Context: an optimization exercise on an open-source flow, tuned for small area and a short achievable clock period. The choices shown serve that exercise and are no tape-out recipe.
RTL that was checked went through simulation tests only; none was proved equivalent to the original.
Some runs may be left out. An edit can pass the tests and still lose a function that they never use.
No functional check of the RTL was part of runs 8 and 14.
Power is estimated from default activity; no workload was simulated.

==> flow/design.v <==
module top_module (
    input wire clk,
    input wire reset,
    input wire signed [15:0] x_in,
    input wire signed [15:0] d_in,
    output wire signed [15:0] y_out
);
    reg [15:0] d0;                  
    reg [15:0] dl [1:15];           
    reg        p16, n16;            
    reg [15:0] rz, rp, rn;
    reg [15:0] y;
    reg [15:0] dr, yo;              
    reg        kp, kn;              
    reg [3:0]  cnt;                 
    integer i;
    wire        v15 = &cnt;
    wire [15:0] d15 = v15 ? dl[15] : 16'd0;
    wire [15:0] d1  = dl[1];
    wire        p1  = (|d1) & ~d1[15];
    wire        n1  = d1[15];
    wire        p15 = (|d15) & ~d15[15];
    wire        n15 = d15[15];
    wire [15:0] sp = p1 ? rp + d0 : rp - d0;
    wire [15:0] sn = n1 ? rn + d0 : rn - d0;
    wire [15:0] sz = rz - d0;
    wire [15:0] e  = dr - yo;
    wire        first = ~|cnt;
    always @(posedge clk or posedge reset) begin
        if (reset) begin
            d0  <= 16'd0;
            p16 <= 1'b0;
            n16 <= 1'b0;
            rz  <= 16'd0;
            rp  <= 16'd0;
            rn  <= 16'd0;
            y   <= 16'd0;
            kp  <= 1'b0;
            kn  <= 1'b0;
            cnt <= 4'd0;
        end else begin
            d0  <= x_in;
            p16 <= p15;
            n16 <= n15;
            rz  <= sz + d15;
            rp  <= p16 ? sp - d15 : sp + d15;
            rn  <= n16 ? sn - d15 : sn + d15;
            y   <= kp ? sp : (kn ? sn : sz);
            kp  <= ~first & (|e) & ~e[15];
            kn  <= ~first & e[15];
            if (!v15) cnt <= cnt + 4'd1;
        end
    end
    always @(posedge clk) begin
        dl[1] <= d0;
        for (i = 2; i < 16; i = i + 1)
            dl[i] <= dl[i-1];
        dr <= d_in;
        yo <= y;
    end
    assign y_out = y;
endmodule
==> flow/run.sh <==
#!/bin/bash
# synth_recipe.tcl (not shown) runs the flow's synth.tcl, then flattens the netlist and writes it again
# the make line also repeats each setting of config.mk as NAME=value (left out here)
make -C /OpenROAD-flow-scripts/flow DESIGN_CONFIG=/design/flow/config.mk WORK_HOME=/design/flow/orfs CLKGATE_MAP_FILE= SYNTH_SCRIPT=/design/flow/synth_recipe.tcl finish
==> flow/config.mk <==
export PLATFORM = sky130hd
export DESIGN_NAME = top_module
export DESIGN_NICKNAME = top_module
export VERILOG_FILES = /design/flow/design.v
export SDC_FILE = /design/flow/constraint.sdc
export NUM_CORES = 4
export LEC_CHECK = 0
export CAP_MARGIN = 20
export CORE_MARGIN = 2
export CORE_UTILIZATION = 45
export SLEW_MARGIN = 20
==> flow/constraint.sdc <==
create_clock -name core_clock -period 12.5 [get_ports {clk}]
set_input_delay 2.5000 -clock core_clock [delete_from_list [all_inputs] [get_ports {clk}]]
set_output_delay 2.5000 -clock core_clock [all_outputs]
set_load 0.01 [all_outputs]
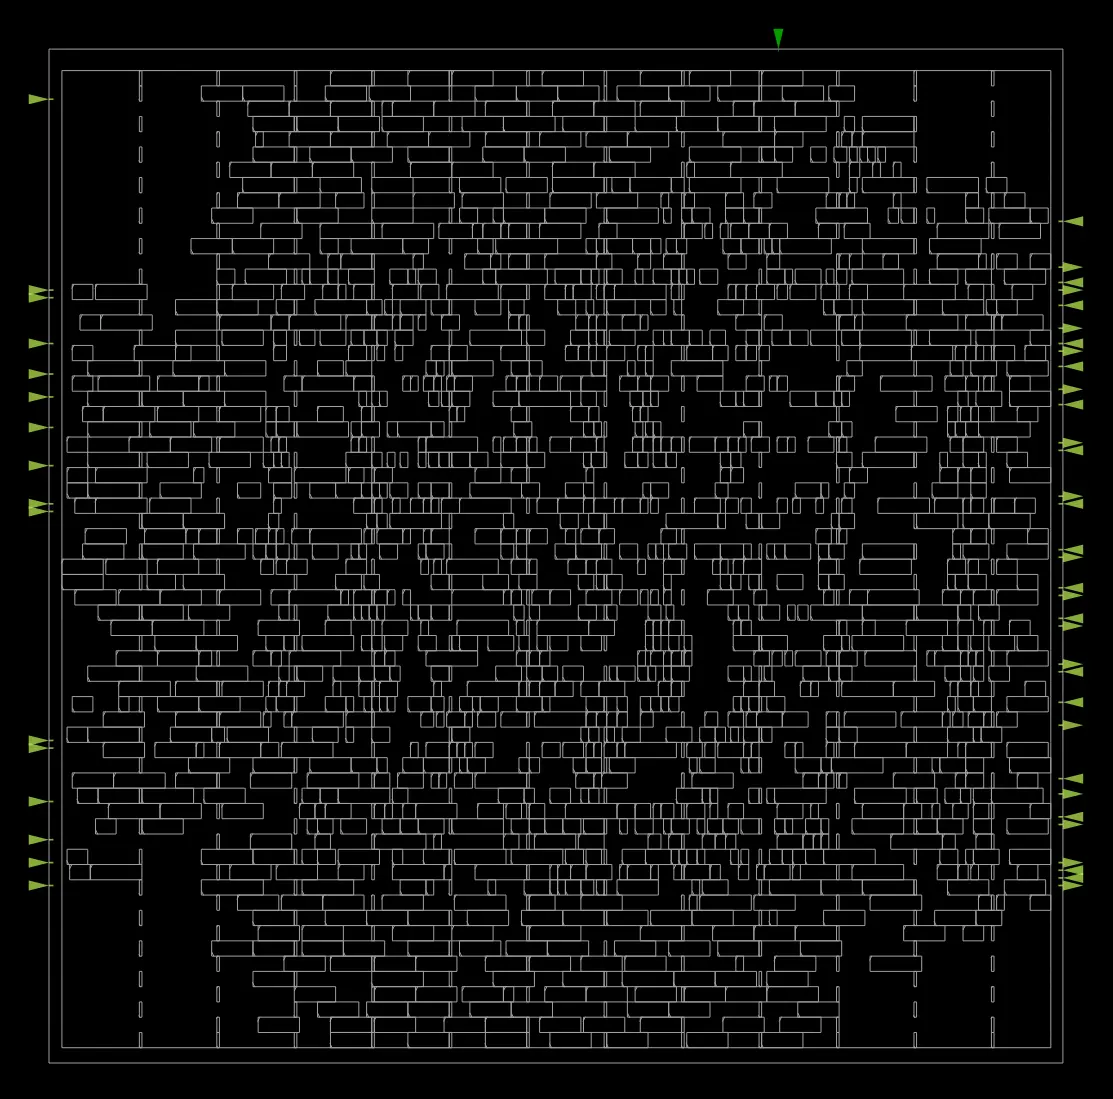
Run 1: cell outlines without signal wires
Seq Cell Count: 360
fraction of area in registers: 47.1%
FILL cells: 2676
Tap Count: 396

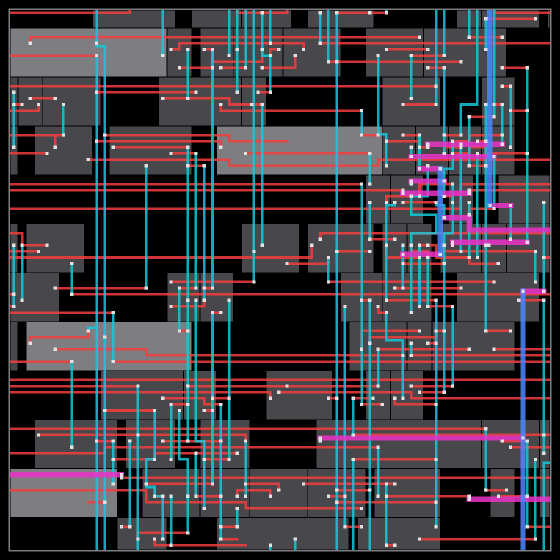
Run 1: layout detail
Region (75, 39) to (105, 69) um. Cells in gray, sequential cells in the stronger gray; small squares are vias.
| layer | color |
|---|---|
| M1 | red |
| M2 | cyan |
| M3 | magenta |
| M4 | blue |
cells with their middle in the window: 61
sequential cells in the window: 4
netlist names of flops here include: rn (4)
most frequent: xnor2_1 (8), ha_1 (8), a21oi_1 (5)

==> results.cfg, run 1 <==
[finish]
final-clk-cell-share_pct = 7.76
multi_input_area_share_pct = 36.8
layout-drive-gt1-share_pct = 6.13
largest_class = sequential cells
mostFrequentLayoutCell = dfxtp_1

[synth]
synth_xor_area_share_pct = 8.66
synth_cell_types = 66
seq_area_frac_synth_pct = 54.5
synth_area_um2 = 14000
synth_top_area_cell = dfxtp_1
synthArstFlopShare_pct = 24.4
netlist.area_leader.share_pct = 38.8
synth_fp_nets = 1451
synth-edff-count = 0

[critical_path]
cp_num_cells = 18
crit_required_ns = 12.94
critPathMaxFanout = 17
critPathSlowestCell = dfxtp_1
max_stage_delay_ns = 0.77
crit_end = rp[14]$_DFF_PP0_
crit_type = reg2reg

[routing]
ant_nets = 0
drcViolationCount = 0
wl_mm = 28.2

[power_and_ir_drop]
pwr-share-seq_pct = 29.3
p_leak_uw = 0.00727

[timing]
min_period_ns = 4.70
skew_ns = 0.0111
fin_tns_setup_ns = 0
final-hold-violation-count = 0

[floorplanning]
die_w_um = 181
ios = 50

[global_route]
grt_max_degree = 58
globalRouteOverflowTotal = 0
grt_pass1_wl_mm = 45.6

[job]
drv_cap = 0

[hold_path]
worstHoldStart = dl[14][11]$_DFF_P_

[clock_network]
hold_buffers = 0

[outcome]
status = finished clean
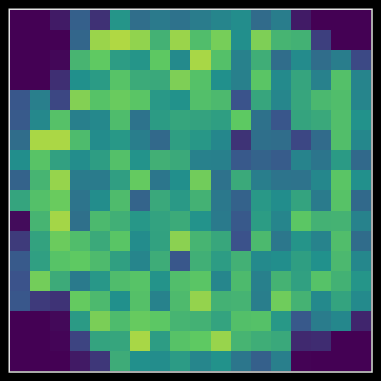
Run 1: placement density heat map
Scale: 2 px per um. The die is cut into 18 by 18 equal tiles; dark purple is low, yellow is high, 0 to 100% covered.
nearly empty tiles: 8.6%
mean over tiles: 48%
tiles over 75% full: 9.0%
fullest tile: 88%
core area: 30700 um2
initial core utilization: 45.8%
Layout Utilization: 53.0%

==> run 1: flip-flops by register name (all words and copies together), names as in the netlist <==
signal and count:
kp 1, yo 16, y 16, cnt 4, kn 1, dr 16
dl 240, p16 1, rn 16, rz 16, d0 16, rp 16
n16 1
==> run 1: metrics by stage <==
step                      utilization [%]  total power, uW  instance area [um2]  setup slack, ns  cells
after global routing                 53.0             5480                16300             7.43   1798
after floorplan                         -             3380                14000             7.72   1300
final                                53.0             5070                16300             7.80   1798
after CTS                            53.0             5090                16300             7.77   1798
after global placement               48.9             3900                15000             7.87   1732
after detailed placement             48.9             3940                15000             7.77   1732
==> run 1: power groups by stage <==
stage	clock [uW]	sequential [uW]	combinational, uW
CTS	1150	1490	2450
global route	1200	1510	2770
finish	1120	1490	2470
global placement	0	1510	2390
detailed placement	0	1510	2430
floorplan	0	1460	1910
==> run 1: metal layers <==
layer	wire, um	vias up	global-route usage (%)
met5	0	-	0
met4	642	0	5.45
met3	1360	45	2.83
met2	12300	181	27.8
met1	13900	4111	24.5
li1	-	4602	-
Run 1, the metal 2 layer:
Scale: 3 px per um. Cells faint in the background.
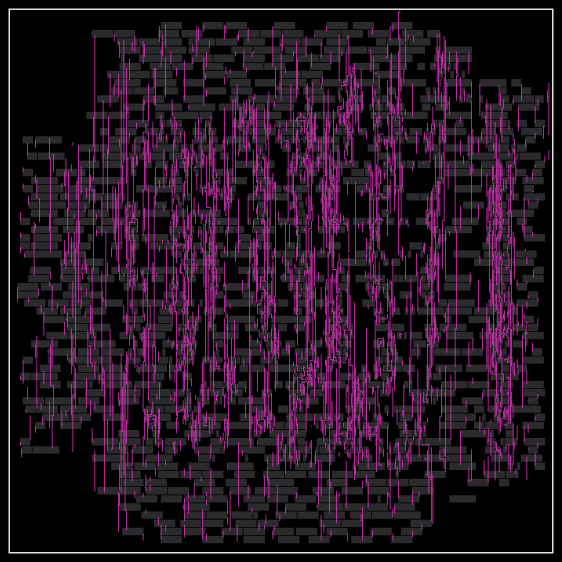

==> run 2: changes to the inputs <==
==> flow/design.v (replaced) <==
module top_module (
    input wire clk,
    input wire reset,
    input wire signed [15:0] x_in,
    input wire signed [15:0] d_in,
    output wire signed [15:0] y_out
);
    reg [15:0] d0;                  
    reg [15:0] dl [1:15];           
    reg        p1, n1;              
    reg        p16, n16;            
    reg [15:0] rz;
    reg [15:1] rp, rn;
    reg [15:0] y;
    reg        ep, en;              
    reg        kp, kn;              
    reg [3:0]  cnt;                 
    integer i;
    wire        v15 = &cnt;
    wire [15:0] d15 = v15 ? dl[15] : 16'd0;
    wire        p15 = (|d15) & ~d15[15];
    wire        n15 = d15[15];
    function [15:0] upd(input [15:0] r, input [15:0] x0, input [15:0] x15,
                        input s0, input s15);
        reg [15:0] a, b, s, c;
        begin
            a = x0 ^ {16{s0}};
            b = x15 ^ {16{s15}};
            s = r ^ a ^ b;
            c = (r & a) | (r & b) | (a & b);
            upd = s + {c[14:0], s0} + s15;
        end
    endfunction
    wire [15:0] rpf = {rp, rz[0]};
    wire [15:0] rnf = {rn, rz[0]};
    wire [15:0] rpn = upd(rpf, d0, d15, ~p1, p16);
    wire [15:0] rnn = upd(rnf, d0, d15, ~n1, n16);
    wire [15:0] rzn = upd(rz, d0, d15, 1'b1, 1'b0);
    wire [15:0] rk = kp ? rpf : (kn ? rnf : rz);
    wire        m  = kp ? ~p1 : (kn ? ~n1 : 1'b1);
    wire [15:0] yn = rk + (d0 ^ {16{m}}) + m;
    wire [15:0] e = d_in - y;
    always @(posedge clk or posedge reset) begin
        if (reset) begin
            d0  <= 16'd0;
            p1  <= 1'b0;
            n1  <= 1'b0;
            p16 <= 1'b0;
            n16 <= 1'b0;
            rz  <= 16'd0;
            rp  <= 15'd0;
            rn  <= 15'd0;
            y   <= 16'd0;
            ep  <= 1'b0;
            en  <= 1'b0;
            kp  <= 1'b0;
            kn  <= 1'b0;
            cnt <= 4'd0;
        end else begin
            d0  <= x_in;
            p1  <= (|d0) & ~d0[15];
            n1  <= d0[15];
            p16 <= p15;
            n16 <= n15;
            rz  <= rzn;
            rp  <= rpn[15:1];
            rn  <= rnn[15:1];
            y   <= yn;
            ep  <= (|e) & ~e[15];
            en  <= e[15];
            kp  <= ep;
            kn  <= en;
            if (!v15) cnt <= cnt + 4'd1;
        end
    end
    always @(posedge clk) begin
        dl[1] <= d0;
        for (i = 2; i < 16; i = i + 1)
            dl[i] <= dl[i-1];
    end
    assign y_out = y;
endmodule
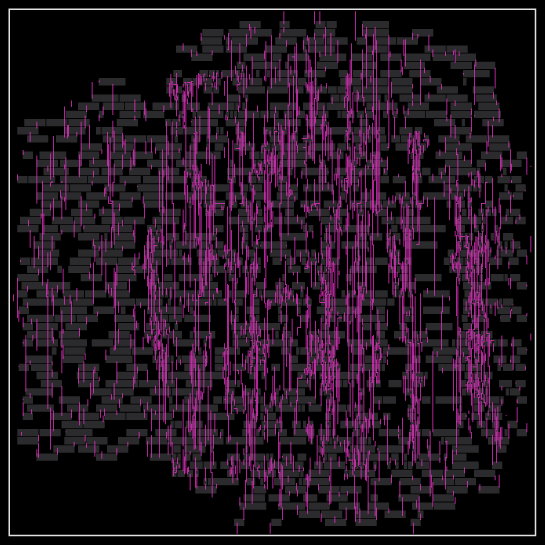
Run 2: the metal 2 layer
Scale: 3 px per um. Cells faint in the background.
main direction: vertical
wire length on this layer: 10700 um
met2 Resource Use GR: 26.7%
via count: 7883
final wirelength: 24.0 mm

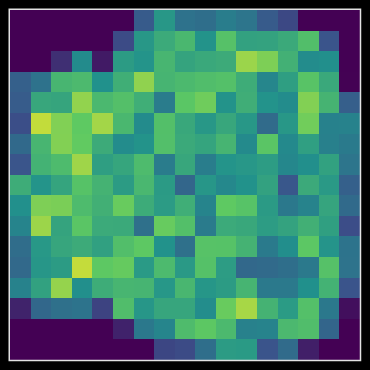
Run 2: placement density heat map
Scale: 2 px per um. The die is cut into 17 by 17 equal tiles; dark purple is low, yellow is high, 0 to 100% covered.
nearly empty tiles: 12%
densest ninth of the die: left middle
mean over tiles: 48%
fullest tile: 91%
tiles over 75% full: 8.3%
Layout Utilization: 53.0%
initial core utilization: 45.8%
core area: 28700 um2

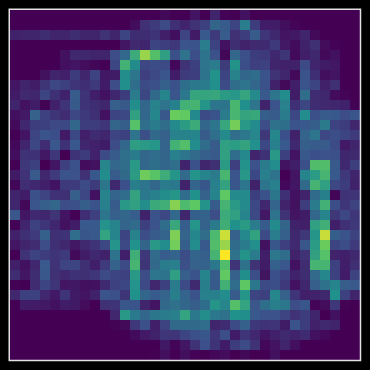
Run 2: wiring heat map
Scale: 2 px per um. The die is cut into 35 by 35 equal tiles; dark purple is low, yellow is high, scaled to the fullest tile. Values are wire area over tile area, all layers added.
fullest tile: 0.55
emptiest ninth of the die: bottom left
densest ninth of the die: middle
Total GRT Usage: 16.5%
mean routed wirelength per cell: 14.7 um

==> results.cfg, run 2 <==
[synth]
seq_area_frac_synth_pct = 53.7
synth_area_um2 = 13100
synth_fp_nets = 1313
synth-edff-count = 0
synth_cell_types = 61
synthArstFlopShare_pct = 27.3
synth_top_area_cell = dfxtp_1

[critical_path]
cp_num_cells = 13
crit_end = ep$_DFF_PP0_
critPathSlowestCell = clkdlybuf4s50_1
crit_type = in2reg
max_stage_delay_ns = 0.41
crit_required_ns = 12.87

[finish]
layout-drive-gt1-share_pct = 6.29
seq_cells = 330
largest_register_ffs = 240
largest_class = sequential cells
largest_register = dl
multi_input_area_share_pct = 36.2
n_fill_cell = 2565
final-clk-cell-share_pct = 7.25
stdcell_area_um2 = 15200

[timing]
fin_tns_setup_ns = 0
skew_ns = 0.0121
min_period_ns = 4.93
setup_ws_ns = 7.57
final-hold-violation-count = 0

[global_route]
grt_pass1_wl_mm = 40.1
grt_max_degree = 66
globalRouteOverflowTotal = 0

[floorplanning]
ios = 50
well_tap_count = 384

[placed_design]
postPlaceCellArea_um2 = 14100
place_ws_ns = 7.08
dp_cells = 1578

[power_and_ir_drop]
pg_seq_uw = 1340
totalPowerFinal_uw = 4490
p_clk_uw = 971
pwr-share-seq_pct = 29.9
p_leak_uw = 0.00689
top_power_group = combinational cells

[routing]
ant_nets = 0

[hold_path]
worstHoldStart = dl[1][10]$_DFF_P_

[outcome]
status = finished clean
==> run 2: cell count changes in the layout (fill, tap and decap cells not counted), sizes merged, moves of 31 or more <==
cell / before / now
nor2: 110 / 53
fa: 7 / 49
inv: 101 / 140
ha: 110 / 76
dfxtp: 272 / 240
xnor2: 115 / 84
xor2: 23 / 54
==> run 2: kinds of logic after synthesis <==
group / after synthesis
simple gates: 224
compound gates: 166
fa+ha+maj: 125
xor+xnor: 138
mux: 18
buf+inv: 153
flops: 330
==> run 2: worst reg2reg max path: stages (launching register included) <==
cell	delay [ns]
dfrtp_1	0.39
ha_1	0.21
nand2_1	0.08
nor2_1	0.09
buf_4	0.28
nand2_1	0.18
xor2_1	0.19
fa_1	0.51
inv_1	0.04
ha_1	0.26
a21o_1	0.19
inv_1	0.08
fa_1	0.23
nor2b_1	0.06
o21ai_0	0.21
a21boi_0	0.15
o21ai_0	0.35
a211oi_1	0.15
o31ai_1	0.37
nor2b_1	0.22
xnor2_1	0.14
==> run 2: layer usage <==
layer / track usage, % / part of all wire (%) / vias up
li1: - / - / 3939
met1: 22.2 / 48 / 3746
met2: 26.7 / 44 / 157
met3: 2.70 / 4.3 / 41
met4: 6.46 / 2.9 / 0
met5: 0 / 0 / -
Run 2, layout detail:
Region (72, 37) to (102, 67) um. Cells in gray, sequential cells in the stronger gray; small squares are vias.
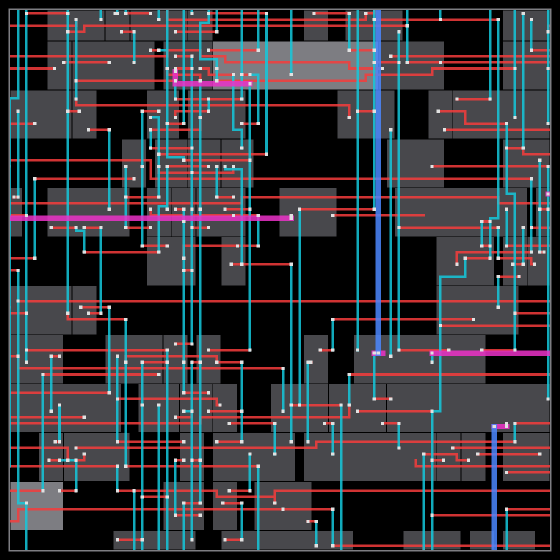

==> run 3: changes to the inputs <==
==> flow/flow/run.sh (new file) <==
#!/bin/bash
# Standard ORFS layout (standard.sh), with two changes to how it is made:
# - repair_timing aims for setup slack beyond the clock's own (SETUP_SLACK_MARGIN),
#   so the layout is optimised for a shorter achieved period;
# - port buffers are a plain buffer cell instead of the resizer's default pick.
# The clock period and constraints are the standard flow's, unchanged.
set -euo pipefail
export SETUP_SLACK_MARGIN=${SETUP_SLACK_MARGIN_OVERRIDE:-9.0}
export BUFFER_PORTS_ARGS="-buffer_cell sky130_fd_sc_hd__buf_2"
bash standard.sh > make_standard.log 2>&1
==> flow/standard.sh (new file) <==
#!/bin/bash
# synth_recipe.tcl (not shown) runs the flow's synth.tcl, then flattens the netlist and writes it again
# the make line also repeats each setting of config.mk as NAME=value (left out here)
make -C /OpenROAD-flow-scripts/flow DESIGN_CONFIG=/design/flow/config.mk WORK_HOME=/design/flow/orfs CLKGATE_MAP_FILE= SYNTH_SCRIPT=/design/flow/synth_recipe.tcl "${@:-finish}"
removed: flow/run.sh
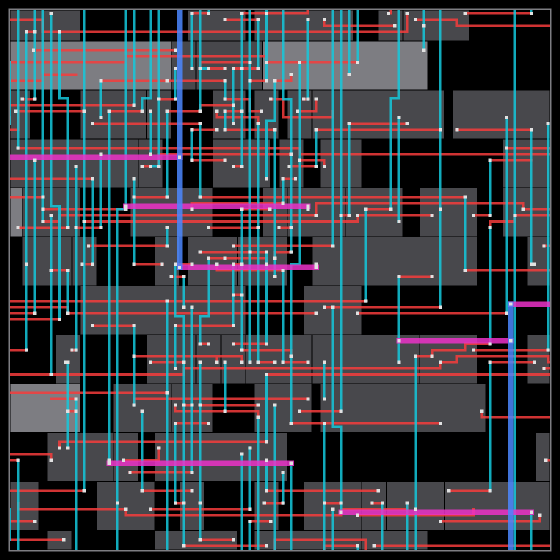
Run 3: layout detail
Region (72, 37) to (102, 67) um. Cells in gray, sequential cells in the stronger gray; small squares are vias.
| layer | color |
|---|---|
| M2 | cyan |
| M4 | blue |
| M3 | magenta |
| M1 | red |
cells with their middle in the window: 61
netlist names of flops here include: rn (2)
sequential cells in the window: 2
most frequent: inv_1 (15), xor2_1 (10), fa_1 (5)

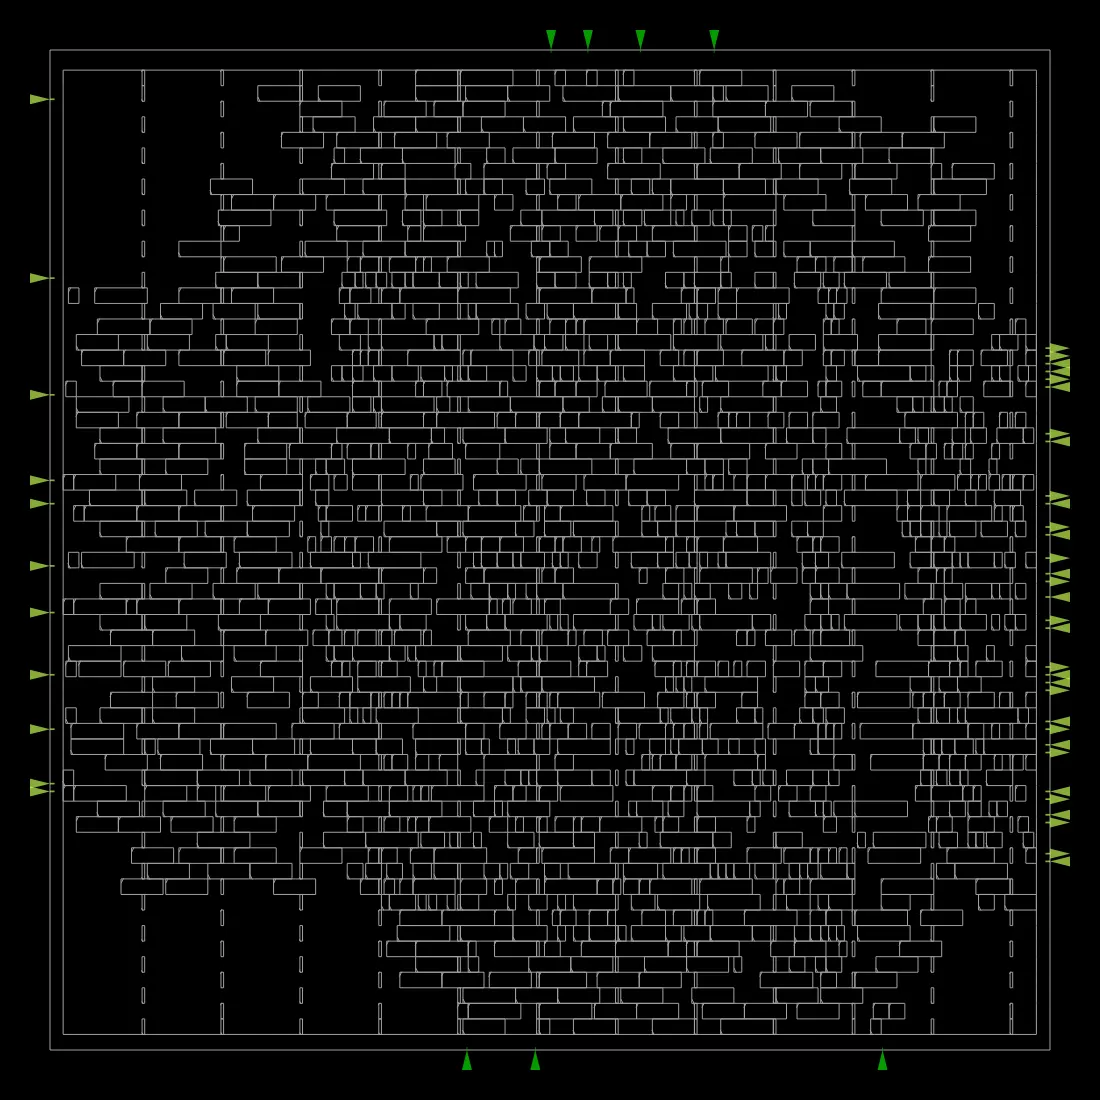
Run 3: cell outlines without signal wires
final std cells w/o fill: 1695
Layout Utilization: 57.0%

==> results.cfg, run 3 <==
[power_and_ir_drop]
p_leak_uw = 0.00734
pg_seq_uw = 1350
p_clk_uw = 963
pwr-share-seq_pct = 26.7
top_power_group = combinational cells

[timing]
min_period_ns = 4.25
fin_tns_setup_ns = 0
final-hold-violation-count = 0
max_freq_mhz = 235

[synth]
synth_top_area_cell = dfxtp_1
synth_cell_types = 61
seq_area_frac_synth_pct = 53.7
synth-edff-count = 0
synthArstFlopShare_pct = 27.3

[routing]
highest_layer = met4
routed-wl-met3_um = 939
routedWlPerCell_um = 15.1
ant_nets = 0
wl_met1_mm = 12.3

[global_route]
track_usage_pct = 16.9
grt_pass1_wl_mm = 41.2
gr-usage-met3_pct = 2.94
grt_max_degree = 48
top_usage_layer = met2

[finish]
layout-drive-gt1-share_pct = 23.8
largest_register = dl
largest_register_ffs = 240

[critical_path]
critPathSlowestCell = fa_2
crit_type = in2reg
crit_required_ns = 12.88
max_stage_delay_ns = 0.34

[floorplanning]
coreArea_um2 = 28700
start_util_pct = 45.8
die_h_um = 175
ios = 50

[placed_design]
dp_cells = 1578

[outcome]
status = finished clean

[hold_path]
worstHoldStart = dl[7][1]$_DFF_P_
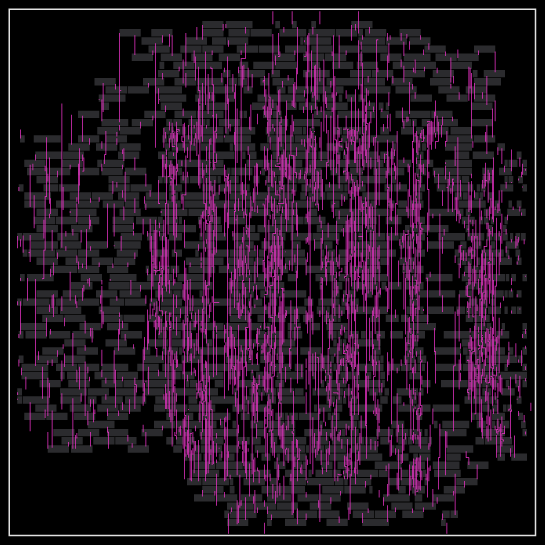
Run 3: the metal 2 layer
Scale: 3 px per um. Cells faint in the background.
wire length on this layer: 11700 um
share of all routed wire: 46%
nets with wire on the layer: 1219
longest straight run: 88.7 um
main direction: vertical
final wirelength: 25.6 mm
via count: 8171
met2 Resource Use GR: 27.7%

-- run 3: layout make-up --
| class | instances | area [um2] |
|---|---|---|
| Sequential cell | 330 | 7060 |
| Tap cell | 384 | 480 |
| Inverter | 136 | 527 |
| Clock buffer | 43 | 955 |
| Timing Repair Buffer | 112 | 803 |
| Multi-Input combinational cell | 671 | 6400 |
| Clock inverter | 19 | 138 |
| Fill cell | 2398 | 12300 |
-- run 3: worst max path at each step --
stage / start / end / slack [ns] / depth (start not counted)
final: d_in[0] / ep$_DFF_PP0_ / 8.25 / 13
after CTS: d_in[0] / ep$_DFF_PP0_ / 8.25 / 13
after floorplan: d_in[0] / ep$_DFF_PP0_ / 7.82 / 12
after detailed placement: d_in[0] / ep$_DFF_PP0_ / 7.41 / 13
after global routing: d_in[0] / ep$_DFF_PP0_ / 8.08 / 14
after global placement: d_in[0] / ep$_DFF_PP0_ / 7.50 / 13
-- run 3: metrics by stage --
stage               cell area, um2  total power (uW)  setup slack (ns)  hold slack (ns)
finish                       16400              5050              8.25            0.322
global route                 16400              5450              8.08            0.328
CTS                          15500              4680              8.25            0.323
detailed placement           13900              3510              7.41            0.312
global placement             13900              3450              7.50            0.310
floorplan                    13200              3070              7.82            0.310
Run 3, placement density heat map:
Scale: 2 px per um. The die is cut into 17 by 17 equal tiles; dark purple is low, yellow is high, 0 to 100% covered.
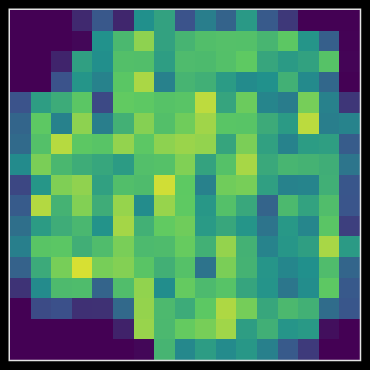

==> run 4: changes to the inputs <==
--- a/flow/design.v
+++ b/flow/design.v
@@ -17,4 +17,4 @@
     reg [3:0]  cnt;                 
+    reg        v15;                 
     integer i;
-    wire        v15 = &cnt;
     wire [15:0] d15 = v15 ? dl[15] : 16'd0;
@@ -22,2 +22,24 @@
     wire        n15 = d15[15];
+    function [15:0] add16(input [15:0] a, input [15:0] b, input ci);
+        reg [15:0] p, g, gg, pp;
+        integer k, st;
+        begin
+            p = a ^ b;
+            g = a & b;
+            gg = g;
+            pp = p;
+            gg[0] = g[0] | (p[0] & ci);
+            for (st = 1; st < 16; st = st * 2)
+                for (k = 2 * st - 1; k < 16; k = k + 2 * st) begin
+                    gg[k] = gg[k] | (pp[k] & gg[k-st]);
+                    pp[k] = pp[k] & pp[k-st];
+                end
+            for (st = 4; st >= 1; st = st / 2)
+                for (k = 3 * st - 1; k < 16; k = k + 2 * st) begin
+                    gg[k] = gg[k] | (pp[k] & gg[k-st]);
+                    pp[k] = pp[k] & pp[k-st];
+                end
+            add16 = p ^ {gg[14:0], ci};
+        end
+    endfunction
     function [15:0] upd(input [15:0] r, input [15:0] x0, input [15:0] x15,
@@ -41,3 +63,4 @@
     wire [15:0] yn = rk + (d0 ^ {16{m}}) + m;
-    wire [15:0] e = d_in - y;
+    wire        eneg = add16(d_in, ~y, 1'b1) >> 15;    
+    wire        enz  = |(d_in ^ y);                   
     always @(posedge clk or posedge reset) begin
@@ -58,2 +81,3 @@
             cnt <= 4'd0;
+            v15 <= 1'b0;
         end else begin
@@ -68,4 +92,4 @@
             y   <= yn;
-            ep  <= (|e) & ~e[15];
-            en  <= e[15];
+            ep  <= enz & ~eneg;
+            en  <= eneg;
             kp  <= ep;
@@ -73,2 +97,3 @@
             if (!v15) cnt <= cnt + 4'd1;
+            if (cnt == 4'd14) v15 <= 1'b1;
         end
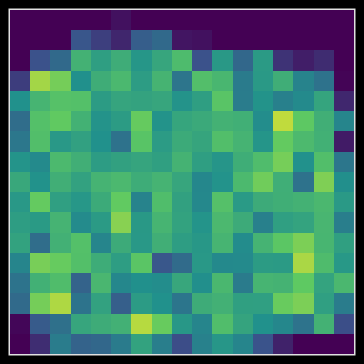
Run 4: placement density heat map
Scale: 2 px per um. The die is cut into 17 by 17 equal tiles; dark purple is low, yellow is high, 0 to 100% covered.
mean over tiles: 48%
emptiest ninth of the die: top right
tiles over 75% full: 7.6%
initial core utilization: 45.7%
Layout Utilization: 52.8%
core area: 27800 um2

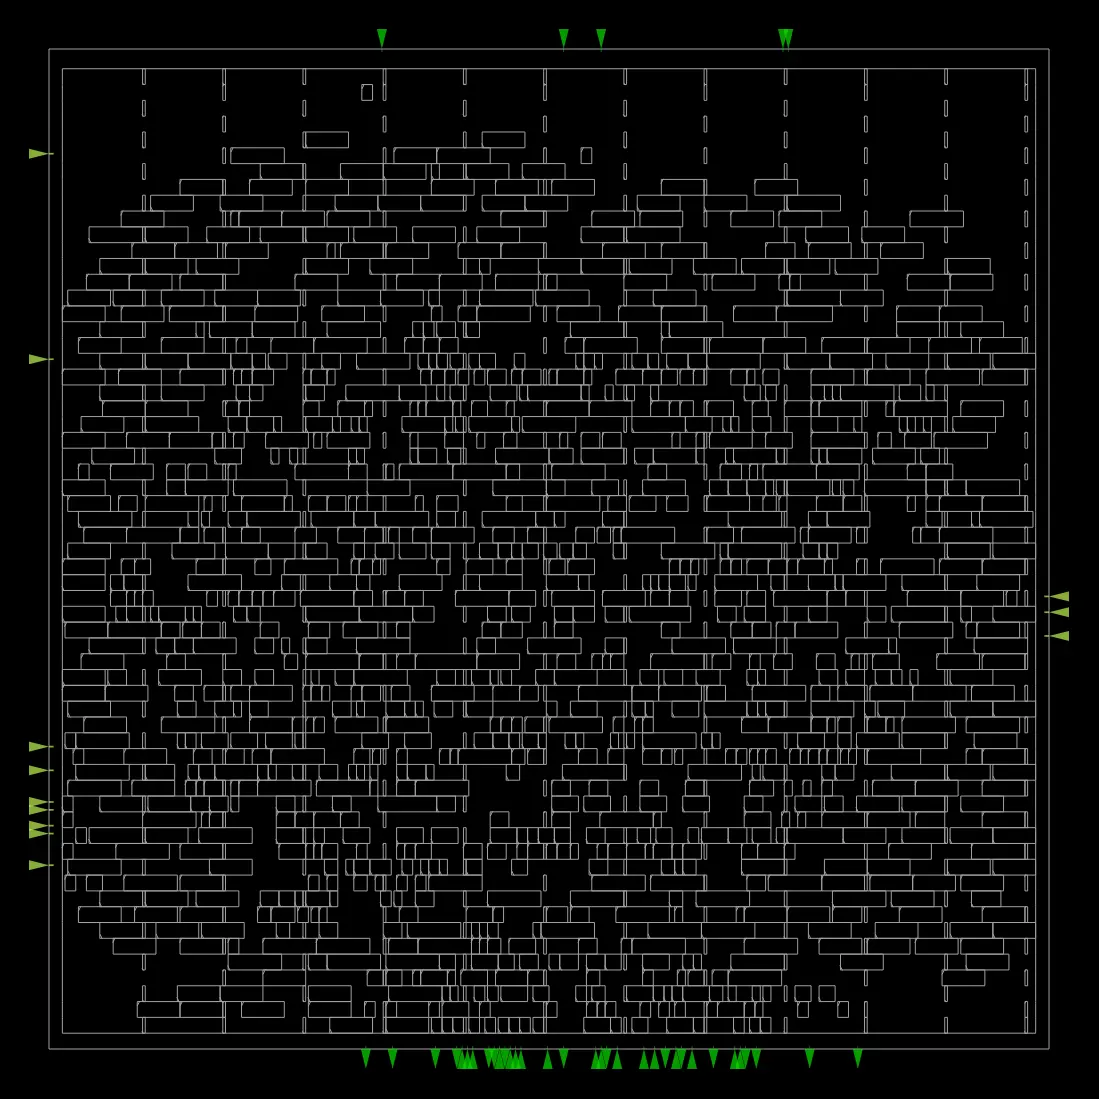
Run 4: cell outlines without signal wires
FILL cells: 2441
row count: 61
fraction of area in registers: 48.4%

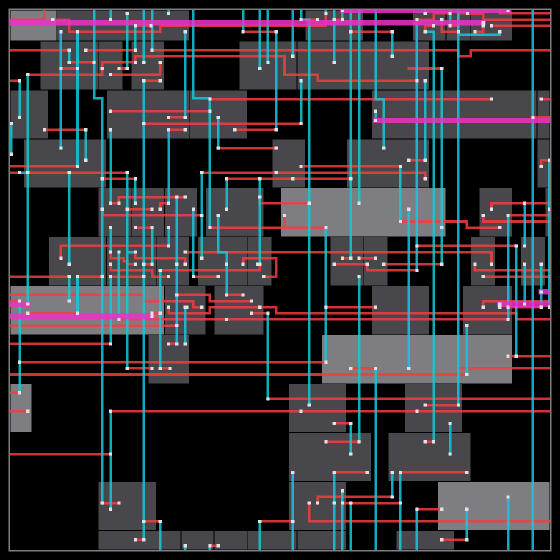
Run 4: layout detail
Region (71, 37) to (101, 67) um. Cells in gray, sequential cells in the stronger gray; small squares are vias.
| layer | color |
|---|---|
| M3 | magenta |
| M2 | cyan |
| M1 | red |
most frequent: xnor2_1 (9), ha_1 (5), o21ai_0 (4)
cells with their middle in the window: 45
netlist names of flops here include: rp (2)
sequential cells in the window: 4

==> results.cfg, run 4 <==
[routing]
routed-wl-met3_um = 827
wl_met1_mm = 11.5
wl_mm = 24.2
vias = 7450
ant_nets = 0
routedWlPerCell_um = 15.8

[finish]
largest_register_ffs = 240
nNonClkBuffers = 63
multi_input_comb_area_um2 = 5310
n_clock_buffer = 49
stdcell_area_um2 = 14700
inverters = 84
largest_register = dl
multi_input_area_share_pct = 36.2
layout-drive-gt1-share_pct = 12.4
seq_cells = 331
final-clk-cell-share_pct = 7.45
layoutNonFillerInstCount = 1530
seqCellArea_um2 = 7100

[global_route]
top_usage_layer = met2
gr-usage-met2_pct = 27.6
track_usage_pct = 17.2
gr-usage-met3_pct = 2.93
grt_pass1_wl_mm = 39.0

[critical_path]
crit_required_ns = 10.00
crit_type = reg2out
max_stage_delay_ns = 0.39

[placed_design]
postPlaceCellArea_um2 = 13400
place_ws_ns = 8.31
dp_cells = 1459

[floorplanning]
ios = 50
die_h_um = 172
well_tap_count = 378

[timing]
setup_ws_ns = 8.95
max_freq_mhz = 282
hold_ws_ns = 0.312

[outcome]
status = finished clean

[synth]
synth_cell_types = 61

[power_and_ir_drop]
pwr-share-seq_pct = 31.4
p_leak_uw = 0.00652
## run 4: changes by cell type after synthesis, moves of 5 or more
cell      change
o31ai_1       -5
inv_1        -53
nor2b_1       -9
xnor2_1      +30
a21oi_1       +5
a21boi_0      -5
xor2_1       -32
nor3_1       -14
nand2_1       -8
nor2_1       -14
nand4_1       +7
## run 4: final timing paths
| kind | end | cells after the start | slack [ns] | from |
|---|---|---|---|---|
| setup / recovery | y_out[13] | 1 | 8.95 | y[13]$_DFF_PP0_ |
| hold / removal | dl[9][12]$_DFF_P_ | 0 | 0.31 | dl[8][12]$_DFF_P_ |
| setup reg to reg | rn[14]$_DFF_PP0_ | 12 | 8.99 | v15$_DFFE_PP0N_ |
| hold reg to reg | dl[9][12]$_DFF_P_ | 0 | 0.31 | dl[8][12]$_DFF_P_ |
| max in group asynchronous | p1$_DFF_PP0_ | 3 | 9.26 | reset |
| min in group asynchronous | d0[8]$_DFF_PP0_ | 2 | 2.18 | reset |
## run 4: power groups by stage
stage	logic [uW]	clock network [uW]	registers, uW
2_1_floorplan	1650	0	1360
4_1_cts	2070	997	1400
3_3_place_gp	2000	0	1420
6_report	2090	966	1400
5_1_grt	2360	1040	1420
3_5_place_dp	2040	0	1420
Run 4, the metal 2 layer:
Scale: 3 px per um. Cells faint in the background.
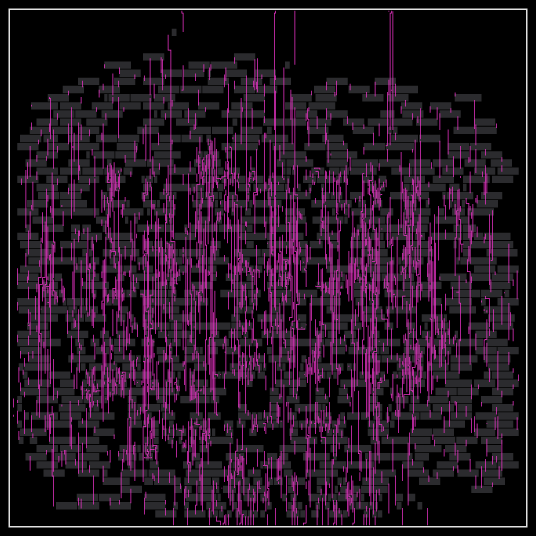

==> run 5: changes to the inputs <==
--- a/flow/config.mk
+++ b/flow/config.mk
@@ -9,3 +9,3 @@
 export CORE_MARGIN = 2
-export CORE_UTILIZATION = 45
+export CORE_UTILIZATION = 65
 export SLEW_MARGIN = 20
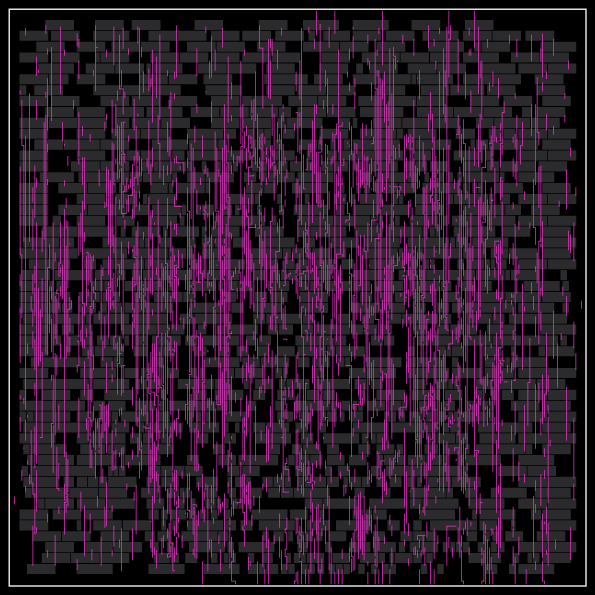
Run 5: the metal 2 layer
Scale: 4 px per um. Cells faint in the background.
share of all routed wire: 49%
main direction: vertical
final wirelength: 24.3 mm
via count: 7543

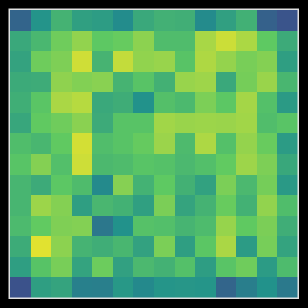
Run 5: placement density heat map
Scale: 2 px per um. The die is cut into 14 by 14 equal tiles; dark purple is low, yellow is high, 0 to 100% covered.
fullest tile: 96%
tiles over 75% full: 36%
mean over tiles: 69%
initial core utilization: 65.7%
core area: 19300 um2
Layout Utilization: 75.2%

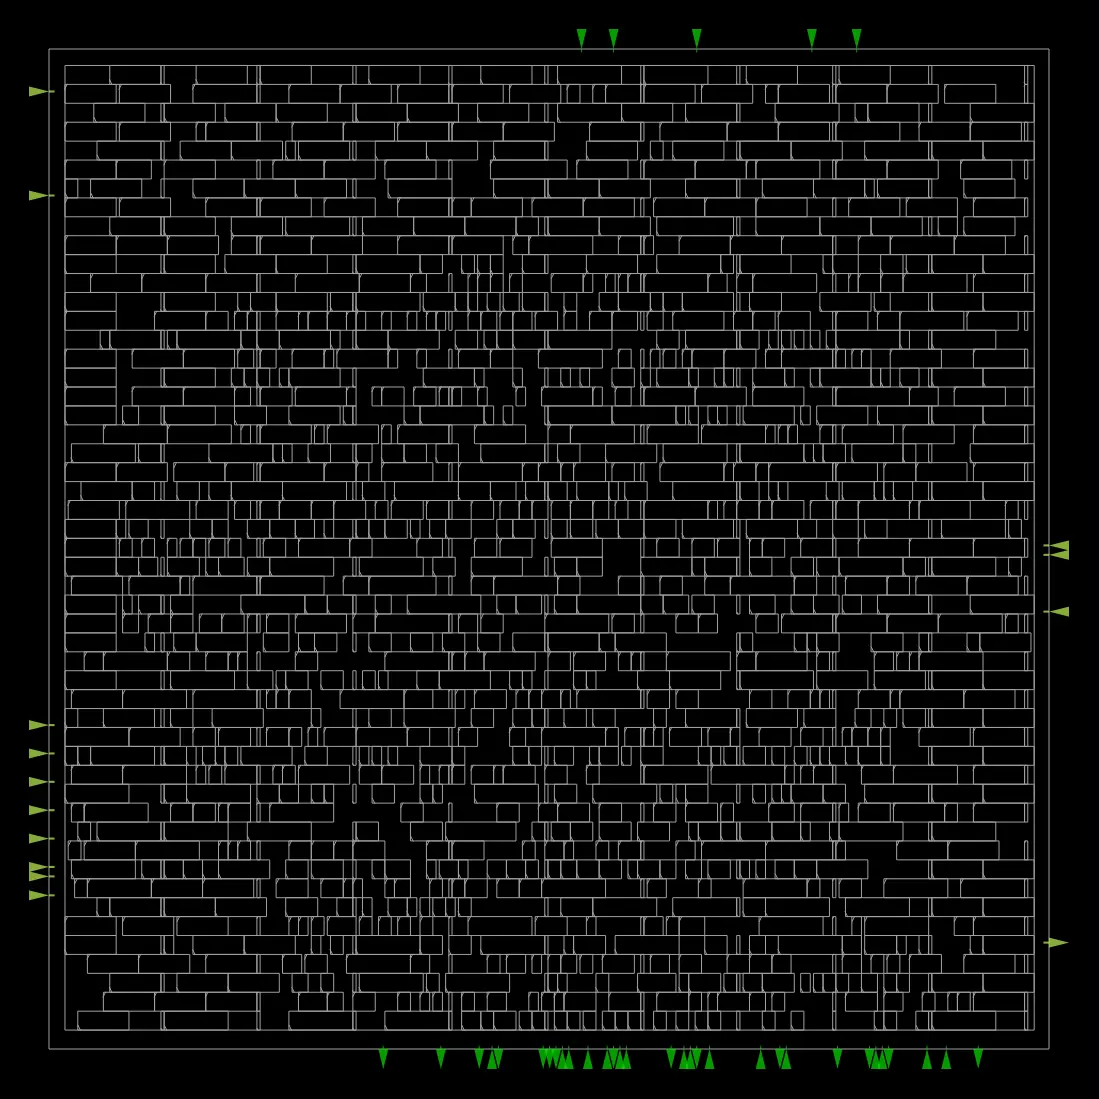
Run 5: cell outlines without signal wires
Tap Count: 265
final std cells w/o fill: 1419

==> results.cfg, run 5 <==
[critical_path]
reg2regPathDepth = 11
path_cells = buf_2
rr_endpoint = rn[13]$_DFF_PP0_
r2r_start = v15$_DFFE_PP0N_
crit_type = reg2out
cp_num_cells = 1
critPathMaxFanout = 2
regToRegSetupSlack_ns = 9.14
cp-startpoint = y[13]$_DFF_PP0_
crit_end = y_out[13]
max_stage_delay_ns = 0.39
critPathBufInv = 1
crit_required_ns = 10.00

[placed_design]
dpl.hpwl_mm = 16.5

[synth]
synth_cell_types = 61
synth_top_area_cell = dfxtp_1
netlist.area_leader.share_pct = 37.8

[global_route]
grt_pass1_wl_mm = 39.2
top_usage_layer = met2
track_usage_pct = 24.6
gr-usage-met2_pct = 41.8
gr-usage-met3_pct = 3.30

[finish]
largest_register = dl
layout-drive-gt1-share_pct = 13.1
largest_register_ffs = 240
area.growth.synth_to_final_pct = 14.5
n_fill_cell = 1343

[power_and_ir_drop]
p_clk_uw = 940
pg_seq_uw = 1400
p_leak_uw = 0.00652
pwr-share-seq_pct = 31.2
top_power_group = combinational cells
powerComb_uw = 2150

[routing]
vias_per_cell = 5.32
routedWlPerCell_um = 17.1
ant_nets = 0

[hold_path]
worstHoldStart = dl[13][7]$_DFF_P_
min_to = dl[14][7]$_DFF_P_
holdPathStages = 0

[floorplanning]
rows = 51
die_h_um = 144
ios = 50

[timing]
fin_tns_setup_ns = 0
setup_viol_count_final = 0
finalCritPeriodShare_pct = 28.7

[outcome]
status = finished clean
-- run 5: stage by stage --
step	worst slack (ns)	power [uW]	std cells	hold WS (ns)	area, um2
3_3_place_gp	8.45	3390	1346	0.310	13300
5_1_grt	8.87	4830	1419	0.330	14500
6_report	8.91	4480	1419	0.319	14500
3_5_place_dp	8.38	3450	1346	0.312	13300
4_1_cts	8.88	4440	1406	0.324	14400
2_1_floorplan	8.83	3010	1046	0.310	12700
-- run 5: layer usage --
| layer | routed length, um | part of all wire, % |
|---|---|---|
| met1 | 10900 | 45 |
| met4 | 666 | 2.7 |
| met5 | 0 | 0 |
| met3 | 760 | 3.1 |
| met2 | 11900 | 49 |
-- run 5: layout make-up --
class | count | area, um2 | share of cell area [%]
Tap cell | 265 | 332 | 2.28
Timing Repair Buffer | 70 | 419 | 2.88
Sequential cell | 331 | 7100 | 48.8
Clock inverter | 13 | 139 | 0.955
Clock buffer | 43 | 905 | 6.22
Multi-Input combinational cell | 613 | 5330 | 36.7
Inverter | 84 | 319 | 2.19
-- run 5: timing repair --
action | in CTS | in global routing
gates resized for setup | 11 | 18
hold buffers | 0 | 0
setup endpoints to repair | 49 | 29
pin swaps | 0 | 3
setup buffers | 4 | 13
Run 5, wiring heat map:
Scale: 2 px per um. The die is cut into 29 by 29 equal tiles; dark purple is low, yellow is high, scaled to the fullest tile. Values are wire area over tile area, all layers added.
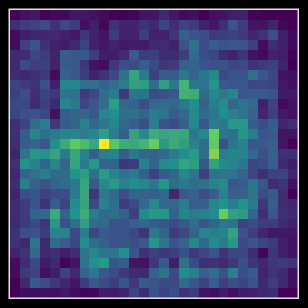

==> run 6: changes to the inputs <==
--- a/flow/config.mk
+++ b/flow/config.mk
@@ -9,3 +9,6 @@
 export CORE_MARGIN = 2
-export CORE_UTILIZATION = 65
+export CORE_UTILIZATION = 45
+export CTS_BUF_LIST = sky130_fd_sc_hd__clkbuf_8
+export CTS_CLUSTER_DIAMETER = 50
+export CTS_CLUSTER_SIZE = 16
 export SLEW_MARGIN = 20
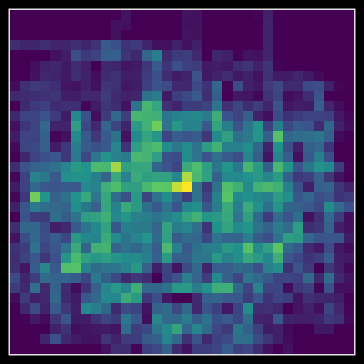
Run 6: wiring heat map
Scale: 2 px per um. The die is cut into 34 by 34 equal tiles; dark purple is low, yellow is high, scaled to the fullest tile. Values are wire area over tile area, all layers added.
emptiest ninth of the die: top right
densest ninth of the die: middle
fullest tile: 0.53
tiles over half the peak: 12%
nearly empty tiles: 17%
mean over tiles: 0.13
via count: 7351
mean routed wirelength per cell: 15.8 um
Total GRT Usage: 16.8%

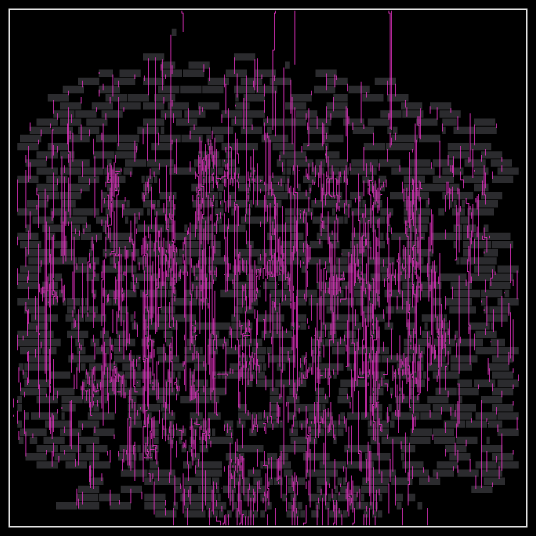
Run 6: the metal 2 layer
Scale: 3 px per um. Cells faint in the background.
share of all routed wire: 46%
nets with wire on the layer: 1082
longest straight run: 70.9 um
main direction: vertical
met2 Resource Use GR: 27.4%
final wirelength: 24.0 mm

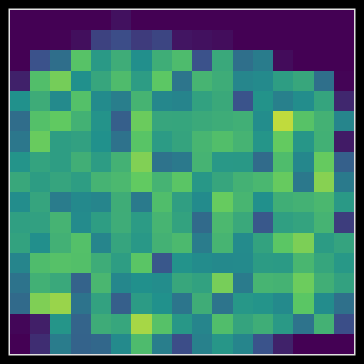
Run 6: placement density heat map
Scale: 2 px per um. The die is cut into 17 by 17 equal tiles; dark purple is low, yellow is high, 0 to 100% covered.
fullest tile: 90%
nearly empty tiles: 12%
mean over tiles: 46%
emptiest ninth of the die: top right
Layout Utilization: 51.0%
core area: 27800 um2
initial core utilization: 45.7%

==> results.cfg, run 6 <==
[outcome]
status = finished clean

[placed_design]
dp_cells = 1459
postPlaceCellArea_um2 = 13400
dpl.hpwl_mm = 17.3

[floorplanning]
rows = 61
ios = 50

[timing]
fin_tns_setup_ns = 0
setup_viol_count_final = 0
hold_ws_ns = 0.320

[finish]
layout-drive-gt1-share_pct = 11.6
n_fill_cell = 2501
stdcell_area_um2 = 14200
seqCellArea_um2 = 7100
largest_register = dl
layoutNonFillerInstCount = 1520

[critical_path]
critPathBufInv = 1
cp-startpoint = y[13]$_DFF_PP0_
regToRegSetupSlack_ns = 8.99
reg2regPathDepth = 12
crit_end = y_out[13]
max_stage_delay_ns = 0.41
critPathMaxFanout = 2

[routing]
highest_layer = met4

[power_and_ir_drop]
totalPowerFinal_uw = 4120
p_leak_uw = 0.00632

[hold_path]
min_to = dl[5][14]$_DFF_P_

[synth]
synth_cell_types = 61

[global_route]
grt_pass1_wl_mm = 38.5

[clock_network]
hold_buffers = 0
-- run 6: logic make-up (layout without fill, tap and decap cells) --
family	count (synthesis)	in the layout	share of synthesized area, %
XOR/XNOR	136	136	9.37
flip-flops	331	331	55.7
AND/OR/NAND/NOR	176	176	6.88
buffers and inverters	102	198	3.11
AO/OA/AOI/OAI	158	158	8.27
adder cells (fa/ha/maj)	125	125	15.2
multiplexers	18	18	1.42
-- run 6: what timing repair did --
item	in CTS	in global routing
setup buffers	6	3
pin swaps	0	1
cloned	0	0
endpoints found under the setup margin	49	82
gates resized for setup	10	15
endpoints found under the hold margin	0	0
-- run 6: area by class of cell --
class / instances / area share, %
multi-input combinational: 613 / 37.6
sequential: 331 / 50.1
tap: 378 / 3.34
inverter: 84 / 2.25
clock buffer: 32 / 3.11
timing repair buffer: 62 / 2.44
clock inverter: 20 / 1.19
-- run 6: power by group --
group	internal, uW	total, uW	leakage, uW	switching, uW
Combinational	948	2090	0.00291	1140
Sequential	1250	1390	0.00306	139
Clock	271	634	0.000344	364
-- run 6: layer usage --
layer	GRT usage (%)	up-vias
met2	27.4	103
li1	-	3648
met4	4.46	0
met5	0	-
met1	23.6	3563
met3	2.52	37
Run 6, layout detail:
Region (71, 37) to (101, 67) um. Cells in gray, sequential cells in the stronger gray; small squares are vias.
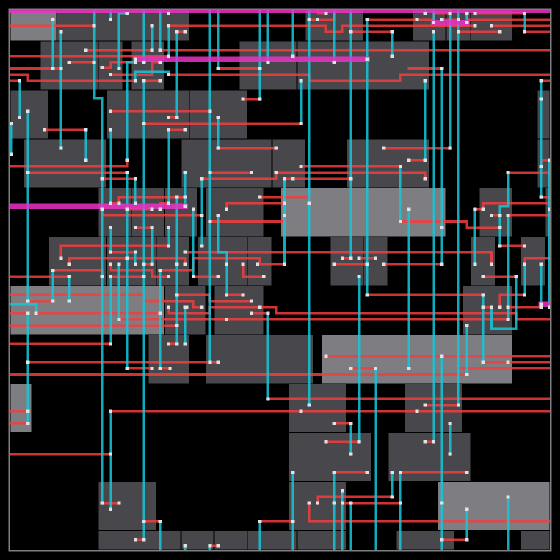

==> run 7: changes to the inputs <==
--- a/flow/config.mk
+++ b/flow/config.mk
@@ -10,5 +10,4 @@
 export CORE_UTILIZATION = 45
-export CTS_BUF_LIST = sky130_fd_sc_hd__clkbuf_8
-export CTS_CLUSTER_DIAMETER = 50
-export CTS_CLUSTER_SIZE = 16
+export CTS_BUF_LIST = sky130_fd_sc_hd__clkbuf_16 sky130_fd_sc_hd__clkbuf_8
+export CTS_CLUSTER_SIZE = 22
 export SLEW_MARGIN = 20
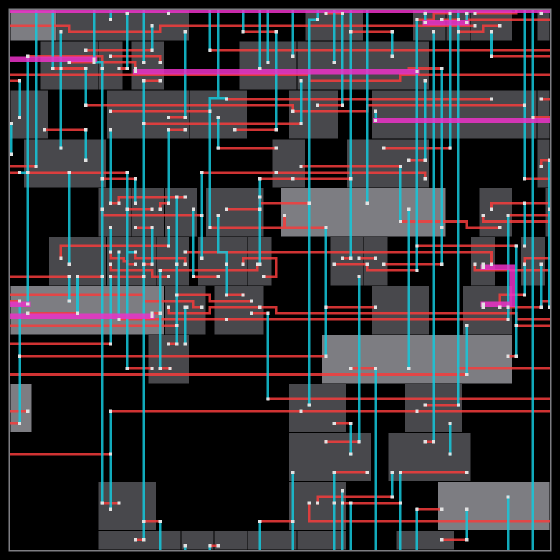
Run 7: layout detail
Region (71, 37) to (101, 67) um. Cells in gray, sequential cells in the stronger gray; small squares are vias.
| layer | color |
|---|---|
| M3 | magenta |
| M2 | cyan |
| M1 | red |
cells with their middle in the window: 46
netlist names of flops here include: rp (2)
sequential cells in the window: 4
most frequent: xnor2_1 (9), ha_1 (5), o21ai_0 (4)

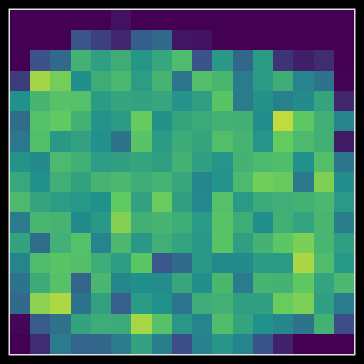
Run 7: placement density heat map
Scale: 2 px per um. The die is cut into 17 by 17 equal tiles; dark purple is low, yellow is high, 0 to 100% covered.
emptiest ninth of the die: top right
tiles over 75% full: 6.6%
nearly empty tiles: 12%
Layout Utilization: 53.0%

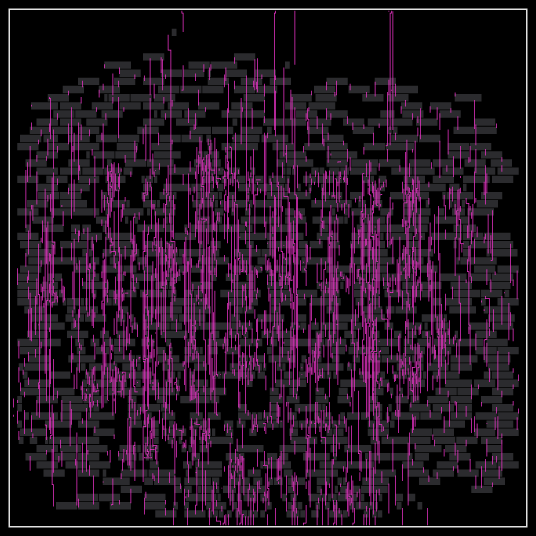
Run 7: the metal 2 layer
Scale: 3 px per um. Cells faint in the background.
longest straight run: 63.8 um
nets with wire on the layer: 1099
via count: 7447
met2 Resource Use GR: 27.5%
final wirelength: 24.2 mm

==> results.cfg, run 7 <==
[outcome]
status = finished clean

[global_route]
track_usage_pct = 17.2
met1_usage_pct = 23.6
gr-usage-met3_pct = 3.18
grt_max_degree = 55
grt_pass1_wl_mm = 39.2

[critical_path]
max_stage_delay_ns = 0.40
critPathBufInv = 1
cp-startpoint = y[13]$_DFF_PP0_
r2r_start = v15$_DFFE_PP0N_
regToRegSetupSlack_ns = 9.04
reg2regPathDepth = 12
critPathMaxFanout = 2

[floorplanning]
coreArea_um2 = 27800
start_util_pct = 45.7
ios = 50
die_h_um = 172
well_tap_count = 378

[placed_design]
dp_cells = 1459
postPlaceCellArea_um2 = 13400
dpl.hpwl_mm = 17.3

[finish]
multi_input_area_share_pct = 36.1
layoutNonFillerInstCount = 1537
largest_class = sequential cells
largest_register = dl
nNonClkBuffers = 70
seqCellArea_um2 = 7100
seq_cells = 331
layout-drive-gt1-share_pct = 12.7
n_fill_cell = 2442
nMultiInputCombCells = 613
n_clock_buffer = 41
seq_share_pct = 48.2
final-clk-cell-share_pct = 7.36
inverters = 84
stdcell_area_um2 = 14700

[power_and_ir_drop]
totalPowerFinal_uw = 4440
p_leak_uw = 0.00659

[synth]
synth-edff-count = 0
netlist.area_leader.share_pct = 37.8
synth_cell_types = 61

[routing]
highest_layer = met4
routedWlPerCell_um = 15.8

[timing]
setup_viol_count_final = 0
fin_tns_setup_ns = 0
hold_ws_ns = 0.313

[hold_path]
min_to = dl[9][12]$_DFF_P_

[clock_network]
hold_buffers = 0
==> run 7: power breakdown <==
part           switching, uW  total, uW  internal [uW]  leakage [uW]
registers                140       1400           1260       0.00306
clock network            399        953            555      0.000576
logic                   1140       2090            948       0.00295
total                   1680       4440           2760       0.00659
==> run 7: cells by family after synthesis <==
| kind of cell | after synthesis | synth area share (%) |
|---|---|---|
| compound gates | 158 | 8.27 |
| xor+xnor | 136 | 9.37 |
| fa+ha+maj | 125 | 15.2 |
| buf+inv | 102 | 3.11 |
| flops | 331 | 55.7 |
| mux | 18 | 1.42 |
| simple gates | 176 | 6.88 |
==> run 7: worst max-delay path by stage <==
stage,to,slack [ns],cells after the start
floorplan,ep$_DFF_PP0_,8.83,7
global route,rn[14]$_DFF_PP0_,8.90,12
finish,y_out[13],8.96,1
global placement,cnt[0]$_DFFE_PP0N_,8.44,3
detailed placement,rn[14]$_DFF_PP0_,8.31,12
CTS,rn[14]$_DFF_PP0_,8.90,12
==> run 7: what timing repair did <==
item	4_1_cts	5_1_grt
setup buffers	6	11
resized for setup	12	13
hold endpoints to repair	0	0
endpoints found under the setup margin	103	29
pin swaps	0	1
Run 7, wiring heat map:
Scale: 2 px per um. The die is cut into 34 by 34 equal tiles; dark purple is low, yellow is high, scaled to the fullest tile. Values are wire area over tile area, all layers added.
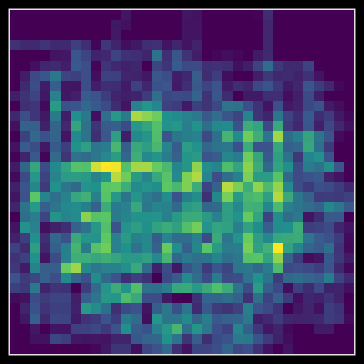

==> run 8: changes to the inputs <==
--- a/flow/design.v
+++ b/flow/design.v
@@ -52,3 +52,3 @@
             c = (r & a) | (r & b) | (a & b);
-            upd = s + {c[14:0], s0} + s15;
+            upd = add16(s, {c[14:0], s0}, s15);
         end
@@ -62,3 +62,3 @@
     wire        m  = kp ? ~p1 : (kn ? ~n1 : 1'b1);
-    wire [15:0] yn = rk + (d0 ^ {16{m}}) + m;
+    wire [15:0] yn = add16(rk, d0 ^ {16{m}}, m);
     wire        eneg = add16(d_in, ~y, 1'b1) >> 15;    
--- a/flow/config.mk
+++ b/flow/config.mk
@@ -10,4 +10,2 @@
 export CORE_UTILIZATION = 45
-export CTS_BUF_LIST = sky130_fd_sc_hd__clkbuf_16 sky130_fd_sc_hd__clkbuf_8
-export CTS_CLUSTER_SIZE = 22
 export SLEW_MARGIN = 20
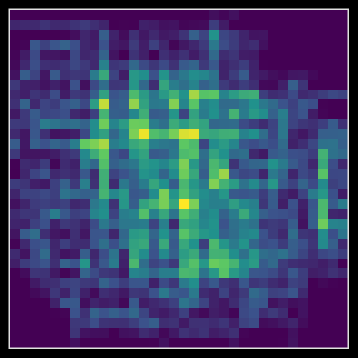
Run 8: wiring heat map
Scale: 2 px per um. The die is cut into 34 by 34 equal tiles; dark purple is low, yellow is high, scaled to the fullest tile. Values are wire area over tile area, all layers added.
fullest tile: 0.49
emptiest ninth of the die: top right
nearly empty tiles: 18%
tiles over half the peak: 13%
densest ninth of the die: middle
mean over tiles: 0.12
via count: 6479
mean routed wirelength per cell: 15.2 um
final wirelength: 21.3 mm

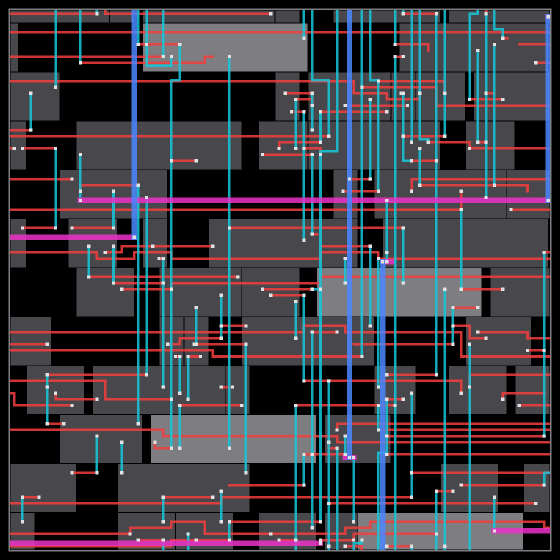
Run 8: layout detail
Region (69, 36) to (99, 66) um. Cells in gray, sequential cells in the stronger gray; small squares are vias.
| layer | color |
|---|---|
| M2 | cyan |
| M3 | magenta |
| M4 | blue |
| M1 | red |
cells with their middle in the window: 45
netlist names of flops here include: rn (3), rz (1)
sequential cells in the window: 4
most frequent: xnor2_1 (7), inv_1 (7), fa_1 (5)

==> results.cfg, run 8 <==
[global_route]
gr-usage-met2_pct = 24.8
grt_pass1_wl_mm = 35.1
met1_usage_pct = 22.2
grt_max_degree = 61

[floorplanning]
ios = 50
die_h_um = 169

[power_and_ir_drop]
pwr-share-seq_pct = 32.0
p_leak_uw = 0.00671
totalPowerFinal_uw = 4290
switching_power_uw = 1490
top_power_group = combinational cells
p_int_uw = 2800

[finish]
layoutNonFillerInstCount = 1399
layout-drive-gt1-share_pct = 20.8
stdcell_area_um2 = 14800
largest_register = dl

[clock_network]
post_cts_buffers = 25

[synth]
synth-edff-count = 0
netlist.area_leader.share_pct = 39.3
yosys.area_share.adder_pct = 19.6
synth_cell_types = 46

[routing]
highest_layer = met4

[timing]
hold_ws_ns = 0.318

[outcome]
status = finished clean

[critical_path]
critPathBufInv = 2
regToRegSetupSlack_ns = 8.63
critPathMaxFanout = 2
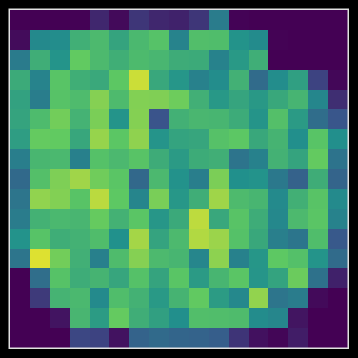
Run 8: placement density heat map
Scale: 2 px per um. The die is cut into 17 by 17 equal tiles; dark purple is low, yellow is high, 0 to 100% covered.
emptiest ninth of the die: top right
tiles over 75% full: 13%
fullest tile: 95%
nearly empty tiles: 11%
mean over tiles: 50%
initial core utilization: 45.6%
core area: 26800 um2
Layout Utilization: 55.2%

## run 8: cell count changes after synthesis, sizes merged, moves of 8 or more
cell | previous run | this run
nand3 | 13 | 5
a21oi | 46 | 23
fa | 49 | 77
o21ai | 33 | 21
xnor2 | 114 | 85
nand2 | 52 | 41
ha | 76 | 68
nor2 | 39 | 15
inv | 84 | 121
and3 | 8 | 0
nor3 | 17 | 1
nand2b | 9 | 1
xor2 | 22 | 35
## run 8: worst paths after layout
kind / from / depth (start not counted) / endpoint
setup / recovery: n16$_DFF_PP0_ / 17 / rn[15]$_DFF_PP0_
min in group asynchronous: reset / 2 / y[7]$_DFF_PP0_
setup reg to reg: n16$_DFF_PP0_ / 17 / rn[15]$_DFF_PP0_
hold / removal: dl[3][0]$_DFF_P_ / 0 / dl[4][0]$_DFF_P_
max in group asynchronous: reset / 3 / v15$_DFFE_PP0N_
hold reg to reg: dl[3][0]$_DFF_P_ / 0 / dl[4][0]$_DFF_P_
## run 8: final cells by class
class,instances,area (um2),area share [%]
clock buffer,42,962,6.50
clock inverter,19,248,1.67
inverter,121,458,3.09
multi-input combinational,455,4970,33.6
sequential,331,7100,48.0
tap,341,427,2.88
timing repair buffer,90,637,4.30
Run 8, cell outlines without signal wires:
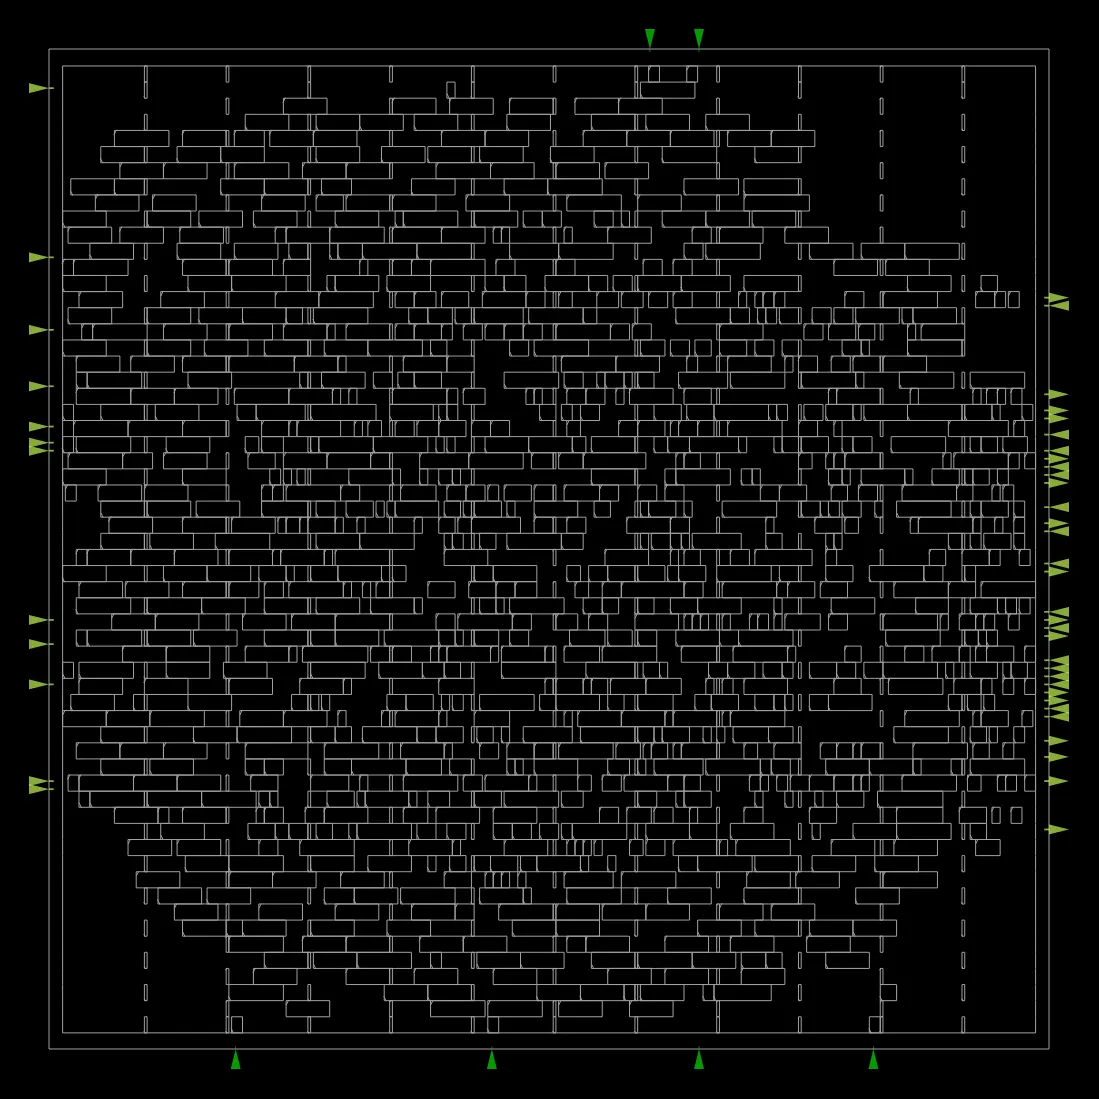

==> run 9: changes to the inputs <==
--- a/flow/design.v
+++ b/flow/design.v
@@ -52,3 +52,3 @@
             c = (r & a) | (r & b) | (a & b);
-            upd = add16(s, {c[14:0], s0}, s15);
+            upd = s + {c[14:0], s0} + s15;
         end
@@ -62,3 +62,3 @@
     wire        m  = kp ? ~p1 : (kn ? ~n1 : 1'b1);
-    wire [15:0] yn = add16(rk, d0 ^ {16{m}}, m);
+    wire [15:0] yn = rk + (d0 ^ {16{m}}) + m;
     wire        eneg = add16(d_in, ~y, 1'b1) >> 15;    
--- a/flow/flow/run.sh
+++ b/flow/flow/run.sh
@@ -9,2 +9,3 @@
 export BUFFER_PORTS_ARGS="-buffer_cell sky130_fd_sc_hd__buf_2"
+export CTS_ARGS="-sink_clustering_enable -repair_clock_nets -dont_use_dummy_load -buf_list \"sky130_fd_sc_hd__clkbuf_16 sky130_fd_sc_hd__clkbuf_8\""
 bash standard.sh > make_standard.log 2>&1
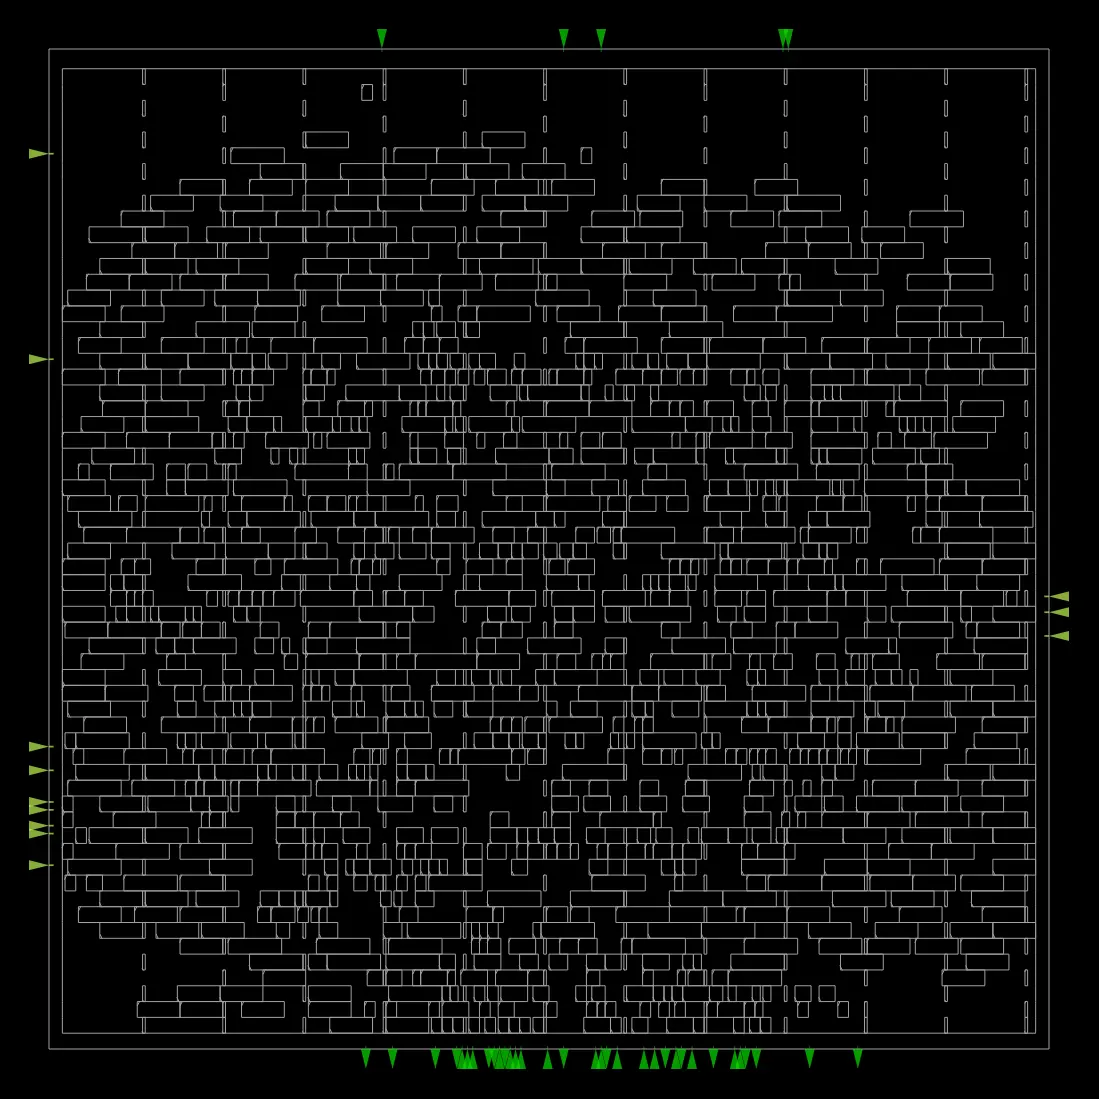
Run 9: cell outlines without signal wires
fraction of area in registers: 49.2%
Tap Count: 378
Layout Utilization: 51.9%
FILL cells: 2463
Seq Cell Count: 331

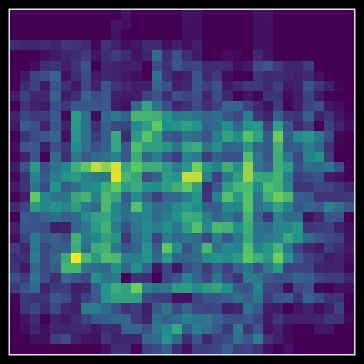
Run 9: wiring heat map
Scale: 2 px per um. The die is cut into 34 by 34 equal tiles; dark purple is low, yellow is high, scaled to the fullest tile. Values are wire area over tile area, all layers added.
densest ninth of the die: middle
nearly empty tiles: 17%
emptiest ninth of the die: top right
tiles over half the peak: 15%
mean over tiles: 0.13
fullest tile: 0.52
via count: 7428
final wirelength: 24.2 mm

==> results.cfg, run 9 <==
[outcome]
status = finished clean

[global_route]
grt_pass1_wl_mm = 39.0

[finish]
multi_input_area_share_pct = 36.8
seqCellArea_um2 = 7100
largest_class = sequential cells
buf_share_pct = 2.54
layout-drive-gt1-share_pct = 11.1
multi_input_comb_area_um2 = 5310
layoutNonFillerInstCount = 1503
stdcell_area_um2 = 14400
final-clk-cell-share_pct = 5.90
inverters = 85
n_clock_buffer = 34

[power_and_ir_drop]
switching_power_uw = 1630
totalPowerFinal_uw = 4310
p_int_uw = 2680
top_power_group = combinational cells
pwr-share-seq_pct = 32.5

[critical_path]
critPathMaxFanout = 2
critPathBufInv = 1

[floorplanning]
die_h_um = 172
coreArea_um2 = 27800

[hold_path]
holdPathStages = 0
min_to = dl[9][12]$_DFF_P_

[routing]
highest_layer = met4

[synth]
synth_cell_types = 61
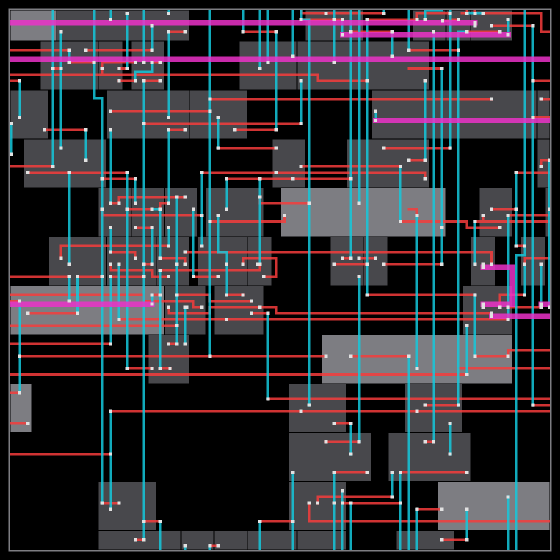
Run 9: layout detail
Region (71, 37) to (101, 67) um. Cells in gray, sequential cells in the stronger gray; small squares are vias.
| layer | color |
|---|---|
| M1 | red |
| M3 | magenta |
| M2 | cyan |
most frequent: xnor2_1 (9), ha_1 (5), o21ai_0 (4)
cells with their middle in the window: 44
netlist names of flops here include: rp (2)
sequential cells in the window: 4

-- run 9: cell types whose count changed after synthesis, moves of 8 or more --
cell and change:
a21oi_1 +24, and3_1 +8, fa_1 -28, ha_1 +8, inv_1 -38, nand2_1 +11
nand2b_1 +8, nor2_1 +24, nor3_1 +16, o21ai_0 +15, xnor2_1 +29, xor2_1 -13
-- run 9: layer usage --
metal  global-route usage [%]  vias to the layer above
met4                     5.66                        0
met3                     3.07                       51
met5                        0                        -
li1                         -                     3643
met2                     27.8                      126
met1                     23.3                     3608
-- run 9: what timing repair did --
action,4_1_cts,5_1_grt
cloned,0,1
endpoints found under the setup margin,102,31
pin swaps,0,1
buffers inserted,6,3
gates resized for setup,11,14
-- run 9: worst max path at each step --
stage	startpoint	to	cells after the start
global placement	reset	cnt[0]$_DFFE_PP0N_	3
CTS	v15$_DFFE_PP0N_	rn[14]$_DFF_PP0_	12
finish	y[0]$_DFF_PP0_	y_out[0]	1
detailed placement	v15$_DFFE_PP0N_	rn[14]$_DFF_PP0_	12
global route	p16$_DFF_PP0_	rp[14]$_DFF_PP0_	12
floorplan	d_in[1]	ep$_DFF_PP0_	7
Run 9, the metal 2 layer:
Scale: 3 px per um. Cells faint in the background.
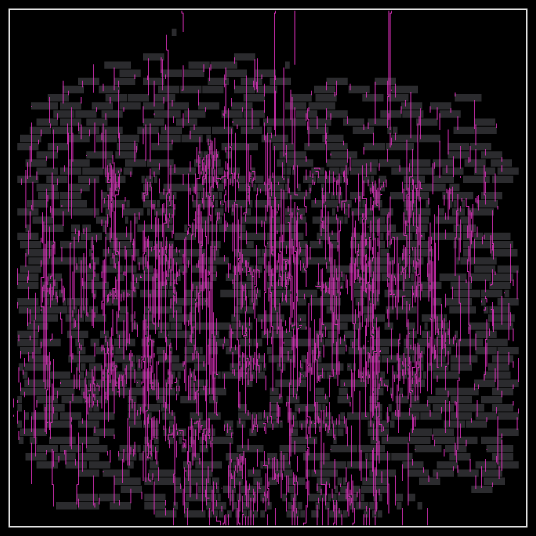

==> run 10: changes to the inputs <==
--- a/flow/flow/run.sh
+++ b/flow/flow/run.sh
@@ -9,3 +9,3 @@
 export BUFFER_PORTS_ARGS="-buffer_cell sky130_fd_sc_hd__buf_2"
-export CTS_ARGS="-sink_clustering_enable -repair_clock_nets -dont_use_dummy_load -buf_list \"sky130_fd_sc_hd__clkbuf_16 sky130_fd_sc_hd__clkbuf_8\""
+export CTS_ARGS="-sink_clustering_enable -repair_clock_nets -dont_use_dummy_load -root_buf sky130_fd_sc_hd__clkbuf_16 -buf_list sky130_fd_sc_hd__clkbuf_8 -sink_clustering_size 16 -sink_clustering_max_diameter 50"
 bash standard.sh > make_standard.log 2>&1
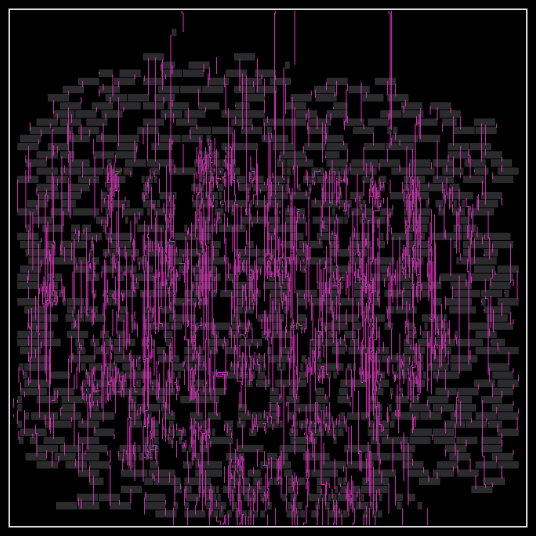
Run 10: the metal 2 layer
Scale: 3 px per um. Cells faint in the background.
nets with wire on the layer: 1091
main direction: vertical
met2 Resource Use GR: 27.1%
via count: 7346
final wirelength: 23.9 mm

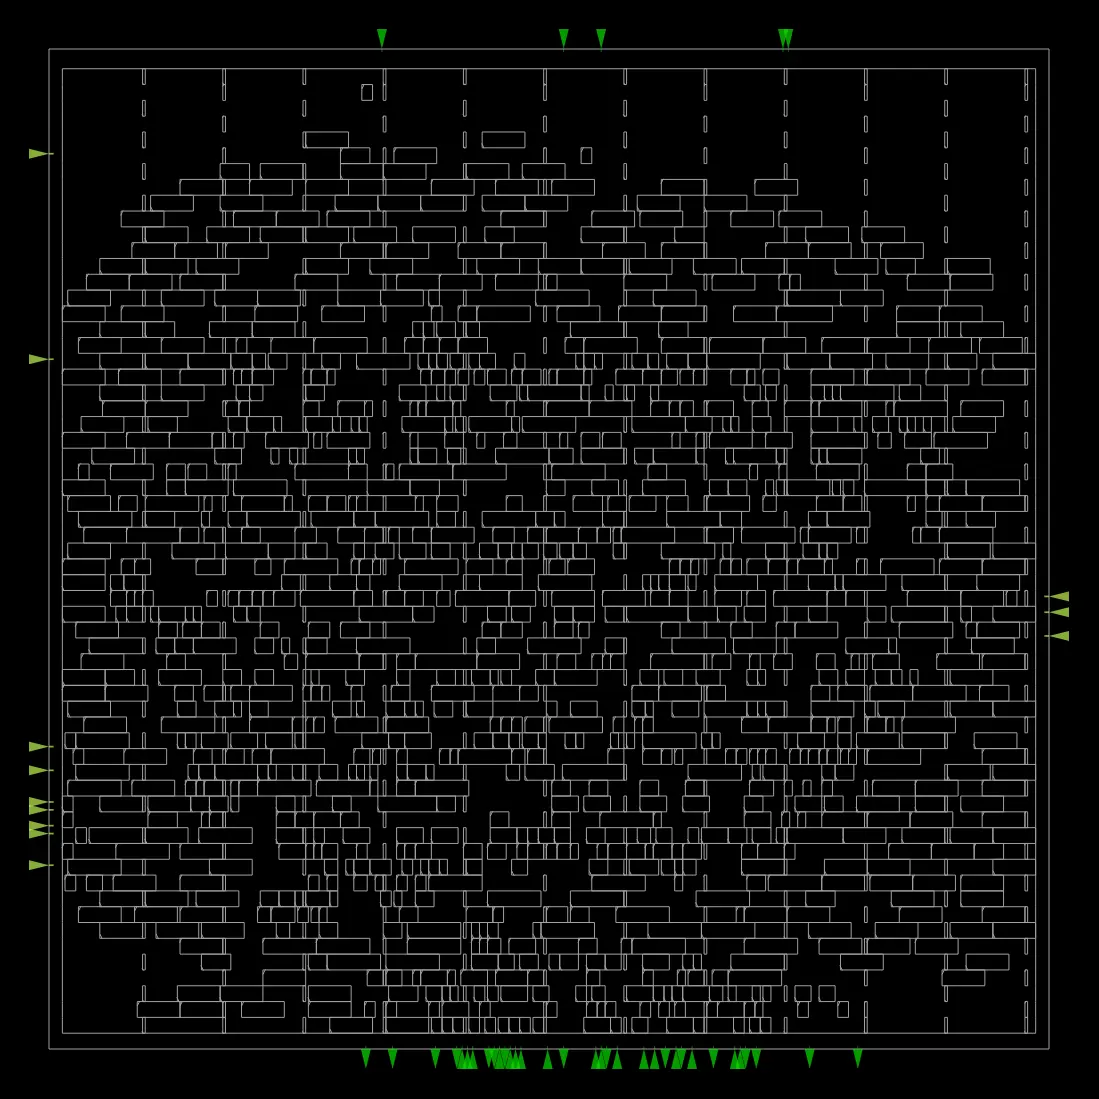
Run 10: cell outlines without signal wires
core area: 27800 um2
final std cells w/o fill: 1498
fraction of area in registers: 50.7%
FILL cells: 2506

==> results.cfg, run 10 <==
[outcome]
status = finished clean

[critical_path]
crit_end = y_out[13]
cp-startpoint = y[13]$_DFF_PP0_
critPathMaxFanout = 2
rr_endpoint = rn[14]$_DFF_PP0_
r2r_start = v15$_DFFE_PP0N_
cp_num_cells = 1
critPathBufInv = 1
critPathTopFamily = flip-flops

[timing]
hold_ws_ns = 0.322
max_freq_mhz = 280
min_period_ns = 3.57
skew_ns = 0.0618

[power_and_ir_drop]
power.share.clock_pct = 13.4
top_power_group = combinational cells
switching_power_uw = 1600
pwr-share-seq_pct = 34.6
totalPowerFinal_uw = 4040
peakVddDrop_uv = 118
p_int_uw = 2440

[global_route]
gr-usage-met3_pct = 2.54
top_usage_layer = met2
grt_pass1_wl_mm = 38.5
met1_usage_pct = 23.5

[finish]
largest_register = dl
stdcell_area_um2 = 14000
layout-drive-gt1-share_pct = 10.6
area.growth.synth_to_final_pct = 10.2
layout_common_cells = dfxtp_1 (240), xnor2_1 (113), dfrtp_1 (86)

[synth]
syn_inst = 1046
synth_cell_types = 61
avgSynthCellArea_um2 = 12.1
synthFlopType = dfxtp_1
synth_xor_area_share_pct = 9.37
synth_area_leaders = dfxtp_1 (38%), dfrtp_1 (18%), xnor2_1 (7.9%)

[placed_design]
dp_cells = 1459
postPlaceCellArea_um2 = 13400
place_ws_ns = 8.31

[clock_network]
clk_latency_ns = 0.52
cts_inserted_buffers = 29

[routing]
highest_layer = met4
routed-wl-met3_um = 993
routedWlPerCell_um = 15.9
firstDrtPassIters = 5
drt_iter0_drc = 459
drcViolationCount = 0

[floorplanning]
die_w_um = 172
die_h_um = 172

[hold_path]
holdPathStages = 0
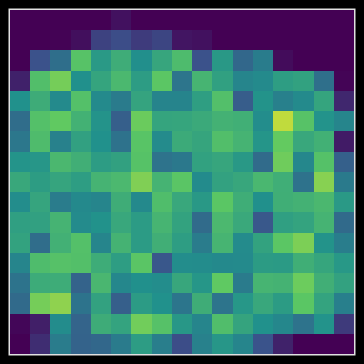
Run 10: placement density heat map
Scale: 2 px per um. The die is cut into 17 by 17 equal tiles; dark purple is low, yellow is high, 0 to 100% covered.
nearly empty tiles: 13%
mean over tiles: 46%
tiles over 75% full: 4.8%
emptiest ninth of the die: top right
fullest tile: 90%
initial core utilization: 45.7%
Layout Utilization: 50.4%

[run 10: cell type report]
class                           count  area (um2)
Clock buffer                       29         433
Fill cell                        2506       13800
Timing Repair Buffer               63         362
Tap cell                          378         473
Sequential cell                   331        7100
Inverter                           84         319
Multi-Input combinational cell    613        5310
[run 10: kinds of logic (layout without fill, tap and decap cells)]
| kind of cell | after synthesis | after routing |
|---|---|---|
| multiplexers | 18 | 18 |
| flip-flops | 331 | 331 |
| XOR/XNOR | 136 | 136 |
| AND/OR/NAND/NOR | 176 | 176 |
| AO/OA/AOI/OAI | 158 | 158 |
| adder cells (fa/ha/maj) | 125 | 125 |
| buffers and inverters | 102 | 176 |
[run 10: worst min-delay path by stage]
stage / end
floorplan: dl[10][0]$_DFF_P_
global placement: dl[13][10]$_DFF_P_
detailed placement: dl[15][5]$_DFF_P_
CTS: dl[14][0]$_DFF_P_
global route: dl[14][0]$_DFF_P_
finish: dl[5][14]$_DFF_P_
[run 10: repair_timing]
action | 4_1_cts | 5_1_grt
pin swaps | 0 | 2
resized for setup | 10 | 13
buffers inserted | 6 | 4
setup endpoints to repair | 103 | 28
Run 10, layout detail:
Region (71, 37) to (101, 67) um. Cells in gray, sequential cells in the stronger gray; small squares are vias.
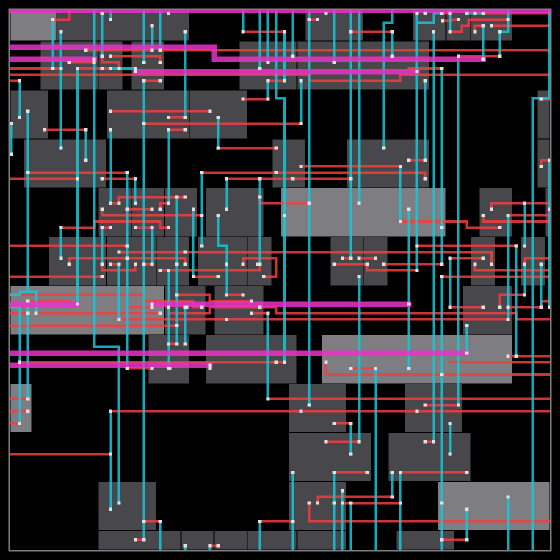

==> run 11: changes to the inputs <==
--- a/flow/design.v
+++ b/flow/design.v
@@ -13,2 +13,3 @@
     reg [15:1] rp, rn;
+    reg [3:1]  cz, cp, cn;          
     reg [15:0] y;
@@ -44,5 +45,16 @@
     endfunction
-    function [15:0] upd(input [15:0] r, input [15:0] x0, input [15:0] x15,
-                        input s0, input s15);
-        reg [15:0] a, b, s, c;
+    function [4:0] rip4(input [3:0] a, input [3:0] b, input ci);
+        reg [4:0] c;
+        integer k;
+        begin
+            c[0] = ci;
+            for (k = 0; k < 4; k = k + 1)
+                c[k+1] = (a[k] & b[k]) | (a[k] & c[k]) | (b[k] & c[k]);
+            rip4 = {c[4], a ^ b ^ c[3:0]};
+        end
+    endfunction
+    function [18:0] upd(input [15:0] r, input [3:1] rc, input [15:0] x0,
+                        input [15:0] x15, input s0, input s15);
+        reg [15:0] a, b, s, c, c2;
+        reg [4:0]  b0, b1, b2, b3;
         begin
@@ -52,3 +64,8 @@
             c = (r & a) | (r & b) | (a & b);
-            upd = s + {c[14:0], s0} + s15;
+            c2 = {c[14:0], s0};
+            b0 = rip4(s[3:0], c2[3:0], s15);
+            b1 = rip4(s[7:4], c2[7:4], rc[1]);
+            b2 = rip4(s[11:8], c2[11:8], rc[2]);
+            b3 = rip4(s[15:12], c2[15:12], rc[3]);
+            upd = {b2[4], b1[4], b0[4], b3[3:0], b2[3:0], b1[3:0], b0[3:0]};
         end
@@ -57,8 +74,9 @@
     wire [15:0] rnf = {rn, rz[0]};
-    wire [15:0] rpn = upd(rpf, d0, d15, ~p1, p16);
-    wire [15:0] rnn = upd(rnf, d0, d15, ~n1, n16);
-    wire [15:0] rzn = upd(rz, d0, d15, 1'b1, 1'b0);
+    wire [18:0] rpn = upd(rpf, cp, d0, d15, ~p1, p16);
+    wire [18:0] rnn = upd(rnf, cn, d0, d15, ~n1, n16);
+    wire [18:0] rzn = upd(rz, cz, d0, d15, 1'b1, 1'b0);
     wire [15:0] rk = kp ? rpf : (kn ? rnf : rz);
+    wire [3:1]  ck = kp ? cp : (kn ? cn : cz);
     wire        m  = kp ? ~p1 : (kn ? ~n1 : 1'b1);
-    wire [15:0] yn = rk + (d0 ^ {16{m}}) + m;
+    wire [15:0] yn = rk + (d0 ^ {16{m}}) + {3'd0, ck[3], 3'd0, ck[2], 3'd0, ck[1], 4'd0} + m;
     wire        eneg = add16(d_in, ~y, 1'b1) >> 15;    
@@ -75,2 +93,5 @@
             rn  <= 15'd0;
+            cz  <= 3'd0;
+            cp  <= 3'd0;
+            cn  <= 3'd0;
             y   <= 16'd0;
@@ -88,5 +109,8 @@
             n16 <= n15;
-            rz  <= rzn;
+            rz  <= rzn[15:0];
             rp  <= rpn[15:1];
             rn  <= rnn[15:1];
+            cz  <= rzn[18:16];
+            cp  <= rpn[18:16];
+            cn  <= rnn[18:16];
             y   <= yn;
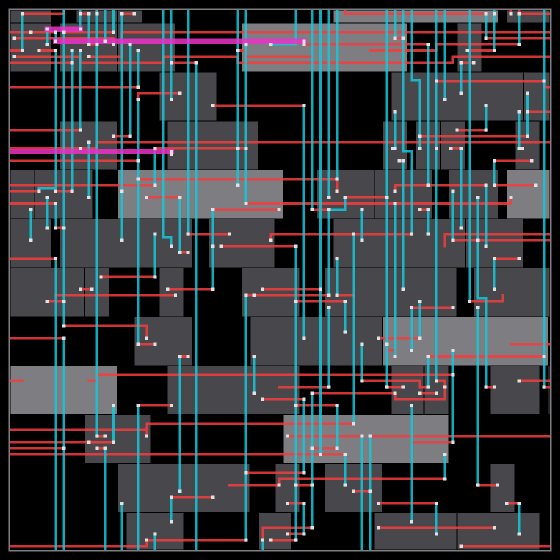
Run 11: layout detail
Region (69, 36) to (99, 66) um. Cells in gray, sequential cells in the stronger gray; small squares are vias.
| layer | color |
|---|---|
| M1 | red |
| M3 | magenta |
| M2 | cyan |
netlist names of flops here include: rz (3), rp (2)
most frequent: xnor2_1 (9), fa_1 (9), inv_1 (7)
sequential cells in the window: 5
cells with their middle in the window: 48

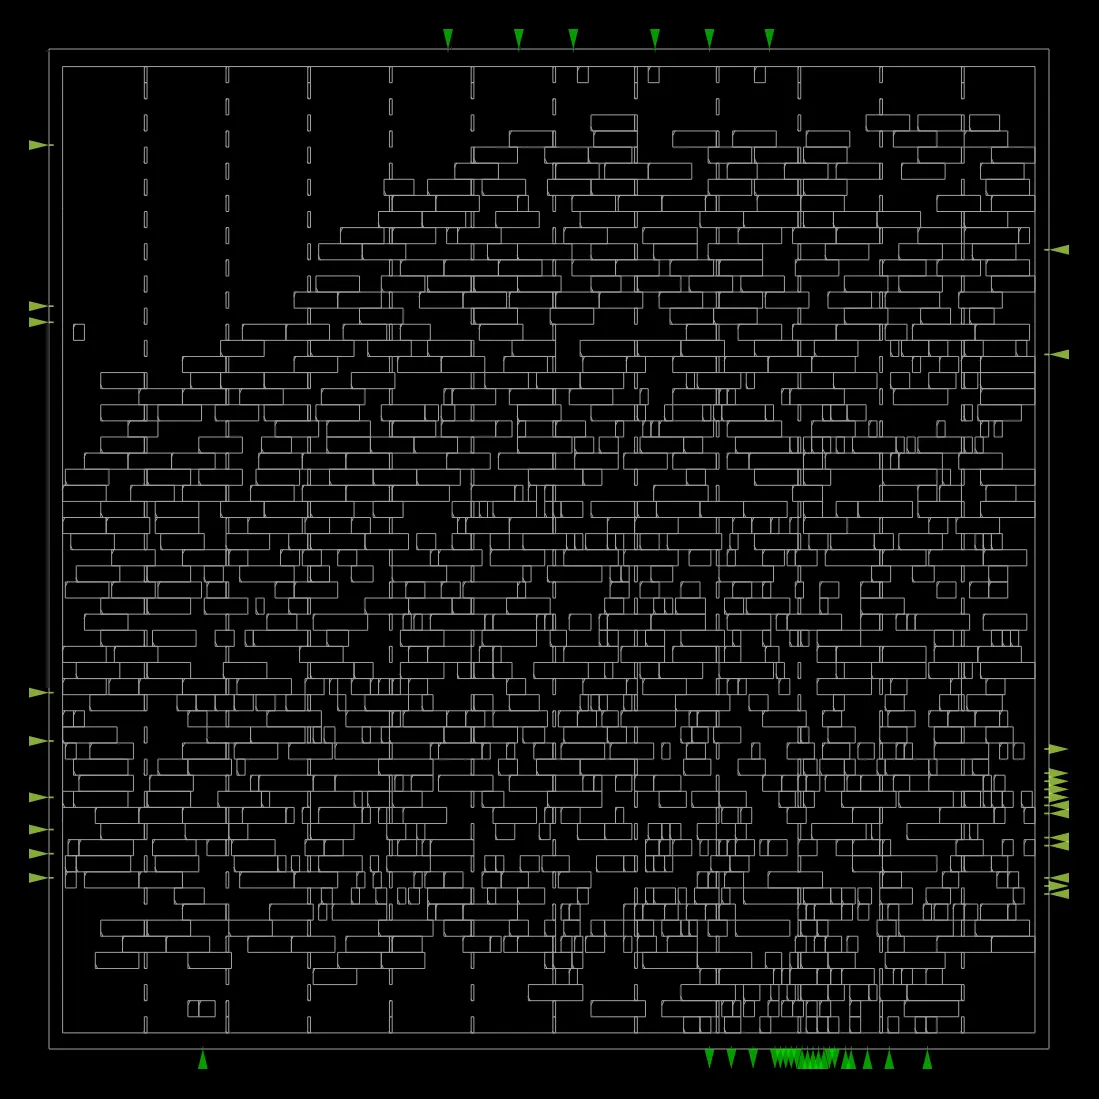
Run 11: cell outlines without signal wires
Tap Count: 341
final std cells w/o fill: 1323
fraction of area in registers: 54.0%
row count: 60
core area: 26800 um2

==> results.cfg, run 11 <==
[outcome]
status = finished clean

[global_route]
grt_pass1_wl_mm = 33.7
met1_usage_pct = 21.0
gr-usage-met3_pct = 2.62
top_usage_layer = met2

[finish]
buf_share_pct = 3.32
largest_class = sequential cells
final-clk-cell-share_pct = 3.30
seq_cells = 340
stdcell_area_um2 = 13500
layout-drive-gt1-share_pct = 12.7
nNonClkBuffers = 73
layout_common_cells = dfxtp_1 (240), inv_1 (110), dfrtp_1 (98)

[clock_network]
cts_inserted_buffers = 30
post_cts_buffers = 10
clk_latency_ns = 0.51

[critical_path]
critPathMaxFanout = 2
critPathBufInv = 1
r2r_start = kn$_DFF_PP0_
cp-startpoint = y[15]$_DFF_PP0_
critPathTopFamily = flip-flops

[power_and_ir_drop]
top_power_group = combinational cells
peakVddDrop_uv = 141
switching_power_uw = 1370
power.share.clock_pct = 14.9
p_int_uw = 2350

[floorplanning]
start_util_pct = 45.6
die_w_um = 169
die_h_um = 169

[routing]
firstDrtPassIters = 4
drt_iter0_drc = 283
drcViolationCount = 0
routedWlPerCell_um = 15.2

[timing]
max_freq_mhz = 283
skew_ns = 0.0402
min_period_ns = 3.53

[synth]
synthFlopType = dfxtp_1
synth_area_leaders = dfxtp_1 (39%), dfrtp_1 (20%), fa_1 (15%)
avgSynthCellArea_um2 = 13.6
synth_xor_area_share_pct = 7.80

[placed_design]
place_ws_ns = 8.35
dp_cells = 1275
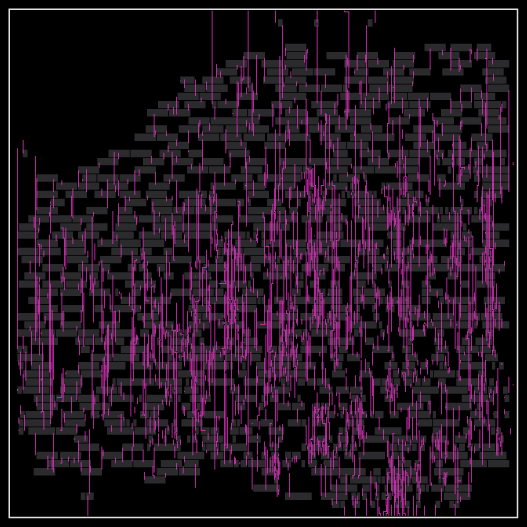
Run 11: the metal 2 layer
Scale: 3 px per um. Cells faint in the background.
wire length on this layer: 9620 um
nets with wire on the layer: 970
main direction: vertical
final wirelength: 20.2 mm
via count: 6087
met2 Resource Use GR: 24.6%

==> run 11: worst paths after layout <==
path / endpoint / slack, ns / cells past startpoint
hold reg to reg: dl[4][5]$_DFF_P_ / 0.31 / 0
hold / removal: dl[4][5]$_DFF_P_ / 0.31 / 0
setup / recovery: y_out[15] / 8.97 / 1
min in group asynchronous: d0[13]$_DFF_PP0_ / 2.10 / 2
max in group asynchronous: v15$_DFFE_PP0N_ / 9.25 / 3
setup reg to reg: y[14]$_DFF_PP0_ / 9.17 / 12
==> run 11: through the flow <==
step                      hold slack [ns]  power, uW
after floorplan                     0.310       2750
after global placement              0.310       3100
after detailed placement            0.312       3140
after CTS                           0.313       3730
after global routing                0.318       4100
final                               0.314       3720
==> run 11: layer usage <==
| metal | vias to the layer above | part of all wire (%) | routed length (um) |
|---|---|---|---|
| met5 | - | 0 | 0 |
| li1 | 2955 | - | - |
| met4 | 0 | 2.4 | 489 |
| met1 | 3010 | 46 | 9350 |
| met2 | 82 | 48 | 9620 |
| met3 | 40 | 3.5 | 698 |
==> run 12: changes to the inputs <==
==> flow/flow/run.sh (replaced) <==
#!/bin/bash
# The standard ORFS layout (standard.sh: standard synthesis, floorplan,
# placement, CTS, routing), with three changes to how the layout is made:
# - repair_timing aims for setup slack beyond the clock's own (SETUP_SLACK_MARGIN),
#   so the layout is optimised for a shorter achieved period;
# - port buffers are a plain buf_2 instead of the resizer's default pick;
# - CTS: clkbuf_16 root, clkbuf_8 leaf buffers, no dummy loads, smaller clusters.
# The clock period and constraints (constraint.sdc) are the standard flow's, unchanged.
# make's full output goes to make_standard.log; each ORFS step logs to orfs/logs.
set -euo pipefail
export SETUP_SLACK_MARGIN=9.0
export BUFFER_PORTS_ARGS="-buffer_cell sky130_fd_sc_hd__buf_2"
export CTS_ARGS="-sink_clustering_enable -repair_clock_nets -dont_use_dummy_load -root_buf sky130_fd_sc_hd__clkbuf_16 -buf_list sky130_fd_sc_hd__clkbuf_8 -sink_clustering_size 16 -sink_clustering_max_diameter 50"
bash standard.sh > make_standard.log 2>&1
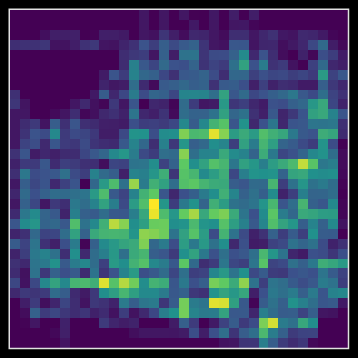
Run 12: wiring heat map
Scale: 2 px per um. The die is cut into 34 by 34 equal tiles; dark purple is low, yellow is high, scaled to the fullest tile. Values are wire area over tile area, all layers added.
mean over tiles: 0.11
tiles over half the peak: 16%
emptiest ninth of the die: top left
nearly empty tiles: 16%
densest ninth of the die: middle
Total GRT Usage: 15.0%
mean routed wirelength per cell: 15.2 um

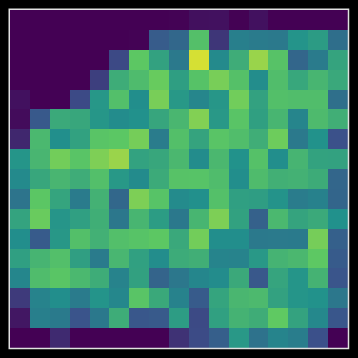
Run 12: placement density heat map
Scale: 2 px per um. The die is cut into 17 by 17 equal tiles; dark purple is low, yellow is high, 0 to 100% covered.
tiles over 75% full: 6.2%
emptiest ninth of the die: top left
mean over tiles: 46%
Layout Utilization: 50.6%
initial core utilization: 45.6%

==> results.cfg, run 12 <==
[routing]
drcViolationCount = 0
vias_per_cell = 4.60
firstDrtPassIters = 4
drt_iter0_drc = 283
wl_mm = 20.2
vias = 6087

[placed_design]
place_ws_ns = 8.35

[floorplanning]
die_w_um = 169
die_h_um = 169
rows = 60
coreArea_um2 = 26800

[timing]
fin_tns_setup_ns = 0
skew_ns = 0.0402
slew_headroom_pct = 45.8
max_freq_mhz = 283
min_period_ns = 3.53

[critical_path]
crit_end = y_out[15]
critPathTopFamily = flip-flops
rr_endpoint = y[14]$_DFF_PP0_
cp_num_cells = 1
critPathMaxFanout = 2
reg2regPathDepth = 12
regToRegSetupSlack_ns = 9.17
critPathBufInv = 1
r2r_start = kn$_DFF_PP0_
cp-startpoint = y[15]$_DFF_PP0_

[synth]
avgSynthCellArea_um2 = 13.6
synth_area_leaders = dfxtp_1 (39%), dfrtp_1 (20%), fa_1 (15%)
synth_xor_area_share_pct = 7.80
yosys.area_share.adder_pct = 19.2
synthFlopType = dfxtp_1

[power_and_ir_drop]
switching_power_uw = 1370
top_power_group = combinational cells
peakVddDrop_uv = 141
power.share.clock_pct = 14.9
p_int_uw = 2350
swShare_pct = 36.8

[global_route]
grt_pass1_wl_mm = 33.7

[clock_network]
cts_inserted_buffers = 30

[finish]
layout-drive-gt1-share_pct = 12.7
stdcell_area_um2 = 13500

[outcome]
status = finished clean

[hold_path]
min_to = dl[4][5]$_DFF_P_
holdPathStages = 0
==> run 12: area by class of cell <==
class / instances / area, um2
Fill cell: 2356 / 13300
Sequential cell: 340 / 7310
Tap cell: 341 / 427
Clock buffer: 30 / 447
Multi-Input combinational cell: 428 / 4490
Timing Repair Buffer: 73 / 449
Inverter: 111 / 420
==> run 12: what timing repair did <==
action | CTS | global route
buffers inserted | 10 | 8
endpoints found under the setup margin | 110 | 38
resized for setup | 2 | 17
pin swaps | 0 | 4
==> run 12: cell families after synthesis <==
family | count (synthesis)
flops | 340
compound gates | 75
mux | 22
simple gates | 88
buf+inv | 131
fa+ha+maj | 134
xor+xnor | 109
==> run 12: stage by stage <==
stage                     total power (uW)  util (%)  hold slack [ns]  cells
final                                 3720      50.6            0.314   1323
after detailed placement              3140      48.1            0.312   1275
after floorplan                       2750         -            0.310    899
after global placement                3100      48.1            0.310   1275
after CTS                             3730      50.1            0.313   1315
after global routing                  4100      50.6            0.318   1323
==> run 12: routing by layer <==
layer,global-route usage (%),up-vias,wire length (um)
met1,21.0,3010,9350
li1,-,2955,-
met4,3.79,0,489
met5,0,-,0
met3,2.62,40,698
met2,24.6,82,9620
==> run 13: changes to the inputs <==
--- a/flow/flow/run.sh
+++ b/flow/flow/run.sh
@@ -11,4 +11,4 @@
 export SETUP_SLACK_MARGIN=9.0
-export BUFFER_PORTS_ARGS="-buffer_cell sky130_fd_sc_hd__buf_2"
-export CTS_ARGS="-sink_clustering_enable -repair_clock_nets -dont_use_dummy_load -root_buf sky130_fd_sc_hd__clkbuf_16 -buf_list sky130_fd_sc_hd__clkbuf_8 -sink_clustering_size 16 -sink_clustering_max_diameter 50"
+export BUFFER_PORTS_ARGS="-buffer_cell sky130_fd_sc_hd__buf_1"
+export CTS_ARGS="-sink_clustering_enable -repair_clock_nets -dont_use_dummy_load -root_buf sky130_fd_sc_hd__clkbuf_16 -buf_list sky130_fd_sc_hd__clkbuf_4 -sink_clustering_size 10 -sink_clustering_max_diameter 40"
 bash standard.sh > make_standard.log 2>&1
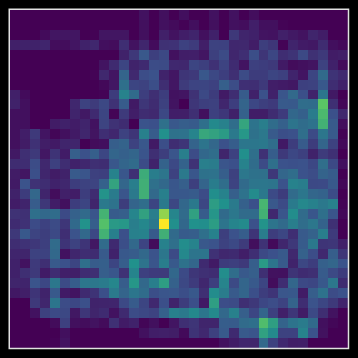
Run 13: wiring heat map
Scale: 2 px per um. The die is cut into 34 by 34 equal tiles; dark purple is low, yellow is high, scaled to the fullest tile. Values are wire area over tile area, all layers added.
mean over tiles: 0.12
tiles over half the peak: 3.4%
emptiest ninth of the die: top left
nearly empty tiles: 16%
densest ninth of the die: middle
mean routed wirelength per cell: 15.6 um
Total GRT Usage: 15.7%
via count: 6247

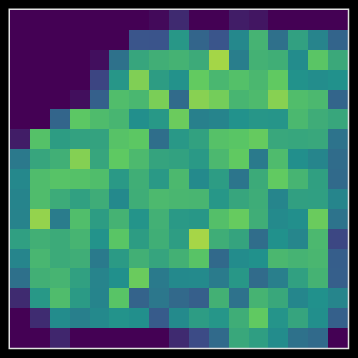
Run 13: placement density heat map
Scale: 2 px per um. The die is cut into 17 by 17 equal tiles; dark purple is low, yellow is high, 0 to 100% covered.
fullest tile: 86%
mean over tiles: 46%
emptiest ninth of the die: top left
nearly empty tiles: 14%
tiles over 75% full: 6.6%
Layout Utilization: 50.5%

==> results.cfg, run 13 <==
[timing]
slew_headroom_pct = 48.4
drv_slew = 0
fin_tns_setup_ns = 0
min_period_ns = 3.52
skew_ns = 0.0444
hold_ws_ns = 0.289
max_freq_mhz = 284

[routing]
firstDrtPassIters = 4
wl_met2_mm = 9.95
vias_per_cell = 4.66
highest_layer = met4
drt_iter0_drc = 181
wl_met1_mm = 9.58
drcViolationCount = 0
routed-wl-met3_um = 923
wl_mm = 20.9

[global_route]
top_usage_layer = met2
gr-usage-met3_pct = 3.30
met1_usage_pct = 21.3
gr-usage-met2_pct = 25.1
grt_max_degree = 69
grt_pass1_wl_mm = 34.7
grt_pass1_vias = 6646

[critical_path]
critPathBufInv = 1
cp_num_cells = 1
critPathTopFamily = flip-flops
cp-startpoint = y[6]$_DFF_PP0_
rr_endpoint = rn[15]$_DFF_PP0_
regToRegSetupSlack_ns = 9.19
crit_end = y_out[6]
critPathMaxFanout = 2
r2r_start = v15$_DFFE_PP0N_
reg2regPathDepth = 11

[hold_path]
min_to = dl[15][13]$_DFF_P_
holdPathStages = 0

[floorplanning]
die_h_um = 169
coreArea_um2 = 26800
start_util_pct = 45.6
rows = 60
die_w_um = 169

[synth]
synth_area_leaders = dfxtp_1 (39%), dfrtp_1 (20%), fa_1 (15%)
avgSynthCellArea_um2 = 13.6
synthFlopType = dfxtp_1

[finish]
layout-drive-gt1-share_pct = 10.6
diodes = 0

[clock_network]
h-tree-depth = 2
cts_inserted_buffers = 49

[outcome]
status = finished clean

[power_and_ir_drop]
peakVddDrop_uv = 131
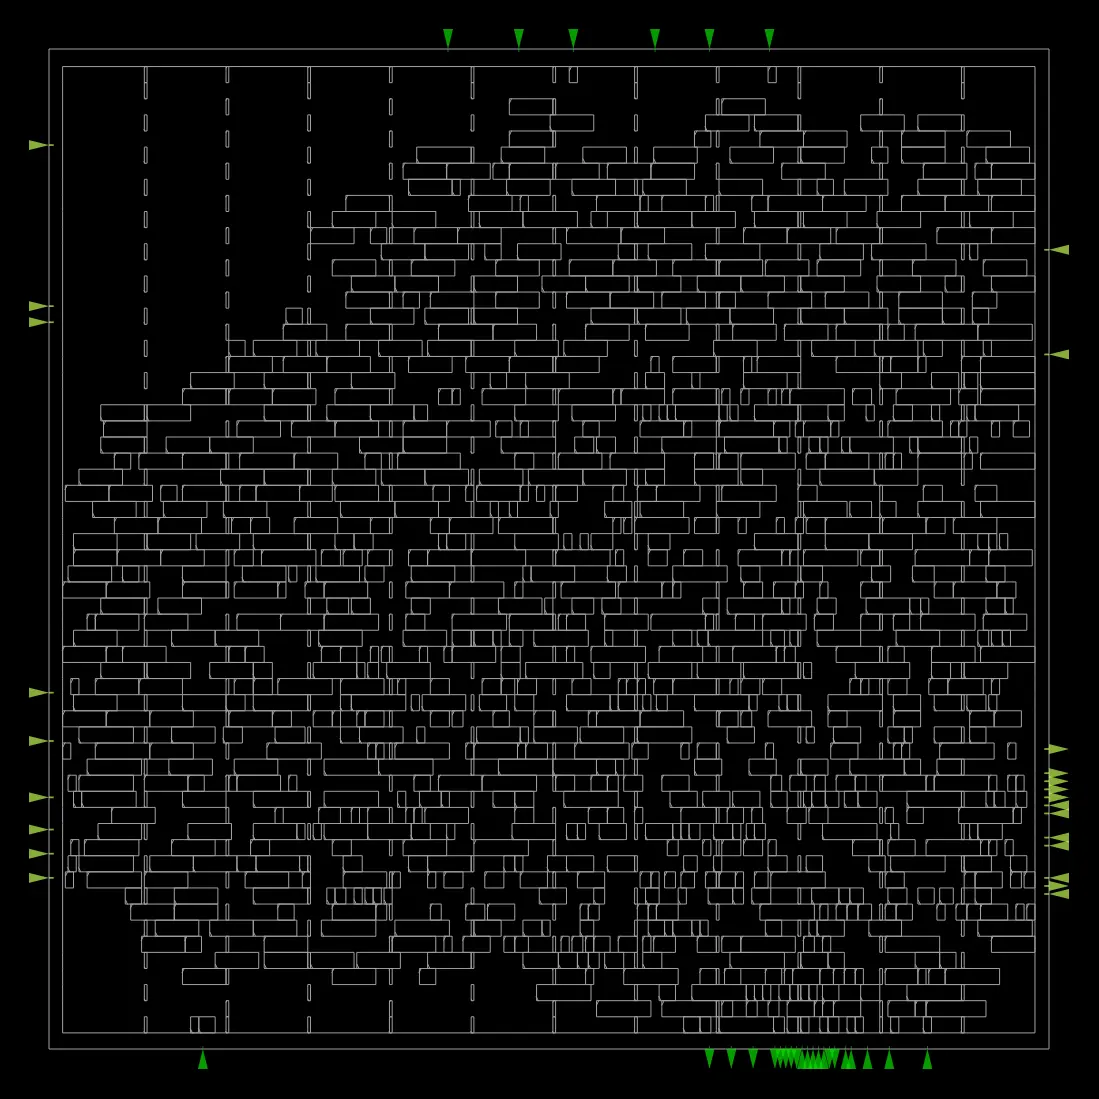
Run 13: cell outlines without signal wires
final std cells w/o fill: 1341
FILL cells: 2384
fraction of area in registers: 54.1%
Seq Cell Count: 340

run 13: timing repair:
item,4_1_cts,5_1_grt
pin swaps,4,4
setup buffers,10,7
endpoints found under the setup margin,105,30
gates resized for setup,12,25
run 13: cell type report:
cell class	instances	area, um2	share of cell area [%]
well taps	341	427	3.15
repair buffers	72	435	3.22
flip-flops and latches	340	7320	54.1
clock buffers	49	455	3.37
inverters	111	420	3.11
multi-input cells	428	4470	33.1
run 13: cells by family (layout without fill, tap and decap cells):
group,Yosys count,count (layout),synth area share [%]
AOI/OAI and AO/OA,75,75,3.89
xor gates and xnor gates,109,109,7.80
adders and majority gates,134,134,19.2
buffers and inverters,131,232,4.27
DFF,340,340,59.7
muxes,22,22,1.85
and+or+nand+nor,88,88,3.29
run 13: through the flow:
step                      instances  cell area [um2]  power (uW)
after detailed placement       1275            12800        3140
after floorplan                 899            12300        2750
after global routing           1341            13500        4130
after global placement         1275            12800        3090
final                          1341            13500        3730
after CTS                      1334            13400        3750
run 13: where the power goes:
part           switching (uW)  total, uW  internal (uW)
sequential                114       1420           1300
clock                     329        564            235
combinational             943       1750            809
total                    1390       3730           2350
Run 13, the metal 2 layer:
Scale: 3 px per um. Cells faint in the background.
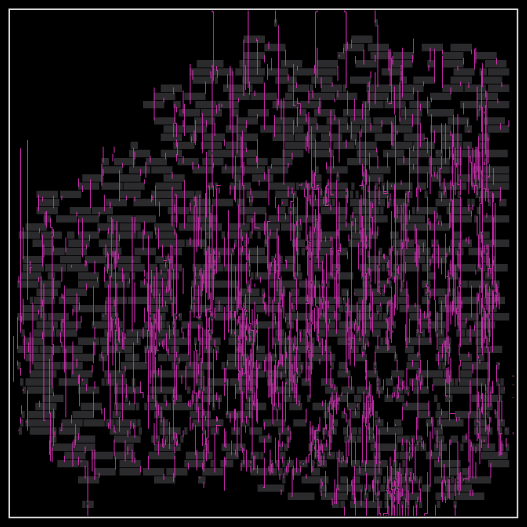

==> run 14: changes to the inputs <==
--- a/flow/design.v
+++ b/flow/design.v
@@ -55,17 +55,13 @@
     endfunction
-    function [18:0] upd(input [15:0] r, input [3:1] rc, input [15:0] x0,
-                        input [15:0] x15, input s0, input s15);
-        reg [15:0] a, b, s, c, c2;
+    function [18:0] acc(input [15:0] r, input [3:1] rc, input [15:0] x,
+                        input s);
+        reg [15:0] a;
         reg [4:0]  b0, b1, b2, b3;
         begin
-            a = x0 ^ {16{s0}};
-            b = x15 ^ {16{s15}};
-            s = r ^ a ^ b;
-            c = (r & a) | (r & b) | (a & b);
-            c2 = {c[14:0], s0};
-            b0 = rip4(s[3:0], c2[3:0], s15);
-            b1 = rip4(s[7:4], c2[7:4], rc[1]);
-            b2 = rip4(s[11:8], c2[11:8], rc[2]);
-            b3 = rip4(s[15:12], c2[15:12], rc[3]);
-            upd = {b2[4], b1[4], b0[4], b3[3:0], b2[3:0], b1[3:0], b0[3:0]};
+            a = x ^ {16{s}};
+            b0 = rip4(r[3:0], a[3:0], s);
+            b1 = rip4(r[7:4], a[7:4], rc[1]);
+            b2 = rip4(r[11:8], a[11:8], rc[2]);
+            b3 = rip4(r[15:12], a[15:12], rc[3]);
+            acc = {b2[4], b1[4], b0[4], b3[3:0], b2[3:0], b1[3:0], b0[3:0]};
         end
@@ -74,9 +70,10 @@
     wire [15:0] rnf = {rn, rz[0]};
-    wire [18:0] rpn = upd(rpf, cp, d0, d15, ~p1, p16);
-    wire [18:0] rnn = upd(rnf, cn, d0, d15, ~n1, n16);
-    wire [18:0] rzn = upd(rz, cz, d0, d15, 1'b1, 1'b0);
-    wire [15:0] rk = kp ? rpf : (kn ? rnf : rz);
-    wire [3:1]  ck = kp ? cp : (kn ? cn : cz);
-    wire        m  = kp ? ~p1 : (kn ? ~n1 : 1'b1);
-    wire [15:0] yn = rk + (d0 ^ {16{m}}) + {3'd0, ck[3], 3'd0, ck[2], 3'd0, ck[1], 4'd0} + m;
+    wire [18:0] vp  = acc(rpf, cp, d0, ~p1);
+    wire [18:0] vn  = acc(rnf, cn, d0, ~n1);
+    wire [18:0] vz  = acc(rz, cz, d0, 1'b1);
+    wire [18:0] rpn = acc(vp[15:0], vp[18:16], d15, p16);
+    wire [18:0] rnn = acc(vn[15:0], vn[18:16], d15, n16);
+    wire [18:0] rzn = acc(vz[15:0], vz[18:16], d15, 1'b0);
+    wire [18:0] vk = kp ? vp : (kn ? vn : vz);
+    wire [15:0] yn = vk[15:0] + {3'd0, vk[18], 3'd0, vk[17], 3'd0, vk[16], 4'd0};
     wire        eneg = add16(d_in, ~y, 1'b1) >> 15;    
--- a/flow/flow/run.sh
+++ b/flow/flow/run.sh
@@ -11,4 +11,4 @@
 export SETUP_SLACK_MARGIN=9.0
-export BUFFER_PORTS_ARGS="-buffer_cell sky130_fd_sc_hd__buf_1"
-export CTS_ARGS="-sink_clustering_enable -repair_clock_nets -dont_use_dummy_load -root_buf sky130_fd_sc_hd__clkbuf_16 -buf_list sky130_fd_sc_hd__clkbuf_4 -sink_clustering_size 10 -sink_clustering_max_diameter 40"
+export BUFFER_PORTS_ARGS="-buffer_cell sky130_fd_sc_hd__buf_2"
+export CTS_ARGS="-sink_clustering_enable -repair_clock_nets -dont_use_dummy_load -root_buf sky130_fd_sc_hd__clkbuf_16 -buf_list sky130_fd_sc_hd__clkbuf_8 -sink_clustering_size 16 -sink_clustering_max_diameter 50"
 bash standard.sh > make_standard.log 2>&1
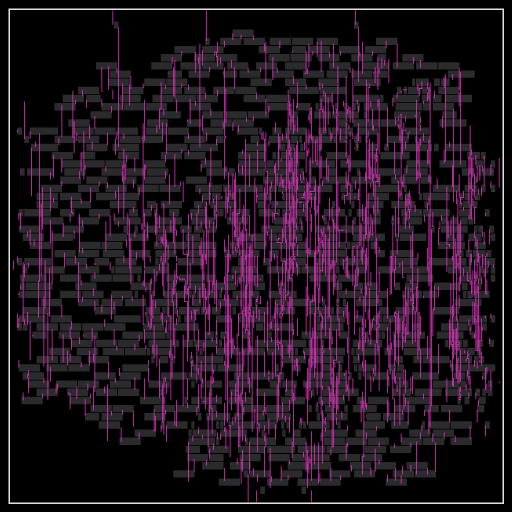
Run 14: the metal 2 layer
Scale: 3 px per um. Cells faint in the background.
wire length on this layer: 8610 um
nets with wire on the layer: 902
share of all routed wire: 45%
longest straight run: 115 um
main direction: vertical
final wirelength: 19.0 mm
met2 Resource Use GR: 24.0%
via count: 5571

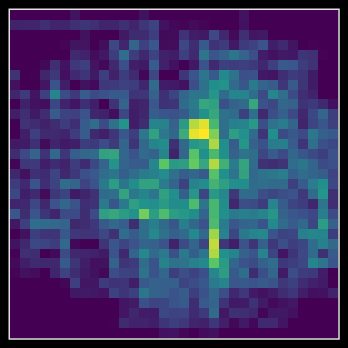
Run 14: wiring heat map
Scale: 2 px per um. The die is cut into 33 by 33 equal tiles; dark purple is low, yellow is high, scaled to the fullest tile. Values are wire area over tile area, all layers added.
tiles over half the peak: 6.5%
nearly empty tiles: 19%
fullest tile: 0.54
densest ninth of the die: middle
Total GRT Usage: 15.2%
mean routed wirelength per cell: 15.2 um

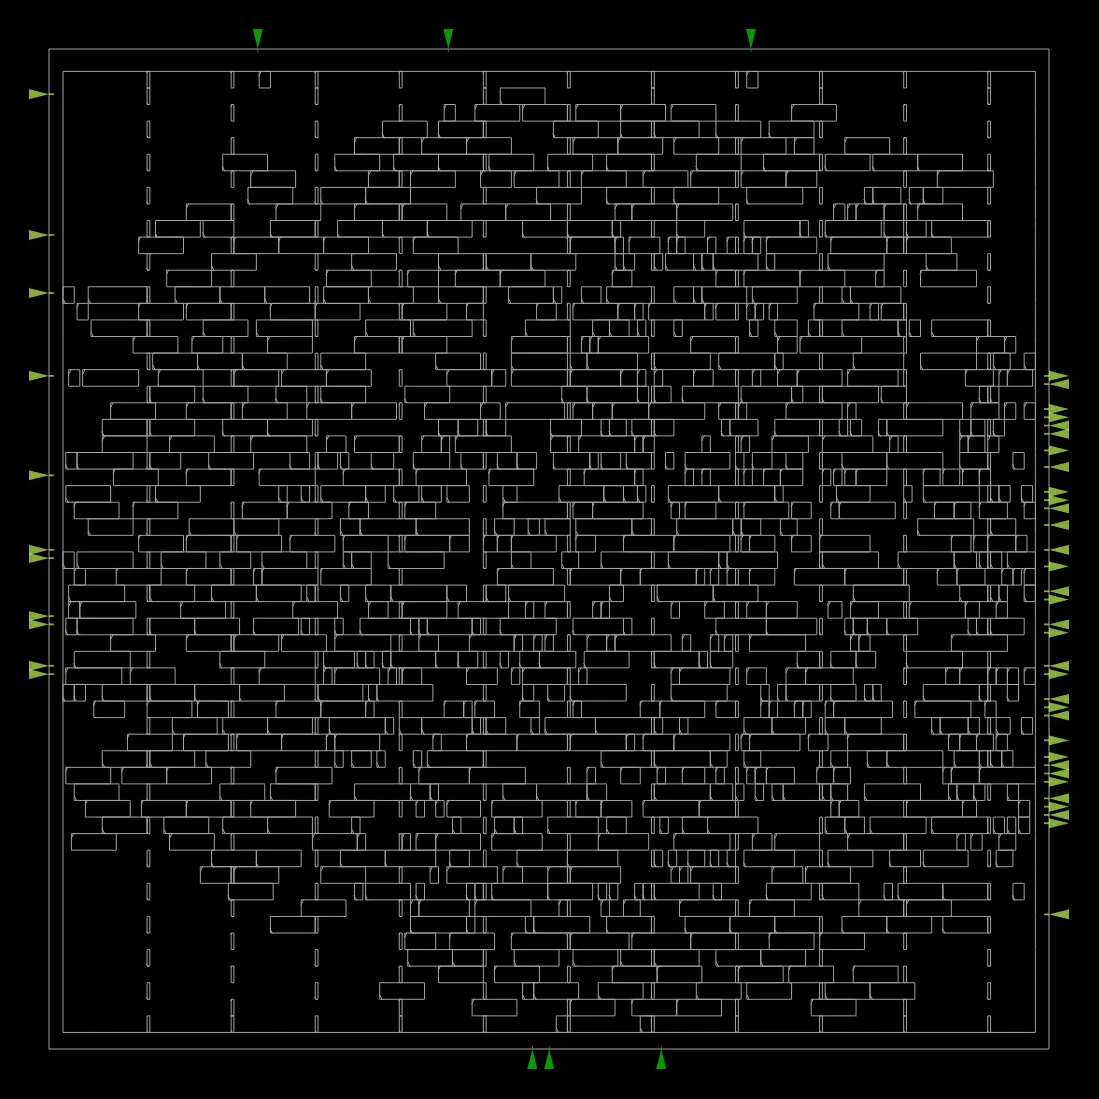
Run 14: cell outlines without signal wires
fraction of area in registers: 55.3%
FILL cells: 2148
core area: 25200 um2
final std cells w/o fill: 1252
Layout Utilization: 52.6%

==> results.cfg, run 14 <==
[power_and_ir_drop]
pwr-share-seq_pct = 38.7
power.share.clock_pct = 15.6
pg_seq_uw = 1390
p_clk_uw = 561

[hold_path]
min_to = dl[15][14]$_DFF_P_

[finish]
layout-drive-gt1-share_pct = 24.7

[placed_design]
dp_cells = 1194

[global_route]
grt_pass1_vias = 5876
grt_max_degree = 59

[timing]
drv_slew = 0
fin_tns_setup_ns = 0
skew_ns = 0.0501

[synth]
synthSimpleGateAreaFrac_pct = 2.80
synth_area_leaders = dfxtp_1 (42%), dfrtp_1 (22%), fa_1 (15%)

[clock_network]
cts_resized = 47

[routing]
vias_per_cell = 4.45

[outcome]
status = finished clean

[critical_path]
regToRegSetupSlack_ns = 8.95
cp_num_cells = 15

[floorplanning]
rows = 58
==> run 14: cell types whose count changed in the layout (fill, tap and decap cells not counted), moves of 27 or more <==
cell      previous run  this run
clkbuf_8             1        28
clkbuf_4            44         0
fa_1                89        38
fa_2                 0        46
buf_1               33         0
xnor2_1             90        53
buf_2                3        46
==> run 14: layer usage <==
layer / vias up / GRT usage, % / wire length [um]
met4: 0 / 5.10 / 623
li1: 2652 / - / -
met2: 127 / 24.0 / 8610
met1: 2744 / 21.3 / 8770
met5: - / 0 / 0
met3: 48 / 2.60 / 1030

==> notes/layouts.md <==
Pictures saved along the way, in no particular order.

Wiring heat map.
shot_01.png
Scale: 2 px per um. The die is cut into 34 by 34 equal tiles; dark purple is low, yellow is high, scaled to the fullest tile. Values are wire area over tile area, all layers added.
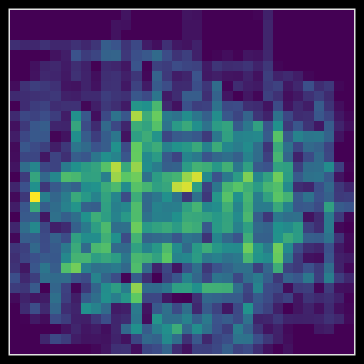
shot_02.png
Scale: 2 px per um. The die is cut into 36 by 36 equal tiles; dark purple is low, yellow is high, scaled to the fullest tile. Values are wire area over tile area, all layers added.
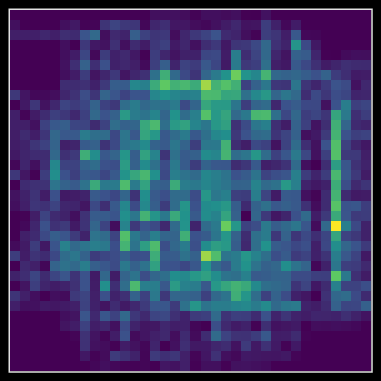
shot_03.png
Scale: 2 px per um. The die is cut into 35 by 35 equal tiles; dark purple is low, yellow is high, scaled to the fullest tile. Values are wire area over tile area, all layers added.
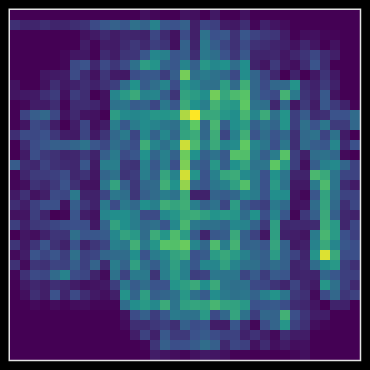
- run 10 = shot_01.png
- run 1 = shot_02.png
- run 3 = shot_03.png


## Gallery

Layout detail.
panel A
Region (67, 34) to (97, 64) um. Cells in gray, sequential cells in the stronger gray; small squares are vias.
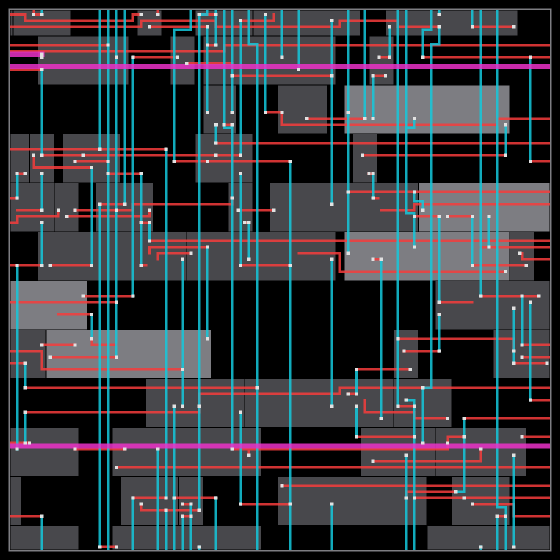
panel B
Region (57, 28) to (87, 58) um. Cells in gray, sequential cells in the stronger gray; small squares are vias.
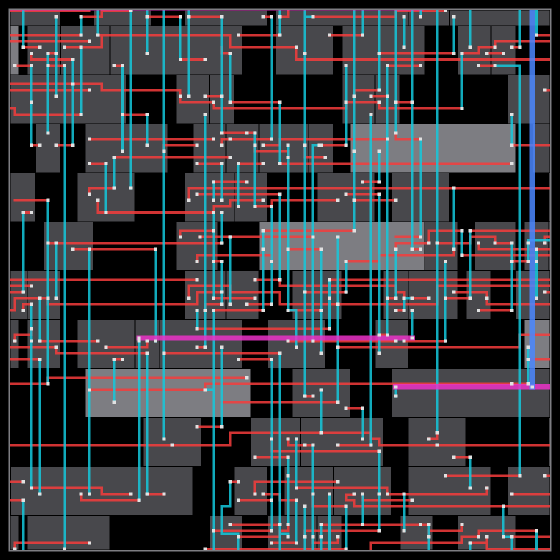
panel C
Region (69, 36) to (99, 66) um. Cells in gray, sequential cells in the stronger gray; small squares are vias.
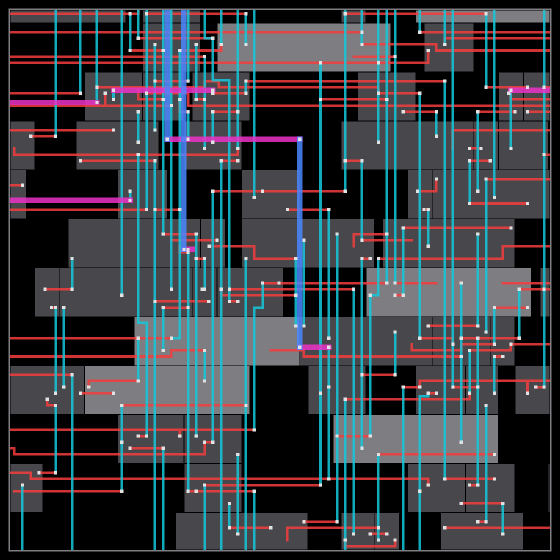
- panel B = run 5
- panel A = run 14
- panel C = run 13

Key to panel B:
| layer | color |
|---|---|
| M1 | red |
| M2 | cyan |
| M3 | magenta |
| M4 | blue |
most frequent: xnor2_1 (9), ha_1 (8), a21oi_1 (7)
sequential cells in the window: 3
netlist names of flops here include: rp (3)
cells with their middle in the window: 64

port drivers added, routing unchanged:
Ports are ideal in the flow. The routed layouts listed here were re-timed in OpenROAD.
Step 1 (the two cells are an assumption about what drives the block):
set clk [get_ports {clk}]
set_driving_cell -lib_cell sky130_fd_sc_hd__clkbuf_16 $clk
set_driving_cell -lib_cell sky130_fd_sc_hd__buf_2 [delete_from_list [all_inputs] $clk]
Step 2, shift: input delay + t, output delay - t, t = (earliest + latest rising clock arrival at the registers) / 2. This alone moves slack from input paths to output paths.
a / b / c = ideal / step 1 / step 2; a / b = the first two.
run | shift t [ns] | setup WS [ns] | worst hold slack (ns) | worst setup path after step 2 | worst data-port slew with drivers (ns)
run 1 | 0.567 | 7.800 / 7.800 / 7.800 | 0.317 / 0.317 / 0.317 | register to register | 0.04
run 2 | 0.542 | 7.574 / 7.589 / 7.047 | 0.323 / 0.323 / 0.323 | input to register | 0.04
run 3 | 0.560 | 8.246 / 8.256 / 7.696 | 0.322 / 0.322 / 0.322 | input to register | 0.05
run 4 | 0.559 | 8.955 / 8.908 / 8.595 | 0.312 / 0.312 / 0.312 | input to register | 0.04
run 5 | 0.590 | 8.915 / 8.867 / 8.532 | 0.319 / 0.319 / 0.319 | input to register | 0.03
run 6 | 0.635 | 8.848 / 8.805 / 8.607 | 0.320 / 0.320 / 0.320 | input to register | 0.05
run 7 | 0.558 | 8.957 / 8.910 / 8.592 | 0.313 / 0.313 / 0.313 | input to register | 0.04
run 8 | 0.550 | 8.633 / 8.633 / 8.414 | 0.318 / 0.318 / 0.318 | input to register | 0.04
run 9 | 0.538 | 8.988 / 8.941 / 8.615 | 0.279 / 0.279 / 0.279 | input to register | 0.05
run 10 | 0.539 | 8.934 / 8.884 / 8.607 | 0.322 / 0.322 / 0.322 | input to register | 0.05
run 11 | 0.534 | 8.965 / 8.917 / 8.505 | 0.314 / 0.314 / 0.314 | input to register | 0.05
run 12 | 0.534 | 8.965 / 8.917 / 8.505 | 0.314 / 0.314 / 0.314 | input to register | 0.05
run 13 | 0.523 | 8.982 / 8.933 / 8.534 | 0.289 / 0.289 / 0.289 | input to register | 0.05
run 14 | 0.543 | 8.951 / 8.920 / 8.564 | 0.278 / 0.278 / 0.278 | input to register | 0.04
After both steps every run listed still meets setup and hold. The setup slack of run 3, which loses most, moves by +0.010 ns with the drivers and by -0.550 ns with both steps.
